From an optimization exercise on the open Yosys and OpenROAD flow, aimed at small area, a short achievable clock period and few clock cycles per item; shortcuts taken in it are not production practice. At most, simulation tests tie the RTL to the original design; equivalence was not proved. The series may have gaps, and a smaller design here may also do less where the tests do not look. For runs 4 to 7, only the layout was checked, not whether the RTL still works.

==> flow/run.sh <==
#!/bin/bash
# synth_recipe.tcl (not shown) runs the flow's synth.tcl, then flattens the netlist and writes it again
# the make line also repeats each setting of config.mk as NAME=value (left out here)
make -C /OpenROAD-flow-scripts/flow DESIGN_CONFIG=/design/flow/config.mk WORK_HOME=/design/flow/orfs CLKGATE_MAP_FILE= SYNTH_SCRIPT=/design/flow/synth_recipe.tcl finish
==> flow/config.mk <==
export PLATFORM = sky130hd
export DESIGN_NAME = Noekeon
export DESIGN_NICKNAME = Noekeon
export VERILOG_FILES = /design/flow/design.v
export SDC_FILE = /design/flow/constraint.sdc
export NUM_CORES = 4
export LEC_CHECK = 0
export CAP_MARGIN = 20
export CORE_MARGIN = 2
export CORE_UTILIZATION = 40
export SLEW_MARGIN = 20
==> flow/constraint.sdc <==
create_clock -name core_clock -period 5.0 [get_ports {inClk}]
set_input_delay 1.0000 -clock core_clock [delete_from_list [all_inputs] [get_ports {inClk}]]
set_output_delay 1.0000 -clock core_clock [all_outputs]
set_load 0.01 [all_outputs]
==> flow/design.v <==
module NoekeonGammaSbox(
	input wire	[3:0] inData,
	output wire	[3:0]	outData
);
assign outData =
	(inData == 4'h0) ? 4'h7:
	(inData == 4'h1) ? 4'hA:
	(inData == 4'h2) ? 4'h2:
	(inData == 4'h3) ? 4'hC:
	(inData == 4'h4) ? 4'h4:
	(inData == 4'h5) ? 4'h8:
	(inData == 4'h6) ? 4'hF:
	(inData == 4'h7) ? 4'h0:
	(inData == 4'h8) ? 4'h5:
	(inData == 4'h9) ? 4'h9:
	(inData == 4'hA) ? 4'h1:
	(inData == 4'hB) ? 4'hE:
	(inData == 4'hC) ? 4'h3:
	(inData == 4'hD) ? 4'hD:
	(inData == 4'hE) ? 4'hB:
	4'h6;	
endmodule
module NoekeonGamma(
	input wire	[127:0]	inData,
	output wire	[127:0]	outData
);
NoekeonGammaSbox sbox00(.inData({inData[096], inData[064], inData[032], inData[000]}), .outData({outData[096], outData[064], outData[032], outData[000]}));
NoekeonGammaSbox sbox01(.inData({inData[097], inData[065], inData[033], inData[001]}), .outData({outData[097], outData[065], outData[033], outData[001]}));
NoekeonGammaSbox sbox02(.inData({inData[098], inData[066], inData[034], inData[002]}), .outData({outData[098], outData[066], outData[034], outData[002]}));
NoekeonGammaSbox sbox03(.inData({inData[099], inData[067], inData[035], inData[003]}), .outData({outData[099], outData[067], outData[035], outData[003]}));
NoekeonGammaSbox sbox04(.inData({inData[100], inData[068], inData[036], inData[004]}), .outData({outData[100], outData[068], outData[036], outData[004]}));
NoekeonGammaSbox sbox05(.inData({inData[101], inData[069], inData[037], inData[005]}), .outData({outData[101], outData[069], outData[037], outData[005]}));
NoekeonGammaSbox sbox06(.inData({inData[102], inData[070], inData[038], inData[006]}), .outData({outData[102], outData[070], outData[038], outData[006]}));
NoekeonGammaSbox sbox07(.inData({inData[103], inData[071], inData[039], inData[007]}), .outData({outData[103], outData[071], outData[039], outData[007]}));
NoekeonGammaSbox sbox08(.inData({inData[104], inData[072], inData[040], inData[008]}), .outData({outData[104], outData[072], outData[040], outData[008]}));
NoekeonGammaSbox sbox09(.inData({inData[105], inData[073], inData[041], inData[009]}), .outData({outData[105], outData[073], outData[041], outData[009]}));
NoekeonGammaSbox sbox10(.inData({inData[106], inData[074], inData[042], inData[010]}), .outData({outData[106], outData[074], outData[042], outData[010]}));
NoekeonGammaSbox sbox11(.inData({inData[107], inData[075], inData[043], inData[011]}), .outData({outData[107], outData[075], outData[043], outData[011]}));
NoekeonGammaSbox sbox12(.inData({inData[108], inData[076], inData[044], inData[012]}), .outData({outData[108], outData[076], outData[044], outData[012]}));
NoekeonGammaSbox sbox13(.inData({inData[109], inData[077], inData[045], inData[013]}), .outData({outData[109], outData[077], outData[045], outData[013]}));
NoekeonGammaSbox sbox14(.inData({inData[110], inData[078], inData[046], inData[014]}), .outData({outData[110], outData[078], outData[046], outData[014]}));
NoekeonGammaSbox sbox15(.inData({inData[111], inData[079], inData[047], inData[015]}), .outData({outData[111], outData[079], outData[047], outData[015]}));
NoekeonGammaSbox sbox16(.inData({inData[112], inData[080], inData[048], inData[016]}), .outData({outData[112], outData[080], outData[048], outData[016]}));
NoekeonGammaSbox sbox17(.inData({inData[113], inData[081], inData[049], inData[017]}), .outData({outData[113], outData[081], outData[049], outData[017]}));
NoekeonGammaSbox sbox18(.inData({inData[114], inData[082], inData[050], inData[018]}), .outData({outData[114], outData[082], outData[050], outData[018]}));
NoekeonGammaSbox sbox19(.inData({inData[115], inData[083], inData[051], inData[019]}), .outData({outData[115], outData[083], outData[051], outData[019]}));
NoekeonGammaSbox sbox20(.inData({inData[116], inData[084], inData[052], inData[020]}), .outData({outData[116], outData[084], outData[052], outData[020]}));
NoekeonGammaSbox sbox21(.inData({inData[117], inData[085], inData[053], inData[021]}), .outData({outData[117], outData[085], outData[053], outData[021]}));
NoekeonGammaSbox sbox22(.inData({inData[118], inData[086], inData[054], inData[022]}), .outData({outData[118], outData[086], outData[054], outData[022]}));
NoekeonGammaSbox sbox23(.inData({inData[119], inData[087], inData[055], inData[023]}), .outData({outData[119], outData[087], outData[055], outData[023]}));
NoekeonGammaSbox sbox24(.inData({inData[120], inData[088], inData[056], inData[024]}), .outData({outData[120], outData[088], outData[056], outData[024]}));
NoekeonGammaSbox sbox25(.inData({inData[121], inData[089], inData[057], inData[025]}), .outData({outData[121], outData[089], outData[057], outData[025]}));
NoekeonGammaSbox sbox26(.inData({inData[122], inData[090], inData[058], inData[026]}), .outData({outData[122], outData[090], outData[058], outData[026]}));
NoekeonGammaSbox sbox27(.inData({inData[123], inData[091], inData[059], inData[027]}), .outData({outData[123], outData[091], outData[059], outData[027]}));
NoekeonGammaSbox sbox28(.inData({inData[124], inData[092], inData[060], inData[028]}), .outData({outData[124], outData[092], outData[060], outData[028]}));
NoekeonGammaSbox sbox29(.inData({inData[125], inData[093], inData[061], inData[029]}), .outData({outData[125], outData[093], outData[061], outData[029]}));
NoekeonGammaSbox sbox30(.inData({inData[126], inData[094], inData[062], inData[030]}), .outData({outData[126], outData[094], outData[062], outData[030]}));
NoekeonGammaSbox sbox31(.inData({inData[127], inData[095], inData[063], inData[031]}), .outData({outData[127], outData[095], outData[063], outData[031]}));
endmodule
module NoekeonPi1(
	input wire	[127:0]	inData,
	output wire	[127:0]	outData
);
assign outData[31:0]		= inData[31:0];
assign outData[63:32]	= {inData[62:32],inData[63]};
assign outData[95:64]	= {inData[90:64],inData[95:91]};
assign outData[127:96]	= {inData[125:96],inData[127:126]};
endmodule
module NoekeonPi2(
	input wire	[127:0]	inData,
	output wire	[127:0]	outData
);
assign outData[31:0]		= inData[31:0];
assign outData[63:32]	= {inData[32],inData[63:33]};
assign outData[95:64]	= {inData[68:64],inData[95:69]};
assign outData[127:96]	= {inData[97:96],inData[127:98]};
endmodule
module NoekeonTheta(
	input wire	[127:0]	inData,
	input wire	[127:0]	inKey,
	output wire	[127:0]	outData
);
assign outData[007:000] = inKey[007:000] ^ inData[039:032] ^ inKey[039:032] ^ inData[103:096] ^ inKey[103:096] ^ inData[047:040] ^ inKey[047:040] ^ inData[111:104] ^ inKey[111:104] ^ inData[063:056] ^ inKey[063:056] ^ inData[127:120] ^ inData[007:000] ^ inKey[127:120];
assign outData[015:008] = inKey[015:008] ^ inData[047:040] ^ inKey[047:040] ^ inData[111:104] ^ inKey[111:104] ^ inData[055:048] ^ inKey[055:048] ^ inData[119:112] ^ inKey[119:112] ^ inData[039:032] ^ inKey[039:032] ^ inData[103:096] ^ inData[015:008] ^ inKey[103:096];
assign outData[023:016] = inKey[023:016] ^ inData[055:048] ^ inKey[055:048] ^ inData[119:112] ^ inKey[119:112] ^ inData[063:056] ^ inKey[063:056] ^ inData[127:120] ^ inKey[127:120] ^ inData[047:040] ^ inKey[047:040] ^ inData[111:104] ^ inData[023:016] ^ inKey[111:104];
assign outData[031:024] = inKey[031:024] ^ inData[063:056] ^ inKey[063:056] ^ inData[127:120] ^ inKey[127:120] ^ inData[039:032] ^ inKey[039:032] ^ inData[103:096] ^ inKey[103:096] ^ inData[055:048] ^ inKey[055:048] ^ inData[119:112] ^ inData[031:024] ^ inKey[119:112];
assign outData[039:032] = inData[039:032] ^ inData[007:000] ^ inData[071:064] ^ inData[015:008] ^ inData[079:072] ^ inData[031:024] ^ inData[095:088] ^ inKey[039:032];
assign outData[047:040] = inData[047:040] ^ inData[015:008] ^ inData[079:072] ^ inData[023:016] ^ inData[087:080] ^ inData[007:000] ^ inData[071:064] ^ inKey[047:040];
assign outData[055:048] = inData[055:048] ^ inData[023:016] ^ inData[087:080] ^ inData[031:024] ^ inData[095:088] ^ inData[015:008] ^ inData[079:072] ^ inKey[055:048];
assign outData[063:056] = inData[063:056] ^ inData[031:024] ^ inData[095:088] ^ inData[007:000] ^ inData[071:064] ^ inData[023:016] ^ inData[087:080] ^ inKey[063:056];
assign outData[071:064] = inKey[071:064] ^ inData[039:032] ^ inKey[039:032] ^ inData[103:096] ^ inKey[103:096] ^ inData[047:040] ^ inKey[047:040] ^ inData[111:104] ^ inKey[111:104] ^ inData[063:056] ^ inKey[063:056] ^ inData[127:120] ^ inData[071:064] ^ inKey[127:120];
assign outData[079:072] = inKey[079:072] ^ inData[047:040] ^ inKey[047:040] ^ inData[111:104] ^ inKey[111:104] ^ inData[055:048] ^ inKey[055:048] ^ inData[119:112] ^ inKey[119:112] ^ inData[039:032] ^ inKey[039:032] ^ inData[103:096] ^ inData[079:072] ^ inKey[103:096];
assign outData[087:080] = inKey[087:080] ^ inData[055:048] ^ inKey[055:048] ^ inData[119:112] ^ inKey[119:112] ^ inData[063:056] ^ inKey[063:056] ^ inData[127:120] ^ inKey[127:120] ^ inData[047:040] ^ inKey[047:040] ^ inData[111:104] ^ inData[087:080] ^ inKey[111:104];
assign outData[095:088] = inKey[095:088] ^ inData[063:056] ^ inKey[063:056] ^ inData[127:120] ^ inKey[127:120] ^ inData[039:032] ^ inKey[039:032] ^ inData[103:096] ^ inKey[103:096] ^ inData[055:048] ^ inKey[055:048] ^ inData[119:112] ^ inData[095:088] ^ inKey[119:112];
assign outData[103:096] = inData[103:096] ^ inData[007:000] ^ inData[071:064] ^ inData[015:008] ^ inData[079:072] ^ inData[031:024] ^ inData[095:088] ^ inKey[103:096];
assign outData[111:104] = inData[111:104] ^ inData[015:008] ^ inData[079:072] ^ inData[023:016] ^ inData[087:080] ^ inData[007:000] ^ inData[071:064] ^ inKey[111:104];
assign outData[119:112] = inData[119:112] ^ inData[023:016] ^ inData[087:080] ^ inData[031:024] ^ inData[095:088] ^ inData[015:008] ^ inData[079:072] ^ inKey[119:112];
assign outData[127:120] = inData[127:120] ^ inData[031:024] ^ inData[095:088] ^ inData[007:000] ^ inData[071:064] ^ inData[023:016] ^ inData[087:080] ^ inKey[127:120];
endmodule
module NoekeonKeyTheta(
	input wire	[127:0]	inKey,
	input wire				inDecipher,  
	output wire	[127:0]	outKey
);
wire	[127:0]	outTheta;
NoekeonTheta noekeon_Theta(
		.inData(inKey),
		.inKey(128'h0),
		.outData(outTheta)
);
assign outKey = (inDecipher == 1'b1) ? outTheta : inKey;
endmodule
module NoekeonRoundSh(
	input wire	[127:0]	inData,
	input wire	[127:0]	inKey,
	input wire	[7:0]		inRoundconst,
	input wire				inDecipher,			 
	output wire	[127:0]	outData
);
wire	[127:0]	temp1;
wire	[127:0]	temp2;
wire	[127:0]	temp3;
wire	[127:0]	temp4;
wire	[127:0]	temp5;
assign temp1 = (inDecipher == 1'b1) ? inData: {inData[127:8],inData[7:0]^inRoundconst};
NoekeonTheta noekeon_theta(.inKey(inKey), .inData(temp1), .outData(temp2));
assign temp3 = (inDecipher == 1'b0) ? temp2: {temp2[127:8],temp2[7:0]^inRoundconst};
NoekeonPi1 noekeon_Pi1(.inData(temp3), .outData(temp4));
NoekeonGamma noekeon_gamma(.inData(temp4), .outData(temp5));
NoekeonPi2 noekeon_Pi2(.inData(temp5), .outData(outData));
endmodule
module NoekeonLastRoundSh(
	input wire	[127:0]	inData,
	input wire	[127:0]	inKey,
	input wire	[7:0]		inRoundconst,
	input wire				inDecipher,		 
	output wire	[127:0]	outData
);
wire	[127:0]	temp1;
wire	[127:0]	temp2;
assign temp1 = (inDecipher == 1'b1) ? inData: {inData[127:8],inData[7:0]^inRoundconst};
NoekeonTheta noekeon_theta(.inKey(inKey), .inData(temp1), .outData(temp2));
assign outData = (inDecipher == 1'b0) ? temp2: {temp2[127:8],temp2[7:0]^inRoundconst};
endmodule
module NoekeonConstatBox(
	input wire	[4:0]		inRoundNum,
	output wire	[7:0]		outRoundConst
);
assign outRoundConst =
	(inRoundNum == 5'd00) ? 8'h80:
	(inRoundNum == 5'd01) ? 8'h1B:
	(inRoundNum == 5'd02) ? 8'h36:
	(inRoundNum == 5'd03) ? 8'h6C:
	(inRoundNum == 5'd04) ? 8'hD8:
	(inRoundNum == 5'd05) ? 8'hAB:
	(inRoundNum == 5'd06) ? 8'h4D:
	(inRoundNum == 5'd07) ? 8'h9A:
	(inRoundNum == 5'd08) ? 8'h2F:
	(inRoundNum == 5'd09) ? 8'h5E:
	(inRoundNum == 5'd10) ? 8'hBC:
	(inRoundNum == 5'd11) ? 8'h63:
	(inRoundNum == 5'd12) ? 8'hC6:
	(inRoundNum == 5'd13) ? 8'h97:
	(inRoundNum == 5'd14) ? 8'h35:
	(inRoundNum == 5'd15) ? 8'h6A:
	8'hD4;
endmodule
module NoekeonDataReg(
	input wire				inClk,
	input wire				inReset,
	input wire				inDataWrKey,		 
	input wire	[127:0]	inDataDataKey,
	input wire				inDataWrExt,		 
	input wire	[127:0]	inDataDataExt,
	input wire	 			inDatawrInt,		 
	input wire	[127:0]	inDataDataInt,
	output wire	[127:0]	outData
);
reg [127:0]		DataReg;
always @(posedge(inClk) or posedge(inReset))
begin
	if(inReset == 1'b1) begin
		DataReg <= 128'b0;
	end else begin
		if(inDataWrKey == 1'b1) begin
			DataReg <= inDataDataKey;
		end else begin
			if (inDataWrExt == 1'b1) begin
				DataReg <= inDataDataExt;
			end else begin
				if (inDatawrInt == 1'b1) begin
					DataReg <= inDataDataInt;
				end
			end
		end
	end
end
assign outData = DataReg;
endmodule
module NoekeonDataOutReg(
	input wire 				inClk,
	input wire				inReset,
	input wire	[127:0]	inData,
	input wire				inWr,
	output wire [127:0]	outData
);
reg [127:0]		DataOutReg;
always @(posedge(inClk) or posedge(inReset))
begin
	if(inReset == 1'b1) begin
		DataOutReg <= 128'b0;
	end else begin
		if(inWr == 1'b1) begin
			DataOutReg <= inData;
		end
	end
end
assign outData = DataOutReg;
endmodule
module NoekeonKeyReg(
	input wire				inClk,
	input wire				inReset,
	input wire				inClear,		 
	input wire				inKeyWrExt,		 
	input wire	[127:0]	inKeyDataExt,
	input wire	 			inKeywrInt,		 
	input wire	[127:0]	inKeyDataInt,
	output wire	[127:0]	outKey
);
reg [127:0]		KeyReg;
always @(posedge(inClk) or posedge(inReset))
begin
	if(inReset == 1'b1) begin
		KeyReg <= 128'b0;
	end else begin
		if(inClear == 1'b1) begin
			KeyReg <= 128'b0;
		end else if(inKeyWrExt == 1'b1) begin
			KeyReg <= inKeyDataExt;
		end else begin
			if (inKeywrInt == 1'b1) begin
				KeyReg <= inKeyDataInt;
			end
		end
	end
end
assign outKey = KeyReg;
endmodule
module NoekeonControl(
	input wire				inClk,
	input wire				inReset,
	input wire				inMode,			 
	input wire				inDecipher,		 
	input wire				inDataWr,
	input wire				inKeyWr,
	output wire				outBusy,
	output wire				outKeyWrCipher,	 
	output wire				outKeyWrExt,		 
	output wire				outDataWrKey,		 
	output wire				outDataWrExt,		 
	output wire 			outDatawrInt,		 
	output wire	[4:0]		outRoundNumber,	 
	output wire				outRegOutDataWr,	 
	output wire				outIntDecipher,
	output wire				outResetKey			 
);
reg	[4:0]		regRoundNum; 
reg	[2:0]		regState;
reg				regMode;
reg				regDecipher;
always @(posedge(inClk) or posedge(inReset)) begin
	if(inReset == 1'b1) begin
		regRoundNum <= 5'b0; 
		regState <= 3'd0;
		regMode <= 1'd0;
		regDecipher <= 1'd0;
	end else begin
		case(regState)
			3'd0 :	begin
							if((inKeyWr == 1'b1) & (inMode == 1'b1)) begin
								regState <= 3'd1;
								regRoundNum <= 5'b0;
								regDecipher <= 1'b0;
								regMode <= 1'b1;
							end else begin
								if(inDataWr == 1'b1) begin
									regMode <= 1'b0;
									if(inDecipher == 1'b0) begin
										regState <= 3'd1;
										regDecipher <= 1'b0;
										regRoundNum <= 5'b0;
									end else begin
										regState <= 3'd4;
										regDecipher <= 1'b1;
										regRoundNum <= 5'd16;
									end
								end
							end
						end
			3'd1 :	begin
							if(regRoundNum < 5'd15) begin
								regRoundNum <= regRoundNum + 5'd1;
							end else begin
								if(regMode == 1'b1) begin
									regState <= 3'd2;
									regRoundNum <= regRoundNum + 5'd1;
								end else begin
									regState <= 3'd3;
									regRoundNum <= regRoundNum + 5'd1;
								end
							end
						end
			3'd2 :	begin
							regState <= 3'd0;
						end
			3'd3 :	begin
							regState <= 3'd0;
						end
			3'd4 :	begin
							if(regRoundNum > 5'd1) begin
								regRoundNum <= regRoundNum - 5'd1;
							end else begin
								regState <= 3'd5;
								regRoundNum <= regRoundNum - 5'd1;
							end
						end
			3'd5 :	begin
							regState <= 3'd0;
						end
		endcase
	end
end
assign outRoundNumber = regRoundNum;
assign outKeyWrExt = ((regState == 3'd0) & (inKeyWr==1'b1) & (inMode==1'b0)) ? 1'b1 : 1'b0;
assign outDataWrKey = ((regState == 3'd0) & (inKeyWr==1'b1) & (inMode==1'b1)) ? 1'b1 : 1'b0;
assign outKeyWrCipher = (regState == 3'd2) ? 1'b1 : 1'b0;
assign outRegOutDataWr = ((regState == 3'd3) | (regState == 3'd5)) ? 1'b1 : 1'b0;
assign outDatawrInt = ((regState == 3'd1) | (regState == 3'd4)) ? 1'b1 : 1'b0;
assign outIntDecipher = regDecipher;
assign outDataWrExt = ((regState == 3'd0) & (inDataWr==1'b1)) ? 1'b1 : 1'b0;
assign outBusy = (regState == 3'd0) ? 1'b0 : 1'b1;
assign outResetKey = ((regState == 3'd0) & (inKeyWr == 1'b1) & (inMode == 1'b1)) ? 1'b1 : 1'b0;
endmodule
module Noekeon(
	input wire				inClk,
	input wire				inReset,
	input wire				inMode,			 
	input wire				inDecipher,		 
	input wire				inDataWr,
	input wire	[127:0]	inDataData,
	input wire				inKeyWr,
	input wire	[127:0]	inKeyData,
	output wire				outBusy,
	output wire	[127:0]	outData
);
wire			controlOutKeyWrCipher;	 
wire			controlOutKeyWrExt;		 
wire			controlOutDataWrKey;		 
wire			controlOutDataWrExt;		 
wire			controlOutDatawrInt;		 
wire			controlOutRegOutDataWr;	 
wire			controlOutResetKey;		 
wire				controlOutIntDecipher;
wire	[127:0]	keyBeforeTheta;
wire	[127:0]	keyAfterTheta;
wire	[4:0]		controlOutRoundNumber;   
wire	[7:0]		roundConstant;
wire	[127:0]	regDataData;
wire	[127:0]	LastRoundData;
wire	[127:0]	RoundData;
NoekeonControl noekeon_Control(
	.inClk(inClk),
	.inReset(inReset),
	.inMode(inMode),
	.inDecipher(inDecipher),
	.inDataWr(inDataWr),
	.inKeyWr(inKeyWr),
	.outBusy(outBusy),
	.outKeyWrCipher(controlOutKeyWrCipher),	
	.outKeyWrExt(controlOutKeyWrExt),		
	.outDataWrKey(controlOutDataWrKey),
	.outDataWrExt(controlOutDataWrExt),
	.outDatawrInt(controlOutDatawrInt),
	.outRoundNumber(controlOutRoundNumber),
	.outRegOutDataWr(controlOutRegOutDataWr),
	.outIntDecipher(controlOutIntDecipher),
	.outResetKey(controlOutResetKey)
);
NoekeonKeyReg noekeon_KeyReg(
 	.inClk(inClk),
 	.inReset(inReset),
 	.inClear(controlOutResetKey),
 	.inKeyWrExt(controlOutKeyWrExt),
 	.inKeyDataExt(inKeyData),
  	.inKeywrInt(controlOutKeyWrCipher),
 	.inKeyDataInt(LastRoundData),
 	.outKey(keyBeforeTheta)
);
NoekeonDataReg noekeon_DataReg(
 	.inClk(inClk),
 	.inReset(inReset),
 	.inDataWrKey(controlOutDataWrKey),
 	.inDataDataKey(inKeyData),
 	.inDataWrExt(controlOutDataWrExt),
 	.inDataDataExt(inDataData),
  	.inDatawrInt(controlOutDatawrInt),
 	.inDataDataInt(RoundData),
 	.outData(regDataData)
);
NoekeonRoundSh noekeon_RoundSh(
 	.inData(regDataData),
 	.inKey(keyAfterTheta),
 	.inRoundconst(roundConstant),
 	.inDecipher(controlOutIntDecipher),
 	.outData(RoundData)
);
NoekeonLastRoundSh noekeon_LastRoundSh(
 	.inData(regDataData),
 	.inKey(keyAfterTheta),
 	.inRoundconst(roundConstant),
 	.inDecipher(controlOutIntDecipher),
 	.outData(LastRoundData)
);
NoekeonDataOutReg noekeon_DataOutReg(
	.inClk(inClk),
 	.inReset(inReset),
 	.inData(LastRoundData),
 	.inWr(controlOutRegOutDataWr),
	.outData(outData)
);
NoekeonConstatBox noekeon_ConstatBox(
 	.inRoundNum(controlOutRoundNumber),
	.outRoundConst(roundConstant)
);
NoekeonKeyTheta noekeon_KeyTheta(
 	.inKey(keyBeforeTheta),
 	.inDecipher(controlOutIntDecipher),
 	.outKey(keyAfterTheta)
);
endmodule
Run 1, where the registers sit:
Drawn at 1.5 px/µm. Other sequential cells in the stronger grey, the rest of the logic in the fainter grey.
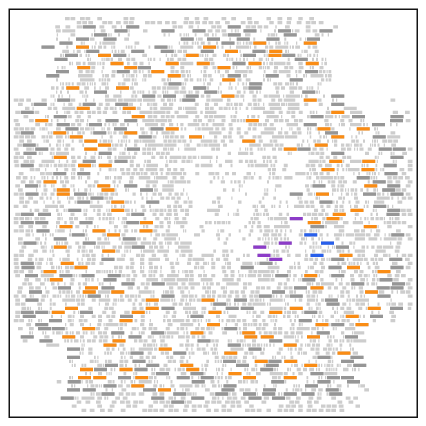
Key: blue = `noekeon_Control.regState` [flops 3]; orange = `noekeon_DataReg.DataReg` [flops 128, where all over the die]; purple = `noekeon_Control.regRoundNum` [flops 5]
Another 258 sequential cells are not coloured.
register fraction of the total cell area: 0.2767
end-of-flow core utilization: 0.5070
Reg area: 9861 µm²

Run 1, selected gate families:
Drawn at 1.5 px/µm.
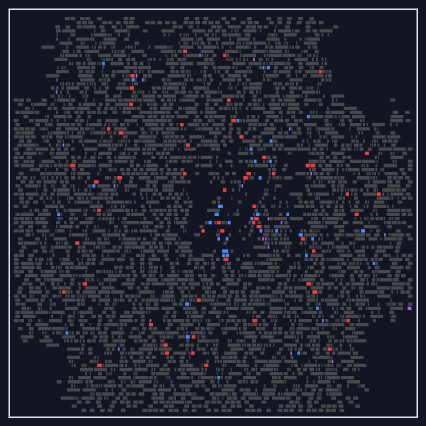
Key: blue = and/or cells [cells 37, most used or2_2]; purple = inv cells [cells 23, most used inv_1]; red = non-inverting ao/oa cells [cells 55, most used a21o_1]
multi-input combinational area share: 0.5041
Final Non-Filler Cells: 4518

==> impl_metrics.env, run 1 <==
export IMPL_use_met3=0.04571
export IMPL_dominant_cells="multi-input gates"
export IMPL_syn_inst=3169
export IMPL_hpwl_um=92060
export IMPL_detail_route_wirelength_met1_um=51600
export IMPL_critical_path_peak_fanout=18
export IMPL_number_of_sinks_on_the_clock_net=394
export IMPL_fmax_mhz=218.1
export IMPL_via_count=26200
export IMPL_n_tap_cell=940
export IMPL_synthesis_yosys_warnings=4
export IMPL_basic_gate_share_of_the_synthesized_area_counting_and_or_nand_and_nor_cells=0.1223
export IMPL_multi_input_area_um2=17960
export IMPL_cp_top_family="XOR/XNOR gates"
export IMPL_clock_tree_area_fraction=0.04333
export IMPL_run_status="timing/DRC/antenna clean"
export IMPL_grt_antenna_before_repair=3
export IMPL_highest_layer="met4"
export IMPL_clk_pin_slew_worst_paths_ns=0.06
export IMPL_first_pass_iters=6
export IMPL_nonClockBufferCount=504
export IMPL_rr_worst_depth=12
export IMPL_fin_max_slew_vios=0
export IMPL_yosysTopAreaCell="dfrtp_1"
export IMPL_tightest_slew_ns=1.099
export IMPL_worst_ep_required_time_ns=5.52
export IMPL_globalRoute_totalOverflow=0
export IMPL_grt_use_met2=0.4989
export IMPL_dpl_instance_area_um2=34090
export IMPL_clk_buf_instances=75
export IMPL_synth_xor_xnor_area_share=0.2819
export IMPL_unrepaired_setup_endpoints_after_global_routing="false"
export IMPL_initial_core_util=0.4057
export IMPL_mostFrequentLayoutCells="512 x xnor2_1, 393 x dfrtp_1, 390 x clkdlybuf4s50_1"
export IMPL_timing_final_setup_violations=0
export IMPL_drt_iter0_markers=2973
export IMPL_grt_pass1_vias=24620
export IMPL_pin_count_of_the_biggest_net_entering_global_routing=135
export IMPL_cts_buffer_depth=3
export IMPL_synth_compound_area_share=0.1835
export IMPL_timing_critical_path_slowest_stage_cell="xnor2_1"
export IMPL_hold_path_depth=2
export IMPL_synthMostInstantiatedCell="xnor2_1"
export IMPL_list_of_cells_traversed_by_the_critical_path="inv_1 -> ha_1 -> nor2_1 -> a2111oi_0 -> or4_1 -> nand3_1 -> xnor2_1 -> xnor2_1 -> nor2_1 -> xor2_1 -> nand2_1 -> a21oi_1"
export IMPL_fill_cells=6645
export IMPL_timing_reg2reg_setup_slack_ns=0.42
export IMPL_min_from="noekeon_DataOutReg.DataOutReg[0]$_DFFE_PP0P_"
export IMPL_number_of_logic_stages_on_the_critical_path_including_buffering=12
export IMPL_numCtsBuffers=47
export IMPL_grt_use_met1=0.4553
export IMPL_synth_top_area_frac=0.3459
export IMPL_tritoncts="built"
export IMPL_cts_hold_fix_buffers=0
export IMPL_core_um2=70270
export IMPL_globalplace_congestion=0.9672
export IMPL_grt_use_total=0.3245
Testbench counts for the RTL of run 1, summed over its fixed seeds: cycles 6,912, items 368.
Run 1, port wiring:
Drawn at 1.5 px/µm.
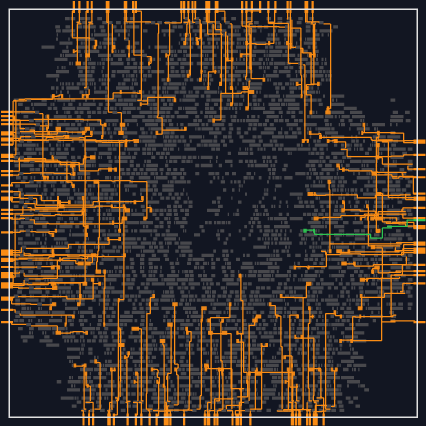
Key: orange = `inKeyData` [bits 128, direction input, end cells 256, wire 8530 µm]; green = `inDecipher` [bits 1, direction input, end cells 2, wire 94.9 µm]
port bufs: 390
I/O pin count: 391

Run 1, top view of the die:
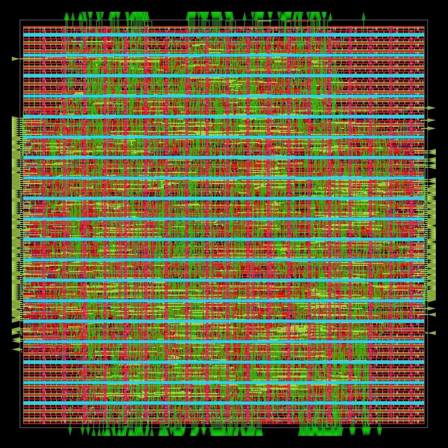
Die Area: 73420 µm²
num rows: 97
finished layout cell area: 35630 µm²

Run 1, the metal 3 layer:
Drawn at 1.5 px/µm.
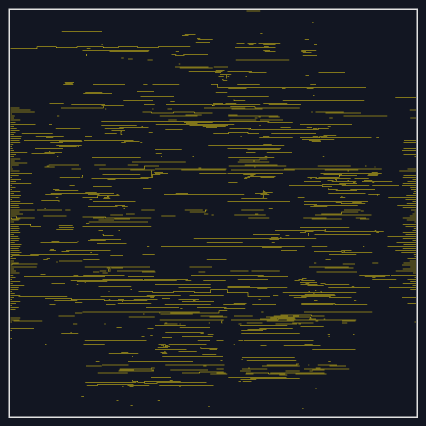

==> run 2: a larger rewrite; changed files in full <==
==> flow/design.v <==
module NoekeonGammaSbox(
	input wire	[3:0]	inData,
	output reg	[3:0]	outData
);
always @(*) begin
	case (inData)
		4'h0: outData = 4'h7;
		4'h1: outData = 4'hA;
		4'h2: outData = 4'h2;
		4'h3: outData = 4'hC;
		4'h4: outData = 4'h4;
		4'h5: outData = 4'h8;
		4'h6: outData = 4'hF;
		4'h7: outData = 4'h0;
		4'h8: outData = 4'h5;
		4'h9: outData = 4'h9;
		4'hA: outData = 4'h1;
		4'hB: outData = 4'hE;
		4'hC: outData = 4'h3;
		4'hD: outData = 4'hD;
		4'hE: outData = 4'hB;
		default: outData = 4'h6;
	endcase
end
endmodule
module NoekeonGamma(
	input wire	[127:0]	inData,
	output wire	[127:0]	outData
);
genvar i;
generate
	for (i = 0; i < 32; i = i + 1) begin : sbox
		NoekeonGammaSbox s(
			.inData({inData[96+i], inData[64+i], inData[32+i], inData[i]}),
			.outData({outData[96+i], outData[64+i], outData[32+i], outData[i]})
		);
	end
endgenerate
endmodule
module NoekeonPi1(
	input wire	[127:0]	inData,
	output wire	[127:0]	outData
);
assign outData[31:0]		= inData[31:0];
assign outData[63:32]	= {inData[62:32],inData[63]};
assign outData[95:64]	= {inData[90:64],inData[95:91]};
assign outData[127:96]	= {inData[125:96],inData[127:126]};
endmodule
module NoekeonPi2(
	input wire	[127:0]	inData,
	output wire	[127:0]	outData
);
assign outData[31:0]		= inData[31:0];
assign outData[63:32]	= {inData[32],inData[63:33]};
assign outData[95:64]	= {inData[68:64],inData[95:69]};
assign outData[127:96]	= {inData[97:96],inData[127:98]};
endmodule
module NoekeonTheta(
	input wire	[127:0]	inData,
	output wire	[127:0]	outData
);
wire	[31:0]	m02;
wire	[31:0]	m13;
NoekeonMix mix02(.inData(inData[31:0] ^ inData[95:64]), .outData(m02));
NoekeonMix mix13(.inData(inData[63:32] ^ inData[127:96]), .outData(m13));
assign outData[31:0]   = inData[31:0]   ^ m13;
assign outData[63:32]  = inData[63:32]  ^ m02;
assign outData[95:64]  = inData[95:64]  ^ m13;
assign outData[127:96] = inData[127:96] ^ m02;
endmodule
module NoekeonKeyTheta(
	input wire	[127:0]	inKey,
	input wire				inUseK,
	input wire				inUseU,
	input wire				inUseT,
	output wire	[127:0]	outKey
);
wire	[31:0]	u;
wire	[31:0]	t;
NoekeonMix mixU(.inData(inKey[63:32] ^ inKey[127:96]), .outData(u));
NoekeonMix mixT(.inData(inKey[31:0] ^ inKey[95:64]), .outData(t));
wire	[31:0]	uu = u & {32{inUseU}};
wire	[31:0]	tt = t & {32{inUseT}};
wire	[127:0]	kk = inKey & {128{inUseK}};
assign outKey = kk ^ {tt, uu, tt, uu};
endmodule
module NoekeonRoundSh(
	input wire	[127:0]	inData,
	input wire				inFirst,
	input wire				inZero,
	input wire	[127:0]	inVec,
	output wire	[127:0]	outData
);
wire	[127:0]	p1;
wire	[127:0]	g;
wire	[127:0]	p2;
wire	[127:0]	src;
wire	[127:0]	th;
NoekeonPi1 noekeon_Pi1(.inData(inData), .outData(p1));
NoekeonGamma noekeon_Gamma(.inData(p1), .outData(g));
NoekeonPi2 noekeon_Pi2(.inData(g), .outData(p2));
assign src = inFirst ? (inData & {128{~inZero}}) : p2;
NoekeonTheta noekeon_Theta(.inData(src), .outData(th));
assign outData = th ^ inVec;
endmodule
module NoekeonMix(
	input wire	[31:0]	inData,
	output wire	[31:0]	outData
);
assign outData = inData ^ {inData[23:0], inData[31:24]} ^ {inData[7:0], inData[31:8]};
endmodule
module NoekeonConstatBox(
	input wire	[7:0]		inRc,
	input wire				inDecipher,
	output wire	[7:0]		outRcNext,
	output wire	[127:0]	outConst
);
wire	[7:0]	fwd = {inRc[6:0], 1'b0} ^ (inRc[7] ? 8'h1B : 8'h00);
wire	[7:0]	rc1 = inRc ^ (inRc[0] ? 8'h1B : 8'h00);
wire	[7:0]	bwd = {inRc[0], rc1[7:1]};
assign outRcNext = inDecipher ? bwd : fwd;
wire	[7:0]	e = inDecipher ? 8'h00 : inRc;
wire	[31:0]	w13 = {e, 8'h00, e, e};
assign outConst = {w13, 32'h0, w13, 24'h0, inRc};
endmodule
module NoekeonDataReg(
	input wire				inClk,
	input wire				inBusy,
	input wire				inLoad,
	input wire	[127:0]	inDataExt,
	input wire	[127:0]	inDataInt,
	output wire	[127:0]	outData
);
reg [127:0]		DataReg;
always @(posedge inClk) begin
	if (inBusy == 1'b1)
		DataReg <= inDataInt;
	else if (inLoad == 1'b1)
		DataReg <= inDataExt;
end
assign outData = DataReg;
endmodule
module NoekeonDataOutReg(
	input wire	[127:0]	inData,
	output wire	[127:0]	outData
);
assign outData = inData;
endmodule
module NoekeonKeyReg(
	input wire				inClk,
	input wire				inReset,
	input wire				inKeyWrExt,
	input wire	[127:0]	inKeyDataExt,
	input wire				inKeyWrInt,
	input wire	[127:0]	inKeyDataInt,
	output wire	[127:0]	outKey
);
reg [127:0]		KeyReg;
always @(posedge inClk or posedge inReset) begin
	if (inReset == 1'b1)
		KeyReg <= 128'b0;
	else if (inKeyWrExt == 1'b1)
		KeyReg <= inKeyDataExt;
	else if (inKeyWrInt == 1'b1)
		KeyReg <= inKeyDataInt;
end
assign outKey = KeyReg;
endmodule
module NoekeonControl(
	input wire				inClk,
	input wire				inReset,
	input wire				inMode,
	input wire				inDecipher,
	input wire				inDataWr,
	input wire				inKeyWr,
	input wire	[7:0]		inRcNext,
	output wire				outBusy,
	output wire				outFirst,
	output wire				outMode,
	output wire				outDecipher,
	output wire	[7:0]		outRc,
	output wire				outDataLoad,	 
	output wire				outKeyWrExt,	 
	output wire				outKeyWrInt,	 
	output wire				outUseK,
	output wire				outUseU,
	output wire				outUseT
);
reg				regBusy;
reg				regFirst;
reg				regMode;
reg				regDecipher;
reg	[7:0]		regRc;
wire	startKey  = ~regBusy & inKeyWr & inMode;
wire	startData = ~regBusy & inDataWr & ~(inKeyWr & inMode);
wire	last      = ~regFirst & (regRc == (regDecipher ? 8'h80 : 8'hD4));
always @(posedge inClk or posedge inReset) begin
	if (inReset == 1'b1)
		regBusy <= 1'b0;
	else if (regBusy == 1'b0)
		regBusy <= startKey | startData;
	else if (last == 1'b1)
		regBusy <= 1'b0;
end
always @(posedge inClk) begin
	regFirst <= ~regBusy;
	if (regBusy == 1'b0) begin
		regMode <= inKeyWr & inMode;
		regDecipher <= inDecipher & ~(inKeyWr & inMode);
		regRc <= (inDecipher & ~(inKeyWr & inMode)) ? 8'hD4 : 8'h80;
	end else begin
		regRc <= inRcNext;
	end
end
assign outBusy = regBusy;
assign outFirst = regFirst;
assign outMode = regMode;
assign outDecipher = regDecipher;
assign outRc = regRc;
assign outDataLoad = startData;
assign outKeyWrExt = ~regBusy & inKeyWr;
assign outKeyWrInt = regBusy & regMode & last;
assign outUseK = ~regMode | regFirst;
assign outUseU = ~regDecipher & (~regMode | regFirst);
assign outUseT = regDecipher | (regMode & regFirst);
endmodule
module Noekeon(
	input wire				inClk,
	input wire				inReset,
	input wire				inMode,			 
	input wire				inDecipher,		 
	input wire				inDataWr,
	input wire	[127:0]	inDataData,
	input wire				inKeyWr,
	input wire	[127:0]	inKeyData,
	output wire				outBusy,
	output wire	[127:0]	outData
);
wire			busy;
wire			first;
wire			mode;
wire			decipher;
wire	[7:0]	rc;
wire	[7:0]	rcNext;
wire			dataLoad;
wire			keyWrExt;
wire			keyWrInt;
wire			useK;
wire			useU;
wire			useT;
wire	[127:0]	key;
wire	[127:0]	keyVec;
wire	[127:0]	constVec;
wire	[127:0]	state;
wire	[127:0]	roundData;
NoekeonControl noekeon_Control(
	.inClk(inClk),
	.inReset(inReset),
	.inMode(inMode),
	.inDecipher(inDecipher),
	.inDataWr(inDataWr),
	.inKeyWr(inKeyWr),
	.inRcNext(rcNext),
	.outBusy(busy),
	.outFirst(first),
	.outMode(mode),
	.outDecipher(decipher),
	.outRc(rc),
	.outDataLoad(dataLoad),
	.outKeyWrExt(keyWrExt),
	.outKeyWrInt(keyWrInt),
	.outUseK(useK),
	.outUseU(useU),
	.outUseT(useT)
);
NoekeonKeyReg noekeon_KeyReg(
	.inClk(inClk),
	.inReset(inReset),
	.inKeyWrExt(keyWrExt),
	.inKeyDataExt(inKeyData),
	.inKeyWrInt(keyWrInt),
	.inKeyDataInt(roundData),
	.outKey(key)
);
NoekeonKeyTheta noekeon_KeyTheta(
	.inKey(key),
	.inUseK(useK),
	.inUseU(useU),
	.inUseT(useT),
	.outKey(keyVec)
);
NoekeonConstatBox noekeon_ConstatBox(
	.inRc(rc),
	.inDecipher(decipher),
	.outRcNext(rcNext),
	.outConst(constVec)
);
NoekeonRoundSh noekeon_RoundSh(
	.inData(state),
	.inFirst(first),
	.inZero(mode),
	.inVec(keyVec ^ constVec),
	.outData(roundData)
);
NoekeonDataReg noekeon_DataReg(
	.inClk(inClk),
	.inBusy(busy),
	.inLoad(dataLoad),
	.inDataExt(inDataData),
	.inDataInt(roundData),
	.outData(state)
);
NoekeonDataOutReg noekeon_DataOutReg(
	.inData(state),
	.outData(outData)
);
assign outBusy = busy;
endmodule
Run 2, the metal 3 layer:
Drawn at 1.5 px/µm.
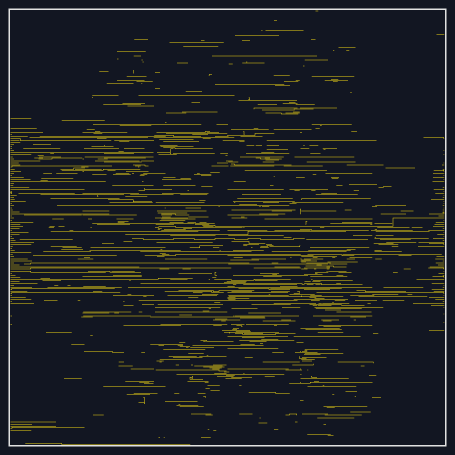
The wires run mostly horizontal. 551 nets have wire on it. The layer carries 13900 µm of wire. The longest straight run is 162 µm. The layer holds 10% of the routed length.
aggregate routed wire length: 134800 µm
vias after detailed routing: 28210
global-route met3 utilization: 0.07253

Run 2, selected gate families:
Drawn at 1.5 px/µm.
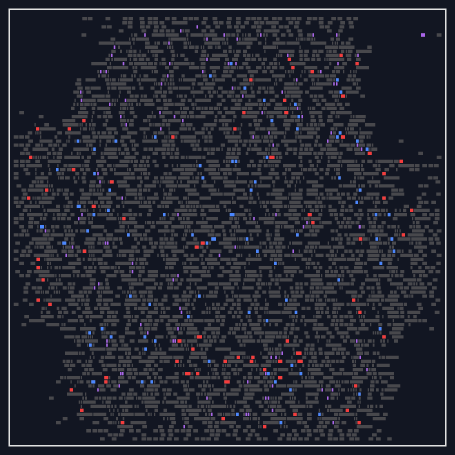
Key: blue = and/or cells [cells 83, most used and3_1]; purple = inv cells [cells 112, most used inv_1]; red = non-inverting ao/oa cells [cells 72, most used o21a_1, where all over the die]
multi-input combinational area share: 0.5447
Final Non-Filler Cells: 4830
most common cell after layout, fill and taps aside: clkdlybuf4s50_1

Run 2, top view of the die:
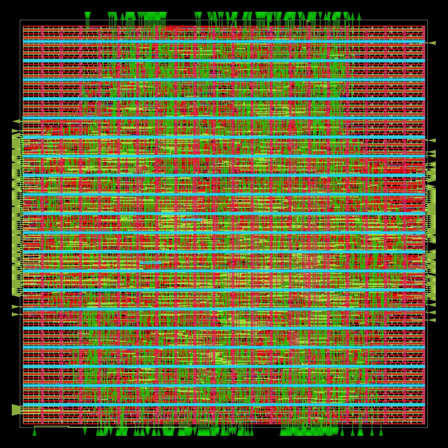
num rows: 104
finished layout cell area: 39330 µm²

Run 2, where the registers sit:
Drawn at 1.5 px/µm. Other sequential cells in the stronger grey, the rest of the logic in the fainter grey.
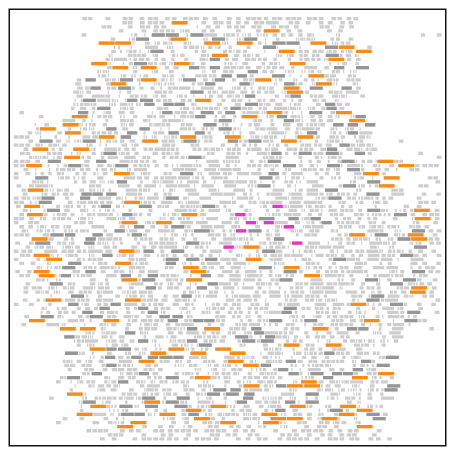
Key: magenta = `noekeon_Control.regRc` [flops 8, where centre]; orange = `noekeon_DataReg.DataReg` [flops 128, where all over the die]
Another 260 sequential cells are not coloured.
end-of-flow core utilization: 0.4867
Reg area: 9882 µm²
register fraction of the total cell area: 0.2513

==> impl_metrics.env, run 2 <==
export IMPL_clk_pin_slew_worst_paths_ns=0.06
export IMPL_clockRootBuffer="clkbuf_16"
export IMPL_grt_pass1_vias=26630
export IMPL_num_nonclk_inverters=112
export IMPL_port_buffers=390
export IMPL_fp_dieArea_um2=84120
export IMPL_number_of_logic_stages_on_the_critical_path_including_buffering=12
export IMPL_timing_critical_path_slowest_stage_cell="xnor3_1"
export IMPL_cts_hold_fix_buffers=0
export IMPL_cp_top_family="compound AO/OA/AOI/OAI gates"
export IMPL_critical_path_peak_fanout=24
export IMPL_timing_final_setup_violations=0
export IMPL_layout_comb_gates_multi_input=2697
export IMPL_multi_input_area_um2=21420
export IMPL_hold_path_depth=2
export IMPL_highest_layer="met5"
export IMPL_n_tap_cell=1060
export IMPL_mostFrequentLayoutCells="390 x clkdlybuf4s50_1, 383 x xnor2_1, 302 x nand2_1"
export IMPL_synth_compound_area_share=0.1818
export IMPL_cts_buffer_depth=3
export IMPL_basic_gate_share_of_the_synthesized_area_counting_and_or_nand_and_nor_cells=0.1127
export IMPL_synth_top_area_frac=0.1193
export IMPL_dpl_instance_area_um2=37680
export IMPL_hpwl_um=102100
export IMPL_run_status="timing/DRC/antenna clean"
export IMPL_synthesis_yosys_warnings=4
export IMPL_die_height_um=290.0
export IMPL_grt_use_total=0.3112
export IMPL_detail_route_wirelength_met1_um=56510
export IMPL_rr_worst_depth=12
export IMPL_synth_xor_xnor_area_share=0.2185
export IMPL_number_of_sinks_on_the_clock_net=396
export IMPL_min_from="noekeon_Control.regRc[2]$_DFF_P_"
export IMPL_timing_final_hold_violations=0
export IMPL_initial_core_util=0.4050
export IMPL_fill_cells=7515
export IMPL_grt_antenna_before_repair=4
export IMPL_postSynthRegisterBits=396
export IMPL_globalRoute_totalOverflow=0
export IMPL_core_um2=80810
export IMPL_synthMostInstantiatedCell="xnor2_1"
export IMPL_clk_buf_instances=88
export IMPL_synth_adder_area_share=0.03900
export IMPL_r2r_end="noekeon_RoundSh.noekeon_Gamma.sbox[5].s.outData[2]$_DFF_P_"
export IMPL_clock_tree_area_fraction=0.04101
export IMPL_pin_count_of_the_biggest_net_entering_global_routing=147
export IMPL_tightest_slew_ns=1.081
export IMPL_nonClockBufferCount=467
export IMPL_grt_use_met2=0.4745
export IMPL_dominant_cells="multi-input gates"
export IMPL_unrepaired_setup_endpoints_after_global_routing="false"
export IMPL_postSynthAreaPerCell_um2=9.634
export IMPL_globalplace_congestion=0.9956
export IMPL_met3_wirelength_um=13940
export IMPL_number_of_gates_resized_after_cts=0
export IMPL_timing_reg2reg_setup_slack_ns=1.01
export IMPL_syn_inst=3397
export IMPL_list_of_cells_traversed_by_the_critical_path="nand2b_4 -> buf_12 -> o22ai_2 -> xor2_2 -> xnor3_1 -> xnor2_1 -> nand2_1 -> o21ai_2 -> inv_1 -> ha_1 -> o311ai_0 -> o21ai_0"
export IMPL_max_cap_viol_count=0
export IMPL_worst_ep_required_time_ns=5.50
export IMPL_numCtsBuffers=51
Testbench counts for the RTL of run 2, summed over its fixed seeds: cycles 6,912, items 368.
Run 2, port wiring:
Drawn at 1 px/µm.
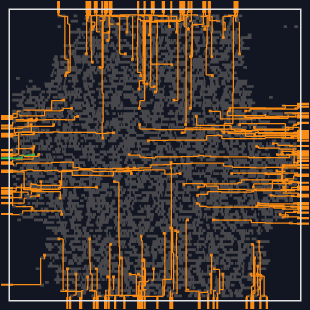

==> run 3, diff against run 2 <==
--- a/flow/design.v
+++ b/flow/design.v
@@ -1,27 +1,15 @@
 module NoekeonGammaSbox(
 	input wire	[3:0]	inData,
-	output reg	[3:0]	outData
+	output wire	[3:0]	outData
 );
-always @(*) begin
-	case (inData)
-		4'h0: outData = 4'h7;
-		4'h1: outData = 4'hA;
-		4'h2: outData = 4'h2;
-		4'h3: outData = 4'hC;
-		4'h4: outData = 4'h4;
-		4'h5: outData = 4'h8;
-		4'h6: outData = 4'hF;
-		4'h7: outData = 4'h0;
-		4'h8: outData = 4'h5;
-		4'h9: outData = 4'h9;
-		4'hA: outData = 4'h1;
-		4'hB: outData = 4'hE;
-		4'hC: outData = 4'h3;
-		4'hD: outData = 4'hD;
-		4'hE: outData = 4'hB;
-		default: outData = 4'h6;
-	endcase
-end
+wire	a1a = inData[1] ^ (~inData[3] & ~inData[2]);
+wire	a0a = inData[0] ^ (inData[2] & a1a);
+wire	b0  = inData[3];
+wire	b3  = a0a;
+wire	b2  = inData[2] ^ b0 ^ a1a ^ b3;
+wire	b1  = a1a ^ (~b3 & ~b2);
+wire	c0  = b0 ^ (b2 & b1);
+assign outData = {b3, b2, b1, c0};
 endmodule
 module NoekeonGamma(
 	input wire	[127:0]	inData,
Run 3, port wiring:
Drawn at 1.5 px/µm.
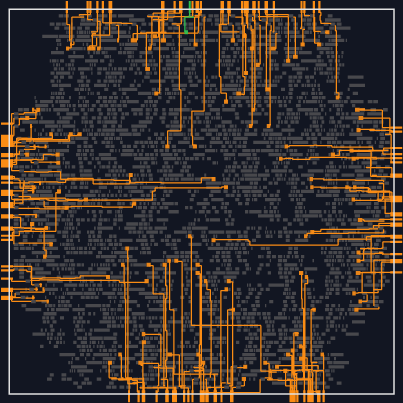

Run 3, the metal 3 layer:
Drawn at 2 px/µm.
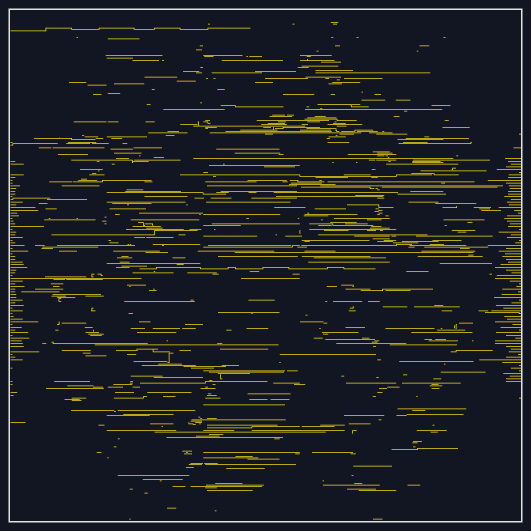
495 nets have wire on it. The layer carries 9590 µm of wire. The wires run mostly horizontal. The layer holds 8.4% of the routed length.
aggregate routed wire length: 114700 µm
global-route met3 utilization: 0.05159
vias after detailed routing: 24470

Run 3, where the registers sit:
Drawn at 2 px/µm. Other sequential cells in the stronger grey, the rest of the logic in the fainter grey.
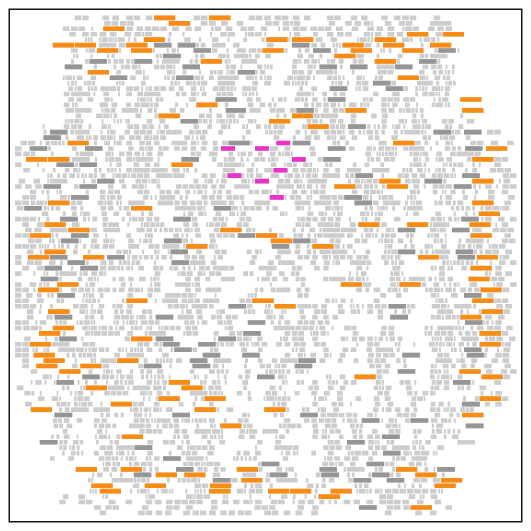
Key: orange = `noekeon_DataReg.DataReg` [flops 128, where all over the die]; magenta = `noekeon_Control.regRc` [flops 8]
Another 132 sequential cells are not coloured.
Reg area: 7320 µm²
register fraction of the total cell area: 0.2282
end-of-flow core utilization: 0.5104

Run 3, top view of the die:
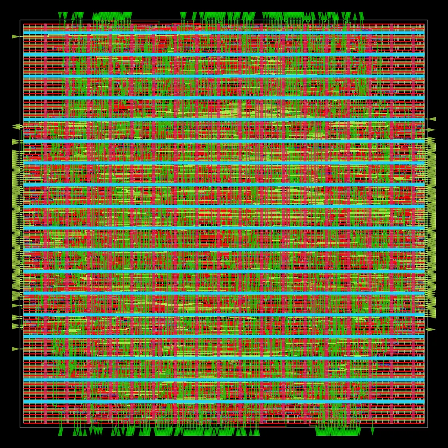
finished layout cell area: 32080 µm²
Final Non-Filler Cells: 4216
die height: 255.5 µm

==> impl_metrics.env, run 3 <==
export IMPL_synthesis_yosys_warnings=3
export IMPL_basic_gate_share_of_the_synthesized_area_counting_and_or_nand_and_nor_cells=0.1126
export IMPL_port_buffers=390
export IMPL_layout_commonest_cell="xnor2_1"
export IMPL_layout_comb_gates_multi_input=2411
export IMPL_timing_critical_path_slowest_stage_cell="a31oi_1"
export IMPL_core_um2=62850
export IMPL_cts_hold_fix_buffers=0
export IMPL_synthMostInstantiatedCell="xnor2_1"
export IMPL_cts_buffer_depth=3
export IMPL_fill_cells=5915
export IMPL_unrepaired_setup_endpoints_after_global_routing="false"
export IMPL_mostFrequentLayoutCells="557 x xnor2_1, 390 x clkdlybuf4s50_1, 353 x nor2_1"
export IMPL_timing_final_setup_violations=0
export IMPL_globalRoute_totalOverflow=0
export IMPL_max_cap_viol_count=0
export IMPL_worst_ep_required_time_ns=5.32
export IMPL_clock_tree_area_fraction=0.04084
export IMPL_run_status="timing/DRC/antenna clean"
export IMPL_number_of_gates_resized_after_cts=0
export IMPL_hold_path_depth=2
export IMPL_num_nonclk_inverters=99
export IMPL_synth_adder_area_share=0.01780
export IMPL_syn_inst=2957
export IMPL_postSynthAreaPerCell_um2=8.560
export IMPL_multi_input_area_um2=16960
export IMPL_critical_path_peak_fanout=6
export IMPL_fp_dieArea_um2=65300
export IMPL_number_of_sinks_on_the_clock_net=268
export IMPL_dpl_instance_area_um2=30740
export IMPL_cp_top_family="XOR/XNOR gates"
export IMPL_globalplace_congestion=0.9738
export IMPL_first_pass_iters=6
Testbench counts for the RTL of run 3, summed over its fixed seeds: cycles 6,912, items 368.
Run 3, selected gate families:
Drawn at 2 px/µm.
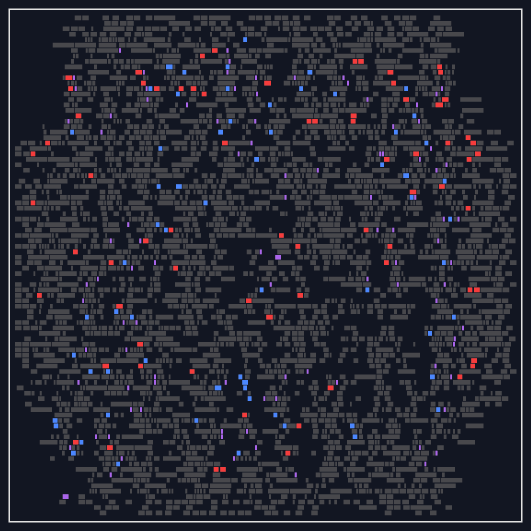

==> run 4, diff against run 3 <==
--- a/flow/design.v
+++ b/flow/design.v
@@ -56,6 +56,12 @@
 assign outData[95:64]  = inData[95:64]  ^ m13;
 assign outData[127:96] = inData[127:96] ^ m02;
 endmodule
+module NoekeonMix(
+	input wire	[31:0]	inData,
+	output wire	[31:0]	outData
+);
+assign outData = inData ^ {inData[23:0], inData[31:24]} ^ {inData[7:0], inData[31:8]};
+endmodule
 module NoekeonKeyTheta(
 	input wire	[127:0]	inKey,
 	input wire				inUseK,
@@ -74,28 +80,28 @@
 endmodule
 module NoekeonRoundSh(
 	input wire	[127:0]	inData,
-	input wire				inFirst,
-	input wire				inZero,
 	input wire	[127:0]	inVec,
 	output wire	[127:0]	outData
 );
 wire	[127:0]	p1;
 wire	[127:0]	g;
 wire	[127:0]	p2;
-wire	[127:0]	src;
 wire	[127:0]	th;
 NoekeonPi1 noekeon_Pi1(.inData(inData), .outData(p1));
 NoekeonGamma noekeon_Gamma(.inData(p1), .outData(g));
 NoekeonPi2 noekeon_Pi2(.inData(g), .outData(p2));
-assign src = inFirst ? (inData & {128{~inZero}}) : p2;
-NoekeonTheta noekeon_Theta(.inData(src), .outData(th));
+NoekeonTheta noekeon_Theta(.inData(p2), .outData(th));
 assign outData = th ^ inVec;
 endmodule
-module NoekeonMix(
-	input wire	[31:0]	inData,
-	output wire	[31:0]	outData
+module NoekeonLastRoundSh(
+	input wire	[127:0]	inData,
+	output wire	[127:0]	outData
 );
-assign outData = inData ^ {inData[23:0], inData[31:24]} ^ {inData[7:0], inData[31:8]};
+wire	[127:0]	p1;
+wire	[127:0]	g;
+NoekeonPi1 noekeon_Pi1(.inData(inData), .outData(p1));
+NoekeonGamma noekeon_Gamma(.inData(p1), .outData(g));
+NoekeonPi2 noekeon_Pi2(.inData(g), .outData(outData));
 endmodule
 module NoekeonConstatBox(
 	input wire	[7:0]		inRc,
@@ -115,16 +121,22 @@
 	input wire				inClk,
 	input wire				inBusy,
 	input wire				inLoad,
+	input wire				inLoadZero,
 	input wire	[127:0]	inDataExt,
 	input wire	[127:0]	inDataInt,
 	output wire	[127:0]	outData
 );
 reg [127:0]		DataReg;
+wire	[127:0]	preRound;
+NoekeonLastRoundSh noekeon_PreRound(.inData(inDataExt), .outData(preRound));
+localparam [127:0] PRE_ZERO = {32'h0, {96{1'b1}}};
 always @(posedge inClk) begin
 	if (inBusy == 1'b1)
 		DataReg <= inDataInt;
 	else if (inLoad == 1'b1)
-		DataReg <= inDataExt;
+		DataReg <= preRound;
+	else if (inLoadZero == 1'b1)
+		DataReg <= PRE_ZERO;
 end
 assign outData = DataReg;
 endmodule
@@ -141,18 +153,25 @@
 	input wire	[127:0]	inKeyDataExt,
 	input wire				inKeyWrInt,
 	input wire	[127:0]	inKeyDataInt,
-	output wire	[127:0]	outKey
+	output wire	[127:0]	outKey,
+	output wire				outValid
 );
 reg [127:0]		KeyReg;
-always @(posedge inClk or posedge inReset) begin
-	if (inReset == 1'b1)
-		KeyReg <= 128'b0;
-	else if (inKeyWrExt == 1'b1)
+reg				regValid;
+always @(posedge inClk) begin
+	if (inKeyWrExt == 1'b1)
 		KeyReg <= inKeyDataExt;
 	else if (inKeyWrInt == 1'b1)
 		KeyReg <= inKeyDataInt;
 end
+always @(posedge inClk or posedge inReset) begin
+	if (inReset == 1'b1)
+		regValid <= 1'b0;
+	else if (inKeyWrExt == 1'b1)
+		regValid <= 1'b1;
+end
 assign outKey = KeyReg;
+assign outValid = regValid;
 endmodule
 module NoekeonControl(
 	input wire				inClk,
@@ -161,13 +180,13 @@
 	input wire				inDecipher,
 	input wire				inDataWr,
 	input wire				inKeyWr,
+	input wire				inKeyValid,
 	input wire	[7:0]		inRcNext,
 	output wire				outBusy,
-	output wire				outFirst,
-	output wire				outMode,
 	output wire				outDecipher,
 	output wire	[7:0]		outRc,
 	output wire				outDataLoad,	 
+	output wire				outZeroLoad,	 
 	output wire				outKeyWrExt,	 
 	output wire				outKeyWrInt,	 
 	output wire				outUseK,
@@ -200,17 +219,17 @@
 		regRc <= inRcNext;
 	end
 end
+wire	useFirstKey = regMode & regFirst;
 assign outBusy = regBusy;
-assign outFirst = regFirst;
-assign outMode = regMode;
 assign outDecipher = regDecipher;
 assign outRc = regRc;
 assign outDataLoad = startData;
+assign outZeroLoad = startKey;
 assign outKeyWrExt = ~regBusy & inKeyWr;
 assign outKeyWrInt = regBusy & regMode & last;
-assign outUseK = ~regMode | regFirst;
-assign outUseU = ~regDecipher & (~regMode | regFirst);
-assign outUseT = regDecipher | (regMode & regFirst);
+assign outUseK = inKeyValid & (~regMode | regFirst);
+assign outUseU = inKeyValid & ((~regDecipher & ~regMode) | useFirstKey);
+assign outUseT = inKeyValid & ((regDecipher & ~regMode) | useFirstKey);
 endmodule
 module Noekeon(
 	input wire				inClk,
@@ -225,14 +244,14 @@
 	output wire	[127:0]	outData
 );
 wire			busy;
-wire			first;
-wire			mode;
 wire			decipher;
 wire	[7:0]	rc;
 wire	[7:0]	rcNext;
 wire			dataLoad;
+wire			zeroLoad;
 wire			keyWrExt;
 wire			keyWrInt;
+wire			keyValid;
 wire			useK;
 wire			useU;
 wire			useT;
@@ -248,13 +267,13 @@
 	.inDecipher(inDecipher),
 	.inDataWr(inDataWr),
 	.inKeyWr(inKeyWr),
+	.inKeyValid(keyValid),
 	.inRcNext(rcNext),
 	.outBusy(busy),
-	.outFirst(first),
-	.outMode(mode),
 	.outDecipher(decipher),
 	.outRc(rc),
 	.outDataLoad(dataLoad),
+	.outZeroLoad(zeroLoad),
 	.outKeyWrExt(keyWrExt),
 	.outKeyWrInt(keyWrInt),
 	.outUseK(useK),
@@ -268,7 +287,8 @@
 	.inKeyDataExt(inKeyData),
 	.inKeyWrInt(keyWrInt),
 	.inKeyDataInt(roundData),
-	.outKey(key)
+	.outKey(key),
+	.outValid(keyValid)
 );
 NoekeonKeyTheta noekeon_KeyTheta(
 	.inKey(key),
@@ -285,8 +305,6 @@
 );
 NoekeonRoundSh noekeon_RoundSh(
 	.inData(state),
-	.inFirst(first),
-	.inZero(mode),
 	.inVec(keyVec ^ constVec),
 	.outData(roundData)
 );
@@ -294,6 +312,7 @@
 	.inClk(inClk),
 	.inBusy(busy),
 	.inLoad(dataLoad),
+	.inLoadZero(zeroLoad),
 	.inDataExt(inDataData),
 	.inDataInt(roundData),
 	.outData(state)
--- a/flow/config.mk
+++ b/flow/config.mk
@@ -8,4 +8,5 @@
 export CAP_MARGIN = 20
 export CORE_MARGIN = 2
 export CORE_UTILIZATION = 40
+export SETUP_SLACK_MARGIN = 1.5
 export SLEW_MARGIN = 20
Run 4, selected gate families:
Drawn at 2 px/µm.
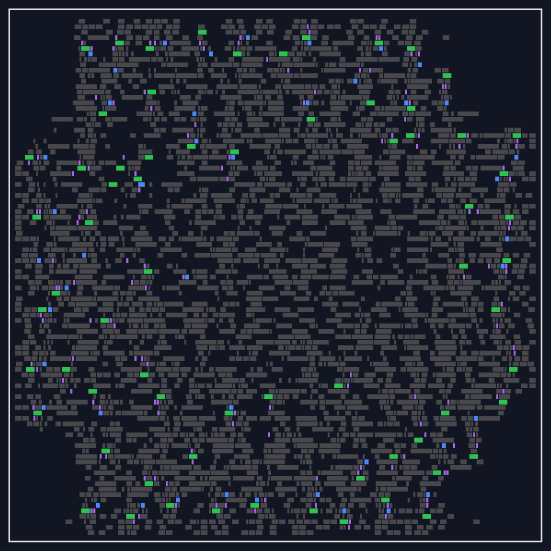
Key: green = fa/ha/maj cells [cells 68, most used ha_1, where all over the die]; blue = and/or cells [cells 44, most used or3_1, where all over the die]; purple = inv cells [cells 145, most used inv_1, where all over the die]
Final Non-Filler Cells: 3903
most common cell after layout, fill and taps aside: xnor2_1
multi-input combinational area share: 0.5576

Run 4, port wiring:
Drawn at 1.5 px/µm.
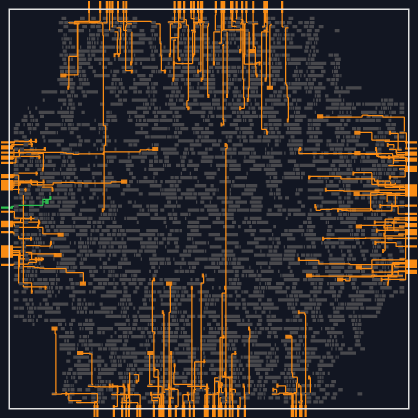

==> impl_metrics.env, run 4 <==
export IMPL_run_status="timing/DRC/antenna clean"
export IMPL_seq_area_frac_synth=0.2919
export IMPL_postSynthRegisterBits=269
export IMPL_fill_cells=5975
export IMPL_detail_route_wirelength_met1_um=40710
export IMPL_cp_top_family="XOR/XNOR gates"
export IMPL_number_of_logic_stages_on_the_critical_path_including_buffering=9
export IMPL_critical_path_peak_fanout=5
export IMPL_slowest_delay_ns=0.57
export IMPL_worstHoldEndpoint="noekeon_Control.regRc[5]$_SDFF_PN0_"
export IMPL_clockRootBuffer="clkbuf_16"
export IMPL_number_of_sinks_on_the_clock_net=269
export IMPL_cts_buffer_depth=3
export IMPL_setup_tns_final_ns=0
export IMPL_ios=391
export IMPL_port_buffers=390
export IMPL_hpwl_um=79630
export IMPL_core_um2=67400
export IMPL_clock_tree_htree_level_count=2
export IMPL_use_met3=0.03971
export IMPL_timing_final_hold_violations=0
export IMPL_grt_antenna_before_repair=0
export IMPL_grt_pass1_vias=21260
export IMPL_cts_hold_fix_buffers=0
export IMPL_n_tap_cell=873
export IMPL_basic_gate_share_of_the_synthesized_area_counting_and_or_nand_and_nor_cells=0.08556
export IMPL_detail_route_drc_violations=0
export IMPL_synth_compound_area_share=0.08753
export IMPL_rr_worst_depth=9
export IMPL_fmax_mhz=291.3
export IMPL_first_pass_iters=5
export IMPL_drt_iter0_markers=1677
export IMPL_via_count=21080
export IMPL_postSynthAreaPerCell_um2=10.33
export IMPL_synthesis_yosys_warnings=3
export IMPL_tritoncts="built"
export IMPL_multi_input_area_um2=18860
export IMPL_tightest_slew_ns=1.090
export IMPL_numSequentialCells=269
export IMPL_nonClockBufferCount=416
export IMPL_timing_reg2reg_setup_slack_ns=1.57
export IMPL_grt_use_total=0.2784
export IMPL_mostFrequentLayoutCells="499 x xnor2_1, 390 x clkdlybuf4s50_1, 270 x nand2_1"
export IMPL_clk_pin_slew_worst_paths_ns=0.06
export IMPL_fin_max_slew_vios=0
export IMPL_min_period_ns=3.433
export IMPL_worst_ep_required_time_ns=5.29
export IMPL_synth_top_area_frac=0.2835
export IMPL_unrepaired_setup_endpoints_after_global_routing="true"
export IMPL_numCtsBuffers=36
export IMPL_seq_cell_share=0.2359
export IMPL_grt_use_met2=0.4892
export IMPL_dpl_instance_area_um2=32220
export IMPL_r2r_end="noekeon_KeyReg.KeyReg[1]$_DFFE_PP_"
export IMPL_synth_area_um2=27330
export IMPL_syn_inst=2647
export IMPL_max_cap_viol_count=0
export IMPL_fp_row_count=95
export IMPL_list_of_cells_traversed_by_the_critical_path="inv_1 -> ha_1 -> xor2_1 -> nand2_1 -> xor3_1 -> xnor2_1 -> xnor2_1 -> xnor2_1 -> o21ai_0"
export IMPL_timing_critical_path_arrival_ns=3.72
export IMPL_initial_core_util=0.4056
export IMPL_timing_critical_path_slowest_stage_cell="xor3_1"
export IMPL_dominant_cells="multi-input gates"
export IMPL_synthMostInstantiatedCell="xnor2_1"
export IMPL_synth_adder_area_share=0.03113
export IMPL_layout_comb_gates_multi_input=2134
export IMPL_number_of_gates_resized_after_cts=13
export IMPL_start_kind="flop"
export IMPL_clock_tree_area_fraction=0.03525
export IMPL_met3_wirelength_um=6564
export IMPL_timing_final_setup_violations=0
export IMPL_yosysTopAreaCell="edfxtp_1"
export IMPL_globalRoute_totalOverflow=0
export IMPL_clk_buf_instances=48
export IMPL_post_drt_via_cell_ratio=5.400
export IMPL_synth_xor_xnor_area_share=0.4257
export IMPL_num_nonclk_inverters=145
export IMPL_pin_count_of_the_biggest_net_entering_global_routing=141
export IMPL_hold_path_depth=2
export IMPL_highest_layer="met4"
export IMPL_min_from="noekeon_Control.regRc[6]$_DFF_P_"
export IMPL_grt_use_met1=0.3538
export IMPL_globalplace_congestion=0.9528
export IMPL_finish_instance_area_um2=33830
Run 4, top view of the die:
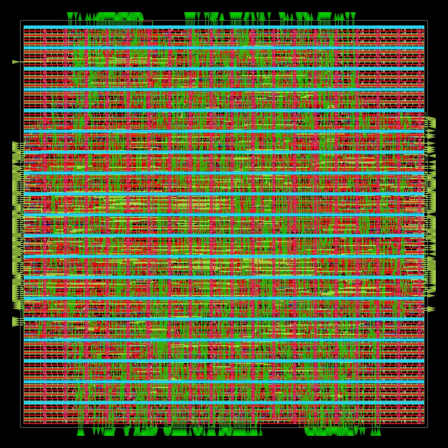
aggregate routed wire length: 100200 µm
die width: 265.4 µm
Die Area: 70440 µm²

Run 4, where the registers sit:
Drawn at 2 px/µm. Other sequential cells in the stronger grey, the rest of the logic in the fainter grey.
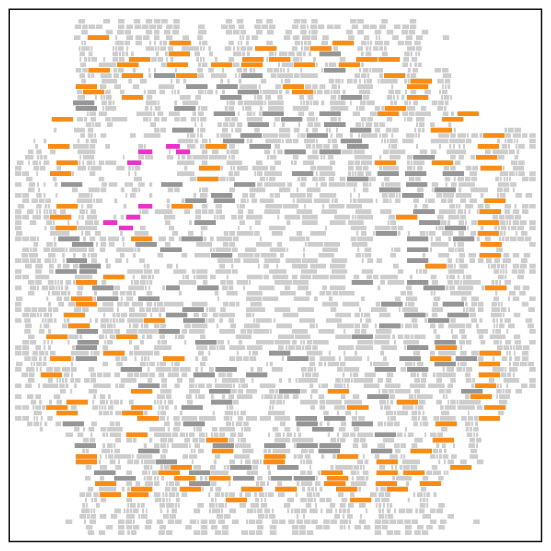
Key: magenta = `noekeon_Control.regRc` [flops 8]; orange = `noekeon_DataReg.DataReg` [flops 128, where all over the die]
Reg area: 7981 µm²
end-of-flow core utilization: 0.5020

Run 4, the metal 3 layer:
Drawn at 2 px/µm.
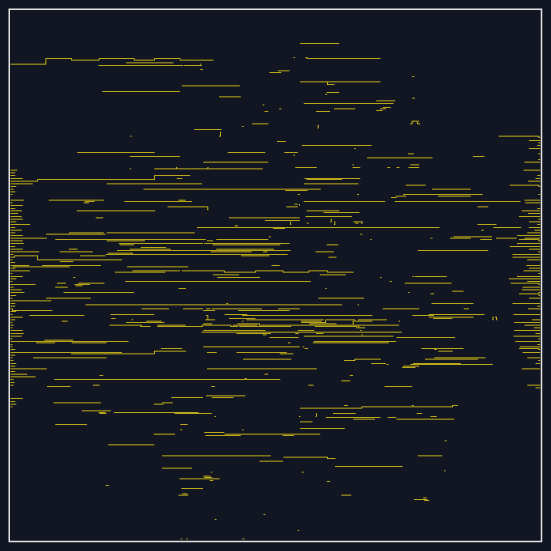

==> run 5, diff against run 4 <==
--- a/flow/config.mk
+++ b/flow/config.mk
@@ -8,5 +8,5 @@
 export CAP_MARGIN = 20
 export CORE_MARGIN = 2
 export CORE_UTILIZATION = 40
-export SETUP_SLACK_MARGIN = 1.5
+export SETUP_SLACK_MARGIN = 2.2
 export SLEW_MARGIN = 20
Run 5, the metal 3 layer:
Drawn at 2 px/µm.
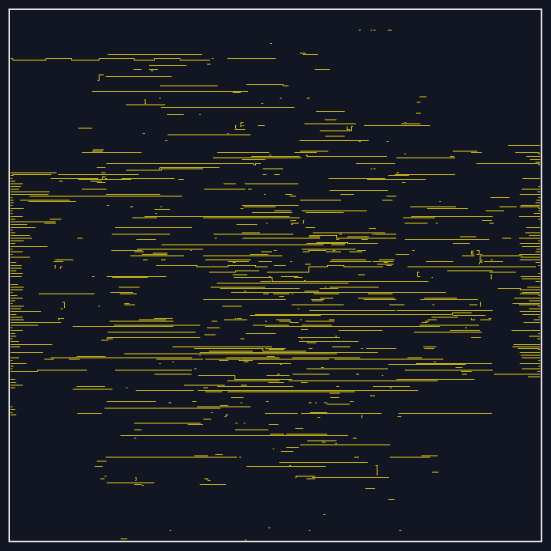
The layer holds 7.5% of the routed length. 456 nets have wire on it. The layer carries 8300 µm of wire. The wires run mostly horizontal.
vias after detailed routing: 23440
aggregate routed wire length: 110600 µm
global-route met3 utilization: 0.05268

Run 5, port wiring:
Drawn at 1.5 px/µm.
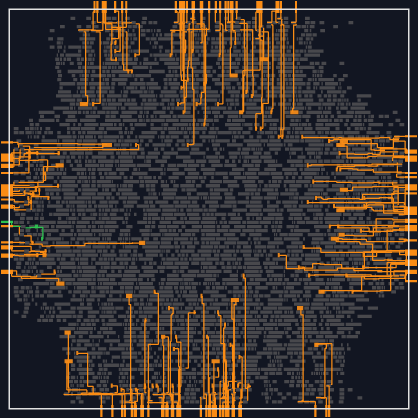
Key: orange = `inKeyData` [bits 128, direction input, end cells 128, wire 6770 µm]; green = `inDecipher` [bits 1, direction input, end cells 2, wire 29.9 µm]

==> impl_metrics.env, run 5 <==
export IMPL_run_status="timing/DRC/antenna clean"
export IMPL_synth_area_um2=27330
export IMPL_synth_top_area_frac=0.2835
export IMPL_list_of_cells_traversed_by_the_critical_path="inv_2 -> ha_4 -> xor2_4 -> nand2_2 -> xnor2_4 -> xor3_2 -> xor2_4 -> xor2_2 -> a22oi_2"
export IMPL_highest_layer="met4"
export IMPL_timing_critical_path_arrival_ns=3.28
export IMPL_tritoncts="built"
export IMPL_fill_cells=4894
export IMPL_grt_use_total=0.2986
export IMPL_n_tap_cell=873
export IMPL_detail_route_wirelength_met1_um=41520
export IMPL_number_of_sinks_on_the_clock_net=269
export IMPL_layout_comb_gates_multi_input=2137
export IMPL_grt_pass1_vias=23600
export IMPL_synth_adder_area_share=0.03113
export IMPL_grt_antenna_before_repair=1
export IMPL_numCtsBuffers=35
export IMPL_ios=391
export IMPL_synth_xor_xnor_area_share=0.4257
export IMPL_yosysTopAreaCell="edfxtp_1"
export IMPL_area_sequential_um2=7983
export IMPL_drt_iter0_markers=1780
export IMPL_postSynthAreaPerCell_um2=10.33
export IMPL_unrepaired_setup_endpoints_after_global_routing="true"
export IMPL_numSequentialCells=269
export IMPL_postSynthRegisterBits=269
export IMPL_timing_reg2reg_setup_slack_ns=2.00
export IMPL_slowest_delay_ns=0.60
export IMPL_cp_top_family="XOR/XNOR gates"
export IMPL_hpwl_um=78140
export IMPL_number_of_logic_stages_on_the_critical_path_including_buffering=9
export IMPL_dominant_cells="multi-input gates"
export IMPL_cts_buffer_depth=3
export IMPL_fin_max_slew_vios=0
export IMPL_detail_route_drc_violations=0
export IMPL_syn_inst=2647
export IMPL_timing_final_setup_violations=0
export IMPL_tightest_slew_ns=0.8787
export IMPL_post_drt_via_cell_ratio=5.426
export IMPL_clockRootBuffer="clkbuf_16"
export IMPL_fp_dieArea_um2=70440
export IMPL_cts_hold_fix_buffers=0
export IMPL_grt_use_met1=0.3627
export IMPL_setup_tns_final_ns=0
export IMPL_hold_path_depth=2
export IMPL_worst_ep_required_time_ns=5.28
export IMPL_seq_cell_share=0.1845
export IMPL_core_um2=67400
export IMPL_min_from="noekeon_Control.regRc[2]$_DFF_P_"
export IMPL_die_x_um=265.4
export IMPL_mostFrequentLayoutCells="386 x clkdlybuf4s50_1, 354 x buf_4, 298 x xnor2_1"
Run 5, selected gate families:
Drawn at 2 px/µm.
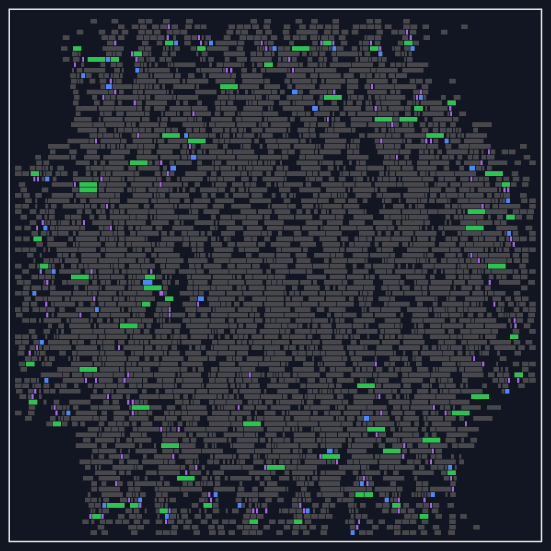
Key: purple = inv cells [cells 145, most used inv_1, where all over the die]; blue = and/or cells [cells 44, most used or3_1, where all over the die]; green = fa/ha/maj cells [cells 68, most used ha_1, where all over the die]
multi-input combinational area share: 0.5685
most common cell after layout, fill and taps aside: clkdlybuf4s50_1

Run 5, top view of the die:
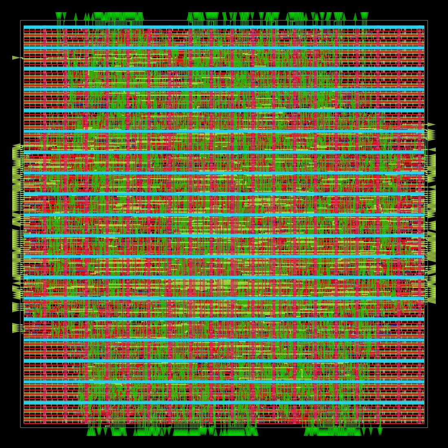
die height: 265.4 µm
end-of-flow core utilization: 0.6421
num rows: 95
Final Non-Filler Cells: 4321
finished layout cell area: 43280 µm²

Run 5, where the registers sit:
Drawn at 2 px/µm. Other sequential cells in the stronger grey, the rest of the logic in the fainter grey.
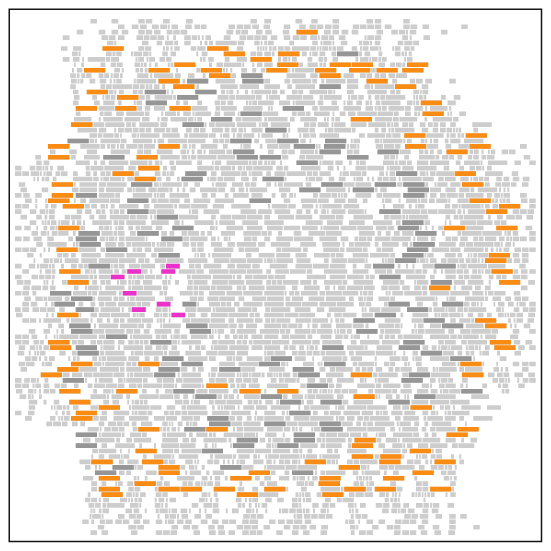

==> run 6, diff against run 5 <==
--- a/flow/design.v
+++ b/flow/design.v
@@ -45,16 +45,18 @@
 endmodule
 module NoekeonTheta(
 	input wire	[127:0]	inData,
+	input wire	[127:0]	inVec,
 	output wire	[127:0]	outData
 );
 wire	[31:0]	m02;
 wire	[31:0]	m13;
 NoekeonMix mix02(.inData(inData[31:0] ^ inData[95:64]), .outData(m02));
 NoekeonMix mix13(.inData(inData[63:32] ^ inData[127:96]), .outData(m13));
-assign outData[31:0]   = inData[31:0]   ^ m13;
-assign outData[63:32]  = inData[63:32]  ^ m02;
-assign outData[95:64]  = inData[95:64]  ^ m13;
-assign outData[127:96] = inData[127:96] ^ m02;
+wire	[127:0]	a = inData ^ inVec;
+assign outData[31:0]   = a[31:0]   ^ m13;
+assign outData[63:32]  = a[63:32]  ^ m02;
+assign outData[95:64]  = a[95:64]  ^ m13;
+assign outData[127:96] = a[127:96] ^ m02;
 endmodule
 module NoekeonMix(
 	input wire	[31:0]	inData,
@@ -86,12 +88,10 @@
 wire	[127:0]	p1;
 wire	[127:0]	g;
 wire	[127:0]	p2;
-wire	[127:0]	th;
 NoekeonPi1 noekeon_Pi1(.inData(inData), .outData(p1));
 NoekeonGamma noekeon_Gamma(.inData(p1), .outData(g));
 NoekeonPi2 noekeon_Pi2(.inData(g), .outData(p2));
-NoekeonTheta noekeon_Theta(.inData(p2), .outData(th));
-assign outData = th ^ inVec;
+NoekeonTheta noekeon_Theta(.inData(p2), .inVec(inVec), .outData(outData));
 endmodule
 module NoekeonLastRoundSh(
 	input wire	[127:0]	inData,
--- a/flow/config.mk
+++ b/flow/config.mk
@@ -7,6 +7,6 @@
 export LEC_CHECK = 0
 export CAP_MARGIN = 20
 export CORE_MARGIN = 2
-export CORE_UTILIZATION = 40
-export SETUP_SLACK_MARGIN = 2.2
+export CORE_UTILIZATION = 60
+export SETUP_SLACK_MARGIN = 1.5
 export SLEW_MARGIN = 20
Run 6, where the registers sit:
Drawn at 2 px/µm. Other sequential cells in the stronger grey, the rest of the logic in the fainter grey.
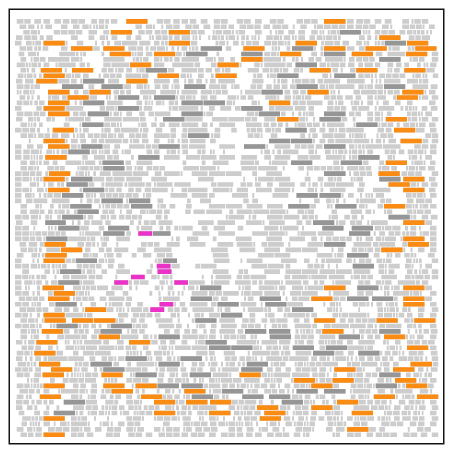
Key: orange = `noekeon_DataReg.DataReg` [flops 128, where all over the die]; magenta = `noekeon_Control.regRc` [flops 8]
Another 133 sequential cells are not coloured.
register fraction of the total cell area: 0.2399
end-of-flow core utilization: 0.7490

Run 6, port wiring:
Drawn at 1.5 px/µm.
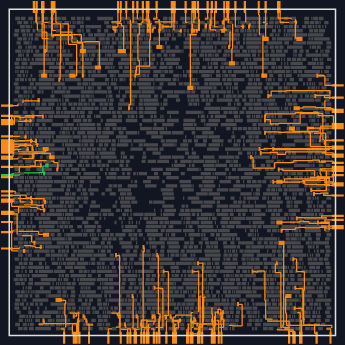
Key: orange = `inKeyData` [bits 128, direction input, end cells 128, wire 3970 µm]; green = `inDecipher` [bits 1, direction input, end cells 2, wire 27.7 µm]

==> impl_metrics.env, run 6 <==
export IMPL_worst_ep_required_time_ns=5.27
export IMPL_grt_pass1_vias=21500
export IMPL_synth_compound_area_share=0.08823
export IMPL_die_x_um=216.5
export IMPL_tritoncts="built"
export IMPL_timing_final_hold_violations=0
export IMPL_layout_comb_gates_multi_input=2136
export IMPL_synthesis_yosys_warnings=3
export IMPL_post_route_worst_setup_slack_ns=1.539
export IMPL_synthMostInstantiatedCell="xnor2_1"
export IMPL_detail_route_wirelength_met1_um=35060
export IMPL_area_sequential_um2=7981
export IMPL_pin_count_of_the_biggest_net_entering_global_routing=129
export IMPL_initial_core_util=0.6099
export IMPL_num_nonclk_inverters=148
export IMPL_start_kind="flop"
export IMPL_dominant_cells="multi-input gates"
export IMPL_ios=391
export IMPL_critical_path_peak_fanout=5
export IMPL_timing_reg2reg_setup_slack_ns=1.54
export IMPL_grt_use_met1=0.5040
export IMPL_run_status="timing/DRC/antenna clean"
export IMPL_synth_xor_xnor_area_share=0.4210
export IMPL_grt_use_met2=0.6363
export IMPL_first_pass_iters=7
export IMPL_numSequentialCells=269
export IMPL_min_period_ns=3.461
export IMPL_multi_input_area_um2=18660
export IMPL_fin_max_slew_vios=0
export IMPL_clk_buf_instances=44
export IMPL_synth_top_area_frac=0.2860
export IMPL_globalRoute_totalOverflow=0
export IMPL_unrepaired_setup_endpoints_after_global_routing="true"
export IMPL_hold_path_depth=2
export IMPL_timing_critical_path_slowest_stage_cell="xnor2_2"
export IMPL_list_of_cells_traversed_by_the_critical_path="inv_1 -> ha_1 -> xnor3_1 -> nand2_1 -> xnor2_1 -> xnor2_2 -> xnor3_1 -> xnor2_1 -> o22ai_1"
export IMPL_drt_iter0_markers=2623
export IMPL_postSynthAreaPerCell_um2=10.21
export IMPL_syn_inst=2652
export IMPL_grt_use_total=0.3835
export IMPL_grt_antenna_before_repair=0
export IMPL_dpl_instance_area_um2=31630
export IMPL_slowest_delay_ns=0.60
export IMPL_setup_tns_final_ns=0
export IMPL_clock_tree_htree_level_count=2
export IMPL_r2r_end="noekeon_DataReg.DataReg[96]$_DFFE_PP_"
export IMPL_core_um2=44410
export IMPL_cp_top_family="XOR/XNOR gates"
export IMPL_clock_tree_area_fraction=0.03498
export IMPL_worstHoldEndpoint="noekeon_Control.regRc[1]$_SDFF_PN0_"
export IMPL_port_buffers=390
export IMPL_detail_route_drc_violations=0
export IMPL_die_height_um=216.5
export IMPL_holdCritPathClass="reg -> reg"
export IMPL_fp_row_count=77
export IMPL_numCtsBuffers=34
export IMPL_fmax_mhz=288.9
export IMPL_synth_adder_area_share=0.03141
export IMPL_synth_area_um2=27090
export IMPL_min_from="noekeon_Control.regRc[2]$_DFF_P_"
export IMPL_postSynthRegisterBits=269
export IMPL_cts_buffer_depth=3
export IMPL_grt_pass1_wl_um=132700
export IMPL_timing_final_setup_violations=0
export IMPL_highest_layer="met4"
export IMPL_clockRootBuffer="clkbuf_16"
export IMPL_finish_instance_area_um2=33260
export IMPL_post_drt_via_cell_ratio=6.030
export IMPL_rr_worst_depth=9
export IMPL_number_of_gates_resized_after_cts=17
export IMPL_fill_cells=3101
export IMPL_yosysTopAreaCell="edfxtp_1"
export IMPL_max_cap_viol_count=0
export IMPL_number_of_sinks_on_the_clock_net=269
export IMPL_clk_pin_slew_worst_paths_ns=0.06
export IMPL_cts_hold_fix_buffers=0
export IMPL_n_tap_cell=592
export IMPL_hpwl_um=71660
Run 6, the metal 3 layer:
Drawn at 2 px/µm.
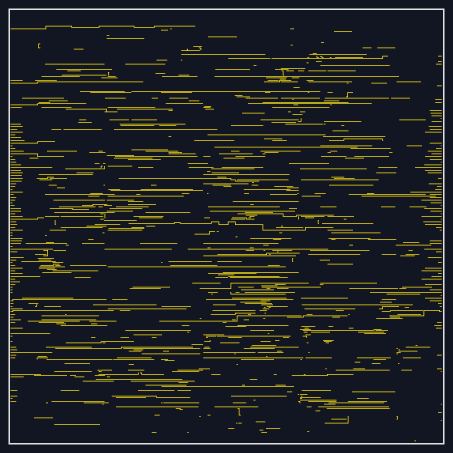
aggregate routed wire length: 91320 µm
global-route met3 utilization: 0.05965
vias after detailed routing: 21820

Run 6, selected gate families:
Drawn at 2 px/µm.
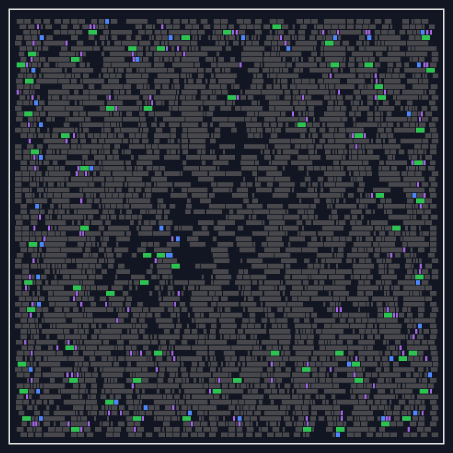
multi-input combinational area share: 0.5609
Final Non-Filler Cells: 3618
most common cell after layout, fill and taps aside: xnor2_1

Run 6, top view of the die:
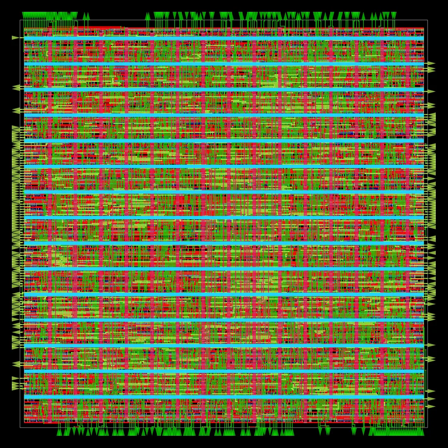

==> run 7, diff against run 6 <==
==> flow/flow/run.sh (new file) <==
#!/bin/bash
# The standard ORFS layout, with each port's buffer made with the
# smallest buffer cell instead of the one buffer_ports picks by default.
# Every input and output port still gets its own buffer.
set -euo pipefail
export BUFFER_PORTS_ARGS="-buffer_cell sky130_fd_sc_hd__buf_1"
bash standard.sh finish > flow_standard.log 2>&1
==> flow/standard.sh (new file) <==
#!/bin/bash
# synth_recipe.tcl (not shown) runs the flow's synth.tcl, then flattens the netlist and writes it again
# the make line also repeats each setting of config.mk as NAME=value (left out here)
make -C /OpenROAD-flow-scripts/flow DESIGN_CONFIG=/design/flow/config.mk WORK_HOME=/design/flow/orfs CLKGATE_MAP_FILE= SYNTH_SCRIPT=/design/flow/synth_recipe.tcl "${@:-finish}"
--- a/flow/config.mk
+++ b/flow/config.mk
@@ -7,6 +7,5 @@
 export LEC_CHECK = 0
 export CAP_MARGIN = 20
 export CORE_MARGIN = 2
-export CORE_UTILIZATION = 60
-export SETUP_SLACK_MARGIN = 1.5
+export CORE_UTILIZATION = 40
 export SLEW_MARGIN = 20
removed: flow/run.sh
Run 7, top view of the die:
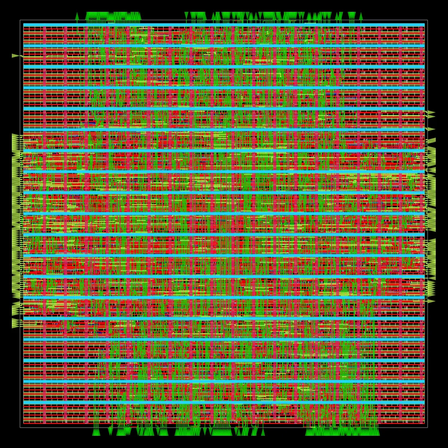
Final Non-Filler Cells: 3903
die width: 264.2 µm
Die Area: 69810 µm²
die height: 264.2 µm
end-of-flow core utilization: 0.4574

Run 7, selected gate families:
Drawn at 2 px/µm.
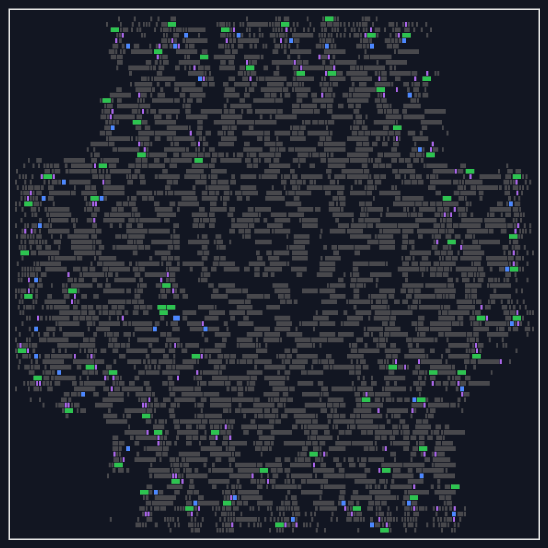
Key: green = fa/ha/maj cells [cells 68, most used ha_1, where all over the die]; blue = and/or cells [cells 39, most used or3_1, where all over the die]; purple = inv cells [cells 148, most used inv_1, where all over the die]
multi-input combinational area share: 0.5935

Run 7, the metal 3 layer:
Drawn at 2 px/µm.
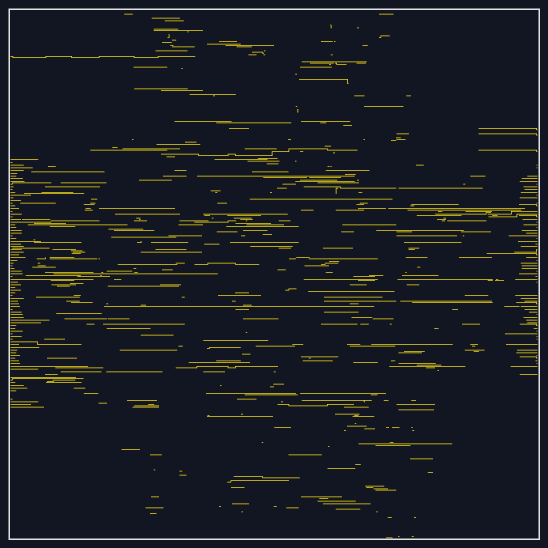
The wires run mostly horizontal. 402 nets have wire on it. The layer carries 6490 µm of wire.
aggregate routed wire length: 99610 µm
global-route met3 utilization: 0.03943
vias after detailed routing: 21250

Run 7, port wiring:
Drawn at 1.5 px/µm.
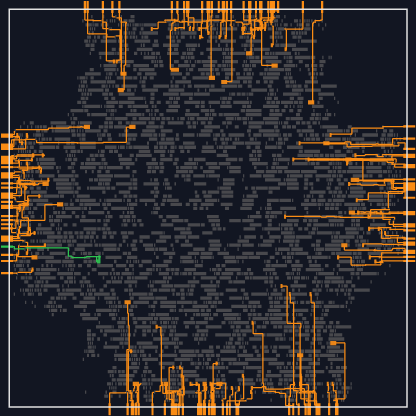
Key: orange = `inKeyData` [bits 128, direction input, end cells 128, wire 4170 µm]; green = `inDecipher` [bits 1, direction input, end cells 2, wire 71.5 µm]

==> impl_metrics.env, run 7 <==
export IMPL_timing_critical_path_arrival_ns=4.17
export IMPL_syn_inst=2652
export IMPL_clk_buf_instances=48
export IMPL_detail_route_drc_violations=0
export IMPL_run_status="timing/DRC/antenna clean"
export IMPL_area_sequential_um2=7981
export IMPL_globalRoute_totalOverflow=0
export IMPL_worst_ep_required_time_ns=5.31
export IMPL_numSequentialCells=269
export IMPL_postSynthAreaPerCell_um2=10.21
export IMPL_r2r_end="noekeon_KeyReg.KeyReg[123]$_DFFE_PP_"
export IMPL_fp_row_count=95
export IMPL_synth_top_area_frac=0.2860
export IMPL_seq_area_frac_synth=0.2945
export IMPL_critical_path_peak_fanout=5
export IMPL_highest_layer="met4"
export IMPL_n_tap_cell=873
export IMPL_unrepaired_setup_endpoints_after_global_routing="false"
export IMPL_clock_tree_area_fraction=0.03719
export IMPL_fin_max_slew_vios=0
export IMPL_numCtsBuffers=35
export IMPL_rr_worst_depth=9
export IMPL_num_nonclk_inverters=148
export IMPL_grt_use_total=0.2790
export IMPL_initial_core_util=0.4033
export IMPL_port_buffers=390
export IMPL_grt_antenna_before_repair=1
export IMPL_tritoncts="built"
export IMPL_first_pass_iters=5
export IMPL_seq_cell_share=0.2598
export IMPL_setup_tns_final_ns=0
export IMPL_timing_critical_path_slowest_stage_cell="xnor2_1"
export IMPL_grt_use_met1=0.3620
export IMPL_hpwl_um=80160
export IMPL_core_um2=67160
export IMPL_synth_compound_area_share=0.08823
export IMPL_synthMostInstantiatedCell="xnor2_1"
export IMPL_slowest_delay_ns=0.89
export IMPL_grt_pass1_vias=21380
export IMPL_number_of_sinks_on_the_clock_net=269
export IMPL_clockRootBuffer="clkbuf_16"
Run 7, where the registers sit:
Drawn at 2 px/µm. Other sequential cells in the stronger grey, the rest of the logic in the fainter grey.
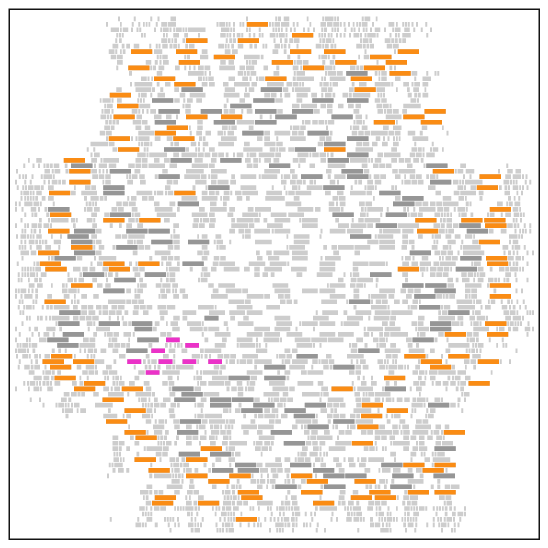

==> run 8, diff against run 7 <==
--- a/flow/design.v
+++ b/flow/design.v
@@ -48,15 +48,17 @@
 	input wire	[127:0]	inVec,
 	output wire	[127:0]	outData
 );
-wire	[31:0]	m02;
-wire	[31:0]	m13;
-NoekeonMix mix02(.inData(inData[31:0] ^ inData[95:64]), .outData(m02));
-NoekeonMix mix13(.inData(inData[63:32] ^ inData[127:96]), .outData(m13));
+wire	[31:0]	p02 = inData[31:0] ^ inData[95:64];
+wire	[31:0]	p13 = inData[63:32] ^ inData[127:96];
+wire	[31:0]	q02 = p02 ^ {p02[23:0], p02[31:24]};
+wire	[31:0]	q13 = p13 ^ {p13[23:0], p13[31:24]};
+wire	[31:0]	r02 = {p02[7:0], p02[31:8]};
+wire	[31:0]	r13 = {p13[7:0], p13[31:8]};
 wire	[127:0]	a = inData ^ inVec;
-assign outData[31:0]   = a[31:0]   ^ m13;
-assign outData[63:32]  = a[63:32]  ^ m02;
-assign outData[95:64]  = a[95:64]  ^ m13;
-assign outData[127:96] = a[127:96] ^ m02;
+assign outData[31:0]   = (a[31:0]   ^ r13) ^ q13;
+assign outData[63:32]  = (a[63:32]  ^ r02) ^ q02;
+assign outData[95:64]  = (a[95:64]  ^ r13) ^ q13;
+assign outData[127:96] = (a[127:96] ^ r02) ^ q02;
 endmodule
 module NoekeonMix(
 	input wire	[31:0]	inData,
--- a/flow/config.mk
+++ b/flow/config.mk
@@ -8,4 +8,6 @@
 export CAP_MARGIN = 20
 export CORE_MARGIN = 2
 export CORE_UTILIZATION = 40
+export PLACE_DENSITY = 0.85
+export SETUP_SLACK_MARGIN = 1.5
 export SLEW_MARGIN = 20
Run 8, where the registers sit:
Drawn at 2 px/µm. Other sequential cells in the stronger grey, the rest of the logic in the fainter grey.
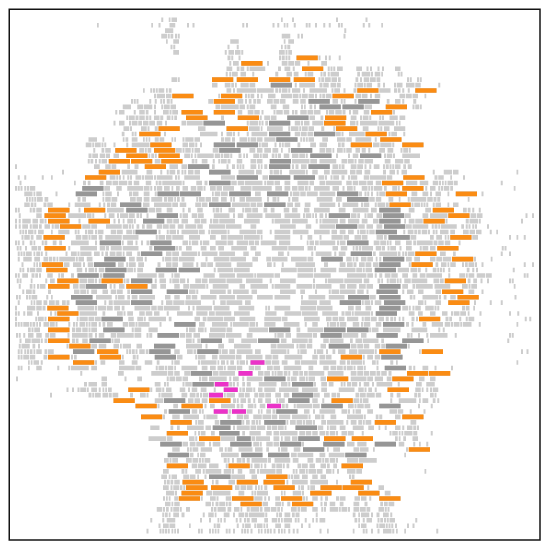
end-of-flow core utilization: 0.4586
register fraction of the total cell area: 0.2591

Run 8, selected gate families:
Drawn at 2 px/µm.
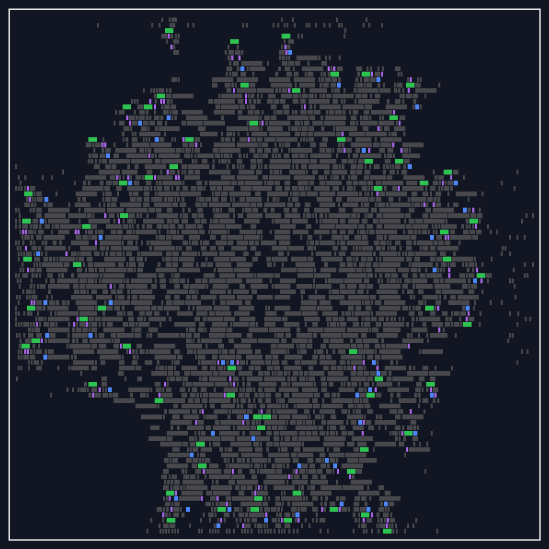
Key: purple = inv cells [cells 137, most used inv_1, where all over the die]; blue = and/or cells [cells 53, most used or3_1, where all over the die]; green = fa/ha/maj cells [cells 68, most used ha_1, where all over the die]
multi-input combinational area share: 0.6020
Final Non-Filler Cells: 3882

==> impl_metrics.env, run 8 <==
export IMPL_unrepaired_setup_endpoints_after_global_routing="true"
export IMPL_pin_count_of_the_biggest_net_entering_global_routing=139
export IMPL_synth_xor_xnor_area_share=0.4265
export IMPL_fin_max_slew_vios=0
export IMPL_max_cap_viol_count=0
export IMPL_port_buffers=390
export IMPL_hpwl_um=76000
export IMPL_synth_top_area_frac=0.2851
export IMPL_grt_pass1_vias=20400
export IMPL_numCtsBuffers=31
export IMPL_cts_buffer_depth=3
export IMPL_timing_critical_path_arrival_ns=3.89
export IMPL_met3_wirelength_um=9974
export IMPL_post_drt_via_cell_ratio=5.524
export IMPL_synth_compound_area_share=0.08467
export IMPL_grt_use_total=0.2597
export IMPL_number_of_logic_stages_on_the_critical_path_including_buffering=9
export IMPL_mostFrequentLayoutCells="521 x xnor2_1, 390 x buf_1, 274 x nand2_1"
export IMPL_finish_instance_area_um2=30800
export IMPL_area_sequential_um2=7981
export IMPL_timing_final_hold_violations=0
export IMPL_syn_inst=2642
export IMPL_grt_use_met1=0.3287
export IMPL_clk_buf_instances=51
export IMPL_postSynthAreaPerCell_um2=10.29
export IMPL_grt_antenna_before_repair=5
export IMPL_clockRootBuffer="clkbuf_16"
export IMPL_synthMostInstantiatedCell="xnor2_1"
export IMPL_setup_tns_final_ns=0
export IMPL_synth_adder_area_share=0.03131
export IMPL_rr_worst_depth=9
export IMPL_timing_critical_path_slowest_stage_cell="xnor2_1"
export IMPL_clock_tree_area_fraction=0.03063
export IMPL_die_height_um=264.7
export IMPL_slowest_delay_ns=0.53
export IMPL_nonClockBufferCount=413
export IMPL_detail_route_wirelength_met1_um=35300
export IMPL_fmax_mhz=285.6
export IMPL_worst_ep_required_time_ns=5.39
export IMPL_tritoncts="built"
export IMPL_grt_use_met2=0.4238
export IMPL_number_of_gates_resized_after_cts=8
export IMPL_yosysTopAreaCell="edfxtp_1"
export IMPL_synth_area_um2=27180
export IMPL_n_tap_cell=873
export IMPL_timing_final_setup_violations=0
export IMPL_clock_tree_htree_level_count=1
export IMPL_r2r_end="noekeon_DataReg.DataReg[120]$_DFFE_PP_"
export IMPL_timing_reg2reg_setup_slack_ns=1.50
export IMPL_die_x_um=264.7
export IMPL_first_pass_iters=6
export IMPL_number_of_sinks_on_the_clock_net=269
export IMPL_multi_input_area_um2=18540
export IMPL_cp_top_family="XOR/XNOR gates"
export IMPL_area_growth_synth_to_final_pct=13.34
export IMPL_cts_hold_fix_buffers=0
export IMPL_postSynthRegisterBits=269
export IMPL_list_of_cells_traversed_by_the_critical_path="inv_1 -> ha_1 -> xnor3_1 -> nand2_1 -> xnor2_1 -> xor2_1 -> xnor2_2 -> xnor3_1 -> o22ai_1"
export IMPL_grt_pass1_wl_um=133500
export IMPL_start_kind="flop"
export IMPL_numSequentialCells=269
export IMPL_clk_pin_slew_worst_paths_ns=0.06
export IMPL_holdCritPathClass="in -> async"
export IMPL_critical_path_peak_fanout=5
export IMPL_fill_cells=6118
export IMPL_drt_iter0_markers=2353
export IMPL_globalRoute_totalOverflow=0
export IMPL_fp_dieArea_um2=70040
export IMPL_dominant_cells="multi-input gates"
export IMPL_dpl_instance_area_um2=29580
export IMPL_basic_gate_share_of_the_synthesized_area_counting_and_or_nand_and_nor_cells=0.08812
export IMPL_layout_comb_gates_multi_input=2128
export IMPL_num_nonclk_inverters=137
export IMPL_run_status="timing/DRC/antenna clean"
export IMPL_tightest_slew_ns=1.108
export IMPL_core_um2=67160
export IMPL_globalplace_congestion=1.026
export IMPL_seq_area_frac_synth=0.2936
export IMPL_highest_layer="met4"
export IMPL_initial_core_util=0.4047
export IMPL_synthesis_yosys_warnings=3
export IMPL_fp_row_count=95
export IMPL_post_route_worst_setup_slack_ns=1.499
export IMPL_ios=391
export IMPL_min_period_ns=3.501
export IMPL_layout_commonest_cell="xnor2_1"
export IMPL_detail_route_drc_violations=0
Testbench counts for the RTL of run 8, summed over its fixed seeds: cycles 6,912, items 368.
Run 8, port wiring:
Drawn at 1.5 px/µm.
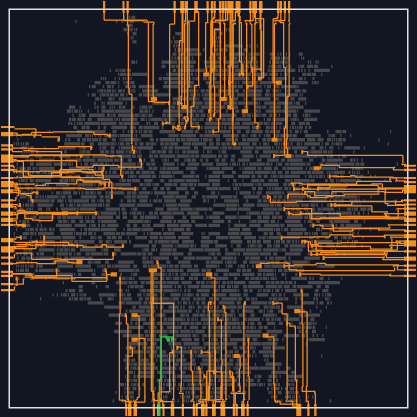
Key: orange = `inKeyData` [bits 128, direction input, end cells 128, wire 8190 µm]; green = `inDecipher` [bits 1, direction input, end cells 2, wire 60.3 µm]

Run 8, the metal 3 layer:
Drawn at 2 px/µm.
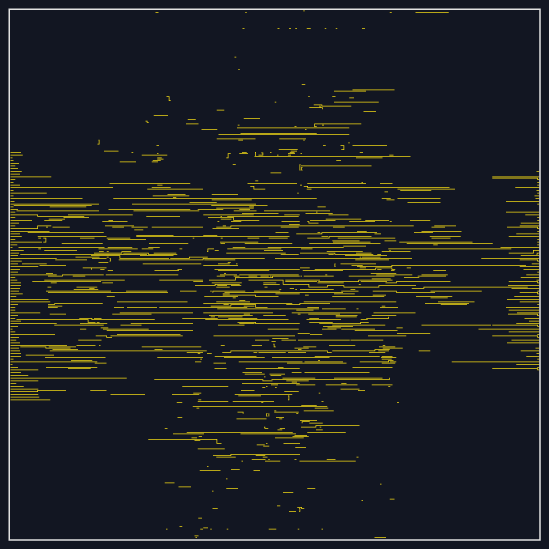
The longest straight run is 101 µm. The wires run mostly horizontal. 561 nets have wire on it.
aggregate routed wire length: 94550 µm
vias after detailed routing: 21440
global-route met3 utilization: 0.05026

Run 8, top view of the die:
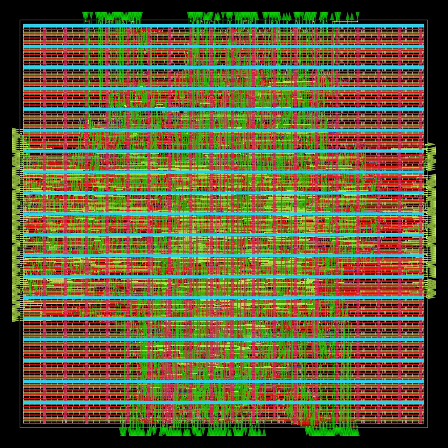

==> run 9, diff against run 8 <==
--- a/flow/config.mk
+++ b/flow/config.mk
@@ -8,6 +8,5 @@
 export CAP_MARGIN = 20
 export CORE_MARGIN = 2
 export CORE_UTILIZATION = 40
-export PLACE_DENSITY = 0.85
-export SETUP_SLACK_MARGIN = 1.5
+export SETUP_SLACK_MARGIN = 1.8
 export SLEW_MARGIN = 20
Run 9, top view of the die:
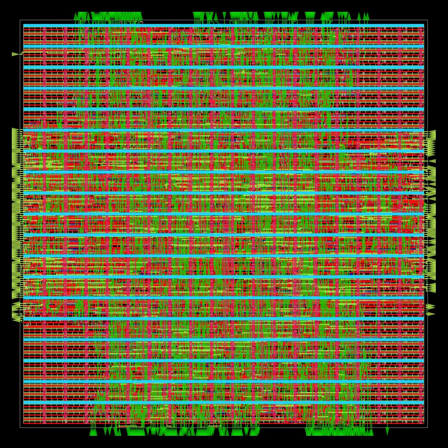
Die Area: 70040 µm²
die height: 264.7 µm
Final Non-Filler Cells: 3979
aggregate routed wire length: 102400 µm
finished layout cell area: 33900 µm²

Run 9, the metal 3 layer:
Drawn at 2 px/µm.
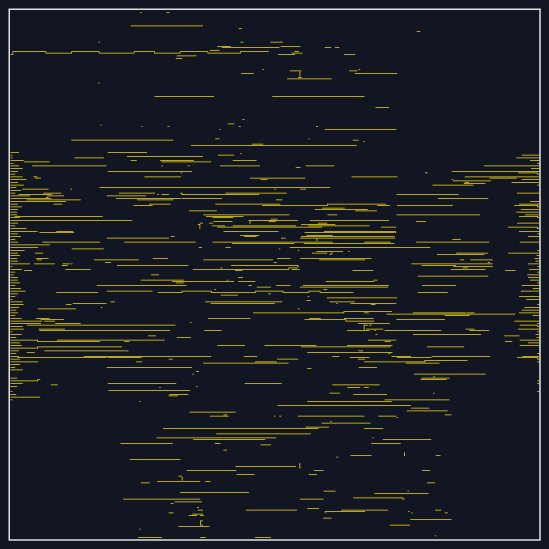
The wires run mostly horizontal. The layer holds 7.4% of the routed length. The longest straight run is 115 µm. 419 nets have wire on it. The layer carries 7530 µm of wire.
vias after detailed routing: 21640
global-route met3 utilization: 0.04124

Run 9, port wiring:
Drawn at 1.5 px/µm.
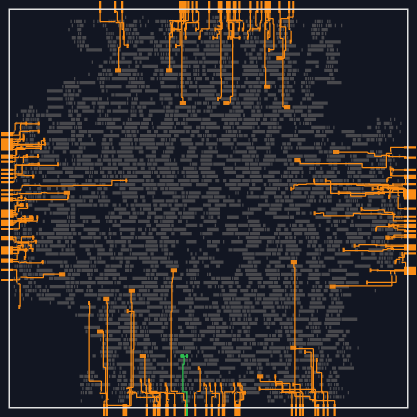

Run 9, where the registers sit:
Drawn at 2 px/µm. Other sequential cells in the stronger grey, the rest of the logic in the fainter grey.
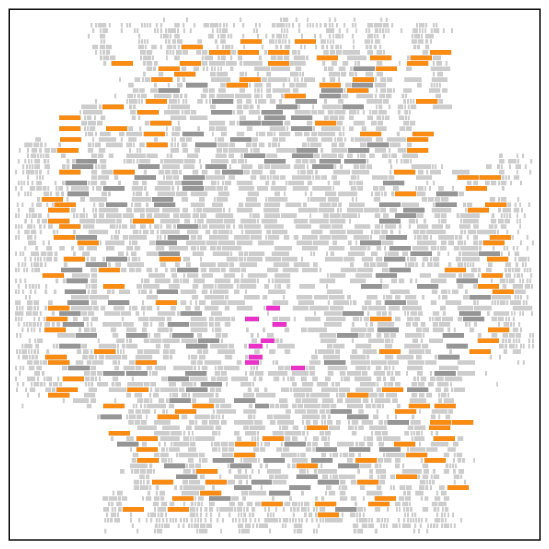
register fraction of the total cell area: 0.2354
end-of-flow core utilization: 0.5048

==> impl_metrics.env, run 9 <==
export IMPL_grt_use_met1=0.3639
export IMPL_post_drt_via_cell_ratio=5.437
export IMPL_fin_max_slew_vios=0
export IMPL_timing_final_setup_violations=0
export IMPL_dominant_cells="multi-input gates"
export IMPL_port_buffers=390
export IMPL_grt_antenna_before_repair=0
export IMPL_synthesis_yosys_warnings=3
export IMPL_die_x_um=264.7
export IMPL_r2r_end="noekeon_DataReg.DataReg[83]$_DFFE_PP_"
export IMPL_grt_pass1_vias=21520
export IMPL_basic_gate_share_of_the_synthesized_area_counting_and_or_nand_and_nor_cells=0.08812
export IMPL_ios=391
export IMPL_first_pass_iters=6
export IMPL_clockRootBuffer="clkbuf_16"
export IMPL_clock_tree_htree_level_count=2
export IMPL_drt_iter0_markers=1910
export IMPL_list_of_cells_traversed_by_the_critical_path="inv_1 -> ha_2 -> xor2_2 -> and2_1 -> xor3_2 -> xor3_2 -> xnor2_4 -> buf_12 -> xor2_4 -> a22oi_1"
export IMPL_synthMostInstantiatedCell="xnor2_1"
export IMPL_cts_hold_fix_buffers=0
export IMPL_highest_layer="met4"
export IMPL_clk_buf_instances=46
export IMPL_run_status="timing/DRC/antenna clean"
export IMPL_area_growth_synth_to_final_pct=24.75
export IMPL_synth_top_area_frac=0.2851
export IMPL_synth_compound_area_share=0.08467
export IMPL_globalplace_congestion=0.9379
export IMPL_clk_pin_slew_worst_paths_ns=0.06
export IMPL_unrepaired_setup_endpoints_after_global_routing="true"
export IMPL_area_sequential_um2=7981
export IMPL_nonClockBufferCount=510
export IMPL_postSynthAreaPerCell_um2=10.29
export IMPL_setup_tns_final_ns=0
export IMPL_seq_area_frac_synth=0.2936
export IMPL_cts_buffer_depth=3
export IMPL_initial_core_util=0.4047
export IMPL_worst_ep_required_time_ns=5.28
export IMPL_syn_inst=2642
export IMPL_slowest_delay_ns=0.53
export IMPL_number_of_sinks_on_the_clock_net=269
export IMPL_tightest_slew_ns=1.033
export IMPL_hpwl_um=79080
export IMPL_number_of_logic_stages_on_the_critical_path_including_buffering=10
export IMPL_critical_path_peak_fanout=5
export IMPL_multi_input_combinational_area_share=0.6090
export IMPL_fmax_mhz=313.0
export IMPL_max_cap_viol_count=0
export IMPL_n_tap_cell=873
export IMPL_layout_commonest_cell="xnor2_1"
export IMPL_synth_adder_area_share=0.03131
export IMPL_start_kind="flop"
export IMPL_fp_row_count=95
export IMPL_synth_area_um2=27180
export IMPL_grt_pass1_wl_um=144100
export IMPL_detail_route_wirelength_met1_um=40940
export IMPL_synth_xor_xnor_area_share=0.4265
export IMPL_globalRoute_totalOverflow=0
export IMPL_timing_critical_path_arrival_ns=3.48
export IMPL_fill_cells=6059
export IMPL_number_of_gates_resized_after_cts=156
export IMPL_tritoncts="built"
export IMPL_core_um2=67160
export IMPL_dpl_instance_area_um2=29600
export IMPL_post_route_worst_setup_slack_ns=1.805
export IMPL_yosysTopAreaCell="edfxtp_1"
export IMPL_layout_comb_gates_multi_input=2129
export IMPL_pin_count_of_the_biggest_net_entering_global_routing=140
export IMPL_timing_critical_path_slowest_stage_cell="xor3_2"
export IMPL_postSynthRegisterBits=269
Run 9, selected gate families:
Drawn at 2 px/µm.
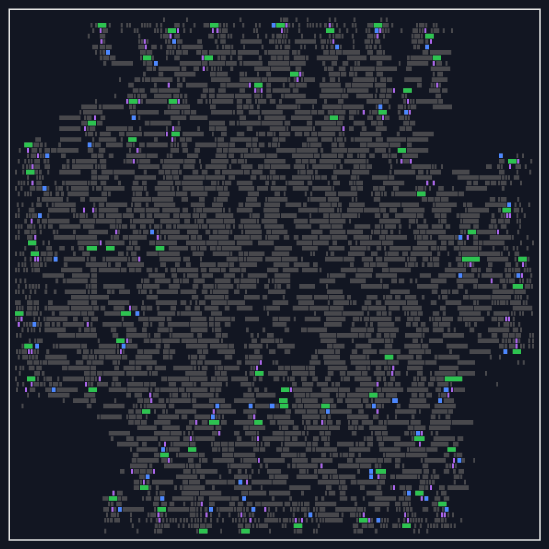

==> run 10, diff against run 9 <==
--- a/flow/config.mk
+++ b/flow/config.mk
@@ -8,5 +8,6 @@
 export CAP_MARGIN = 20
 export CORE_MARGIN = 2
 export CORE_UTILIZATION = 40
+export PLACE_DENSITY = 0.9
 export SETUP_SLACK_MARGIN = 1.8
 export SLEW_MARGIN = 20
Run 10, selected gate families:
Drawn at 2 px/µm.
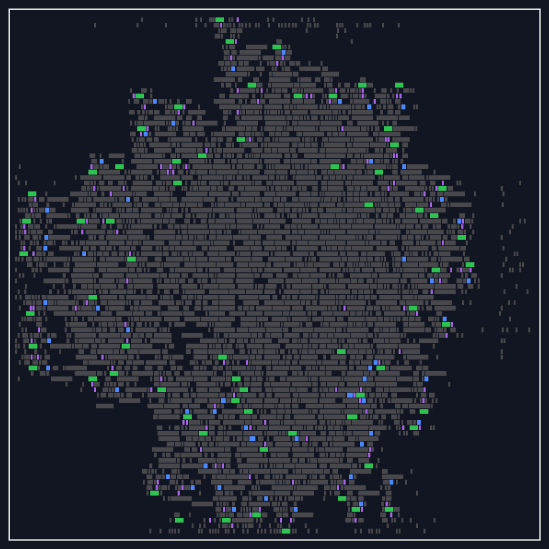
Key: blue = and/or cells [cells 53, most used or3_1, where all over the die]; purple = inv cells [cells 137, most used inv_1, where all over the die]; green = fa/ha/maj cells [cells 68, most used ha_1, where all over the die]
multi-input combinational area share: 0.6099
Final Non-Filler Cells: 3956

Run 10, where the registers sit:
Drawn at 2 px/µm. Other sequential cells in the stronger grey, the rest of the logic in the fainter grey.
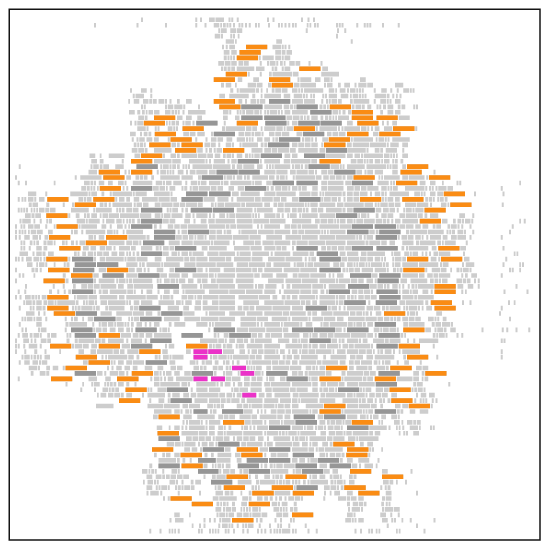
Key: orange = `noekeon_DataReg.DataReg` [flops 128, where all over the die]; magenta = `noekeon_Control.regRc` [flops 8]
Another 133 sequential cells are not coloured.
register fraction of the total cell area: 0.2406
end-of-flow core utilization: 0.4939

==> impl_metrics.env, run 10 <==
export IMPL_timing_final_hold_violations=0
export IMPL_num_nonclk_inverters=137
export IMPL_hpwl_um=77060
export IMPL_layout_commonest_cell="xnor2_1"
export IMPL_detail_route_drc_violations=0
export IMPL_slowest_delay_ns=0.94
export IMPL_basic_gate_share_of_the_synthesized_area_counting_and_or_nand_and_nor_cells=0.08812
export IMPL_fp_dieArea_um2=70040
export IMPL_grt_antenna_before_repair=4
export IMPL_initial_core_util=0.4047
export IMPL_ios=391
export IMPL_layout_comb_gates_multi_input=2128
export IMPL_r2r_end="noekeon_DataReg.DataReg[84]$_DFFE_PP_"
export IMPL_post_route_worst_setup_slack_ns=1.297
export IMPL_setup_tns_final_ns=0
export IMPL_clk_buf_instances=42
export IMPL_met3_wirelength_um=14320
export IMPL_area_growth_synth_to_final_pct=22.04
export IMPL_synth_compound_area_share=0.08467
export IMPL_tightest_slew_ns=1.338
export IMPL_timing_final_setup_violations=0
export IMPL_unrepaired_setup_endpoints_after_global_routing="true"
export IMPL_timing_critical_path_arrival_ns=3.98
export IMPL_multi_input_area_um2=20230
export IMPL_cts_buffer_depth=3
export IMPL_core_um2=67160
export IMPL_timing_critical_path_slowest_stage_cell="xnor2_1"
export IMPL_grt_use_met2=0.4344
export IMPL_postSynthAreaPerCell_um2=10.29
export IMPL_grt_use_met1=0.3204
export IMPL_numCtsBuffers=34
export IMPL_dpl_instance_area_um2=29550
export IMPL_grt_pass1_vias=21590
export IMPL_run_status="timing/DRC/antenna clean"
export IMPL_clockRootBuffer="clkbuf_16"
export IMPL_seq_area_frac_synth=0.2936
export IMPL_grt_use_total=0.2690
export IMPL_highest_layer="met5"
Run 10, the metal 3 layer:
Drawn at 2 px/µm.
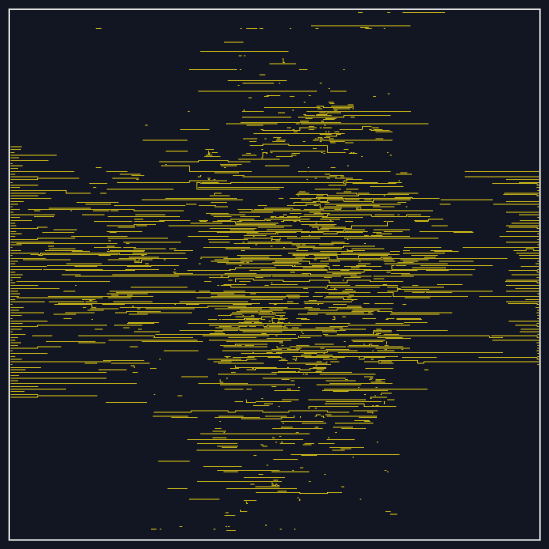
The wires run mostly horizontal. The layer holds 14% of the routed length.
vias after detailed routing: 22920
global-route met3 utilization: 0.07831
aggregate routed wire length: 104700 µm

Run 10, top view of the die:
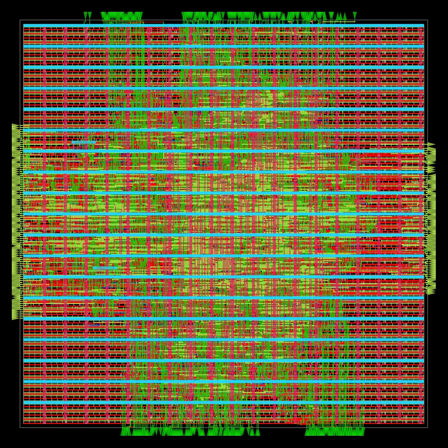
finished layout cell area: 33170 µm²
die width: 264.7 µm

what the ideal ports hide:
The results above use ideal ports. As a check the final layouts listed here were re-extracted and re-timed, cells and wires unchanged. Step 1: set_driving_cell puts a clkbuf_16 on inClk and a buf_2 on each other input, an assumption about the parent block. Step 2 times the ports against the registers' clock, not the clock port: input delays grow and output delays shrink by t, the midpoint of the rising clock arrivals with the driver on. Slacks: ideal / step 1 / step 2; pairs: ideal / step 1.
run	t (ns)	slack for setup (ns)	worst hold slack (ns)	slew at the worst register clock pin (ns)
run 1	0.666	0.415 / 0.415 / 0.415	0.478 / 0.478 / 0.478	0.07 / 0.07
run 2	0.685	1.013 / 1.013 / 0.862	0.558 / 0.558 / 0.558	0.07 / 0.07
run 3	0.630	0.803 / 0.803 / 0.803	0.537 / 0.537 / 0.537	0.06 / 0.06
run 4	0.627	1.567 / 1.567 / 1.385	0.602 / 0.579 / 0.602	0.07 / 0.07
run 5	0.621	1.998 / 1.998 / 1.711	0.534 / 0.534 / 0.534	0.07 / 0.07
run 6	0.615	1.539 / 1.539 / 1.158	0.558 / 0.558 / 0.558	0.07 / 0.07
run 7	0.613	1.140 / 1.140 / 1.140	0.295 / 0.257 / 0.568	0.06 / 0.06
run 8	0.653	1.499 / 1.499 / 1.499	0.230 / 0.191 / 0.572	0.07 / 0.07
run 9	0.628	1.805 / 1.805 / 1.486	0.269 / 0.222 / 0.574	0.06 / 0.06
run 10	0.624	1.297 / 1.297 / 1.297	0.269 / 0.221 / 0.542	0.07 / 0.07
After both steps every run listed still meets setup and hold. For run 6, which loses most, drivers alone change the setup slack by 0.000 ns; drivers and shift together by -0.381 ns.
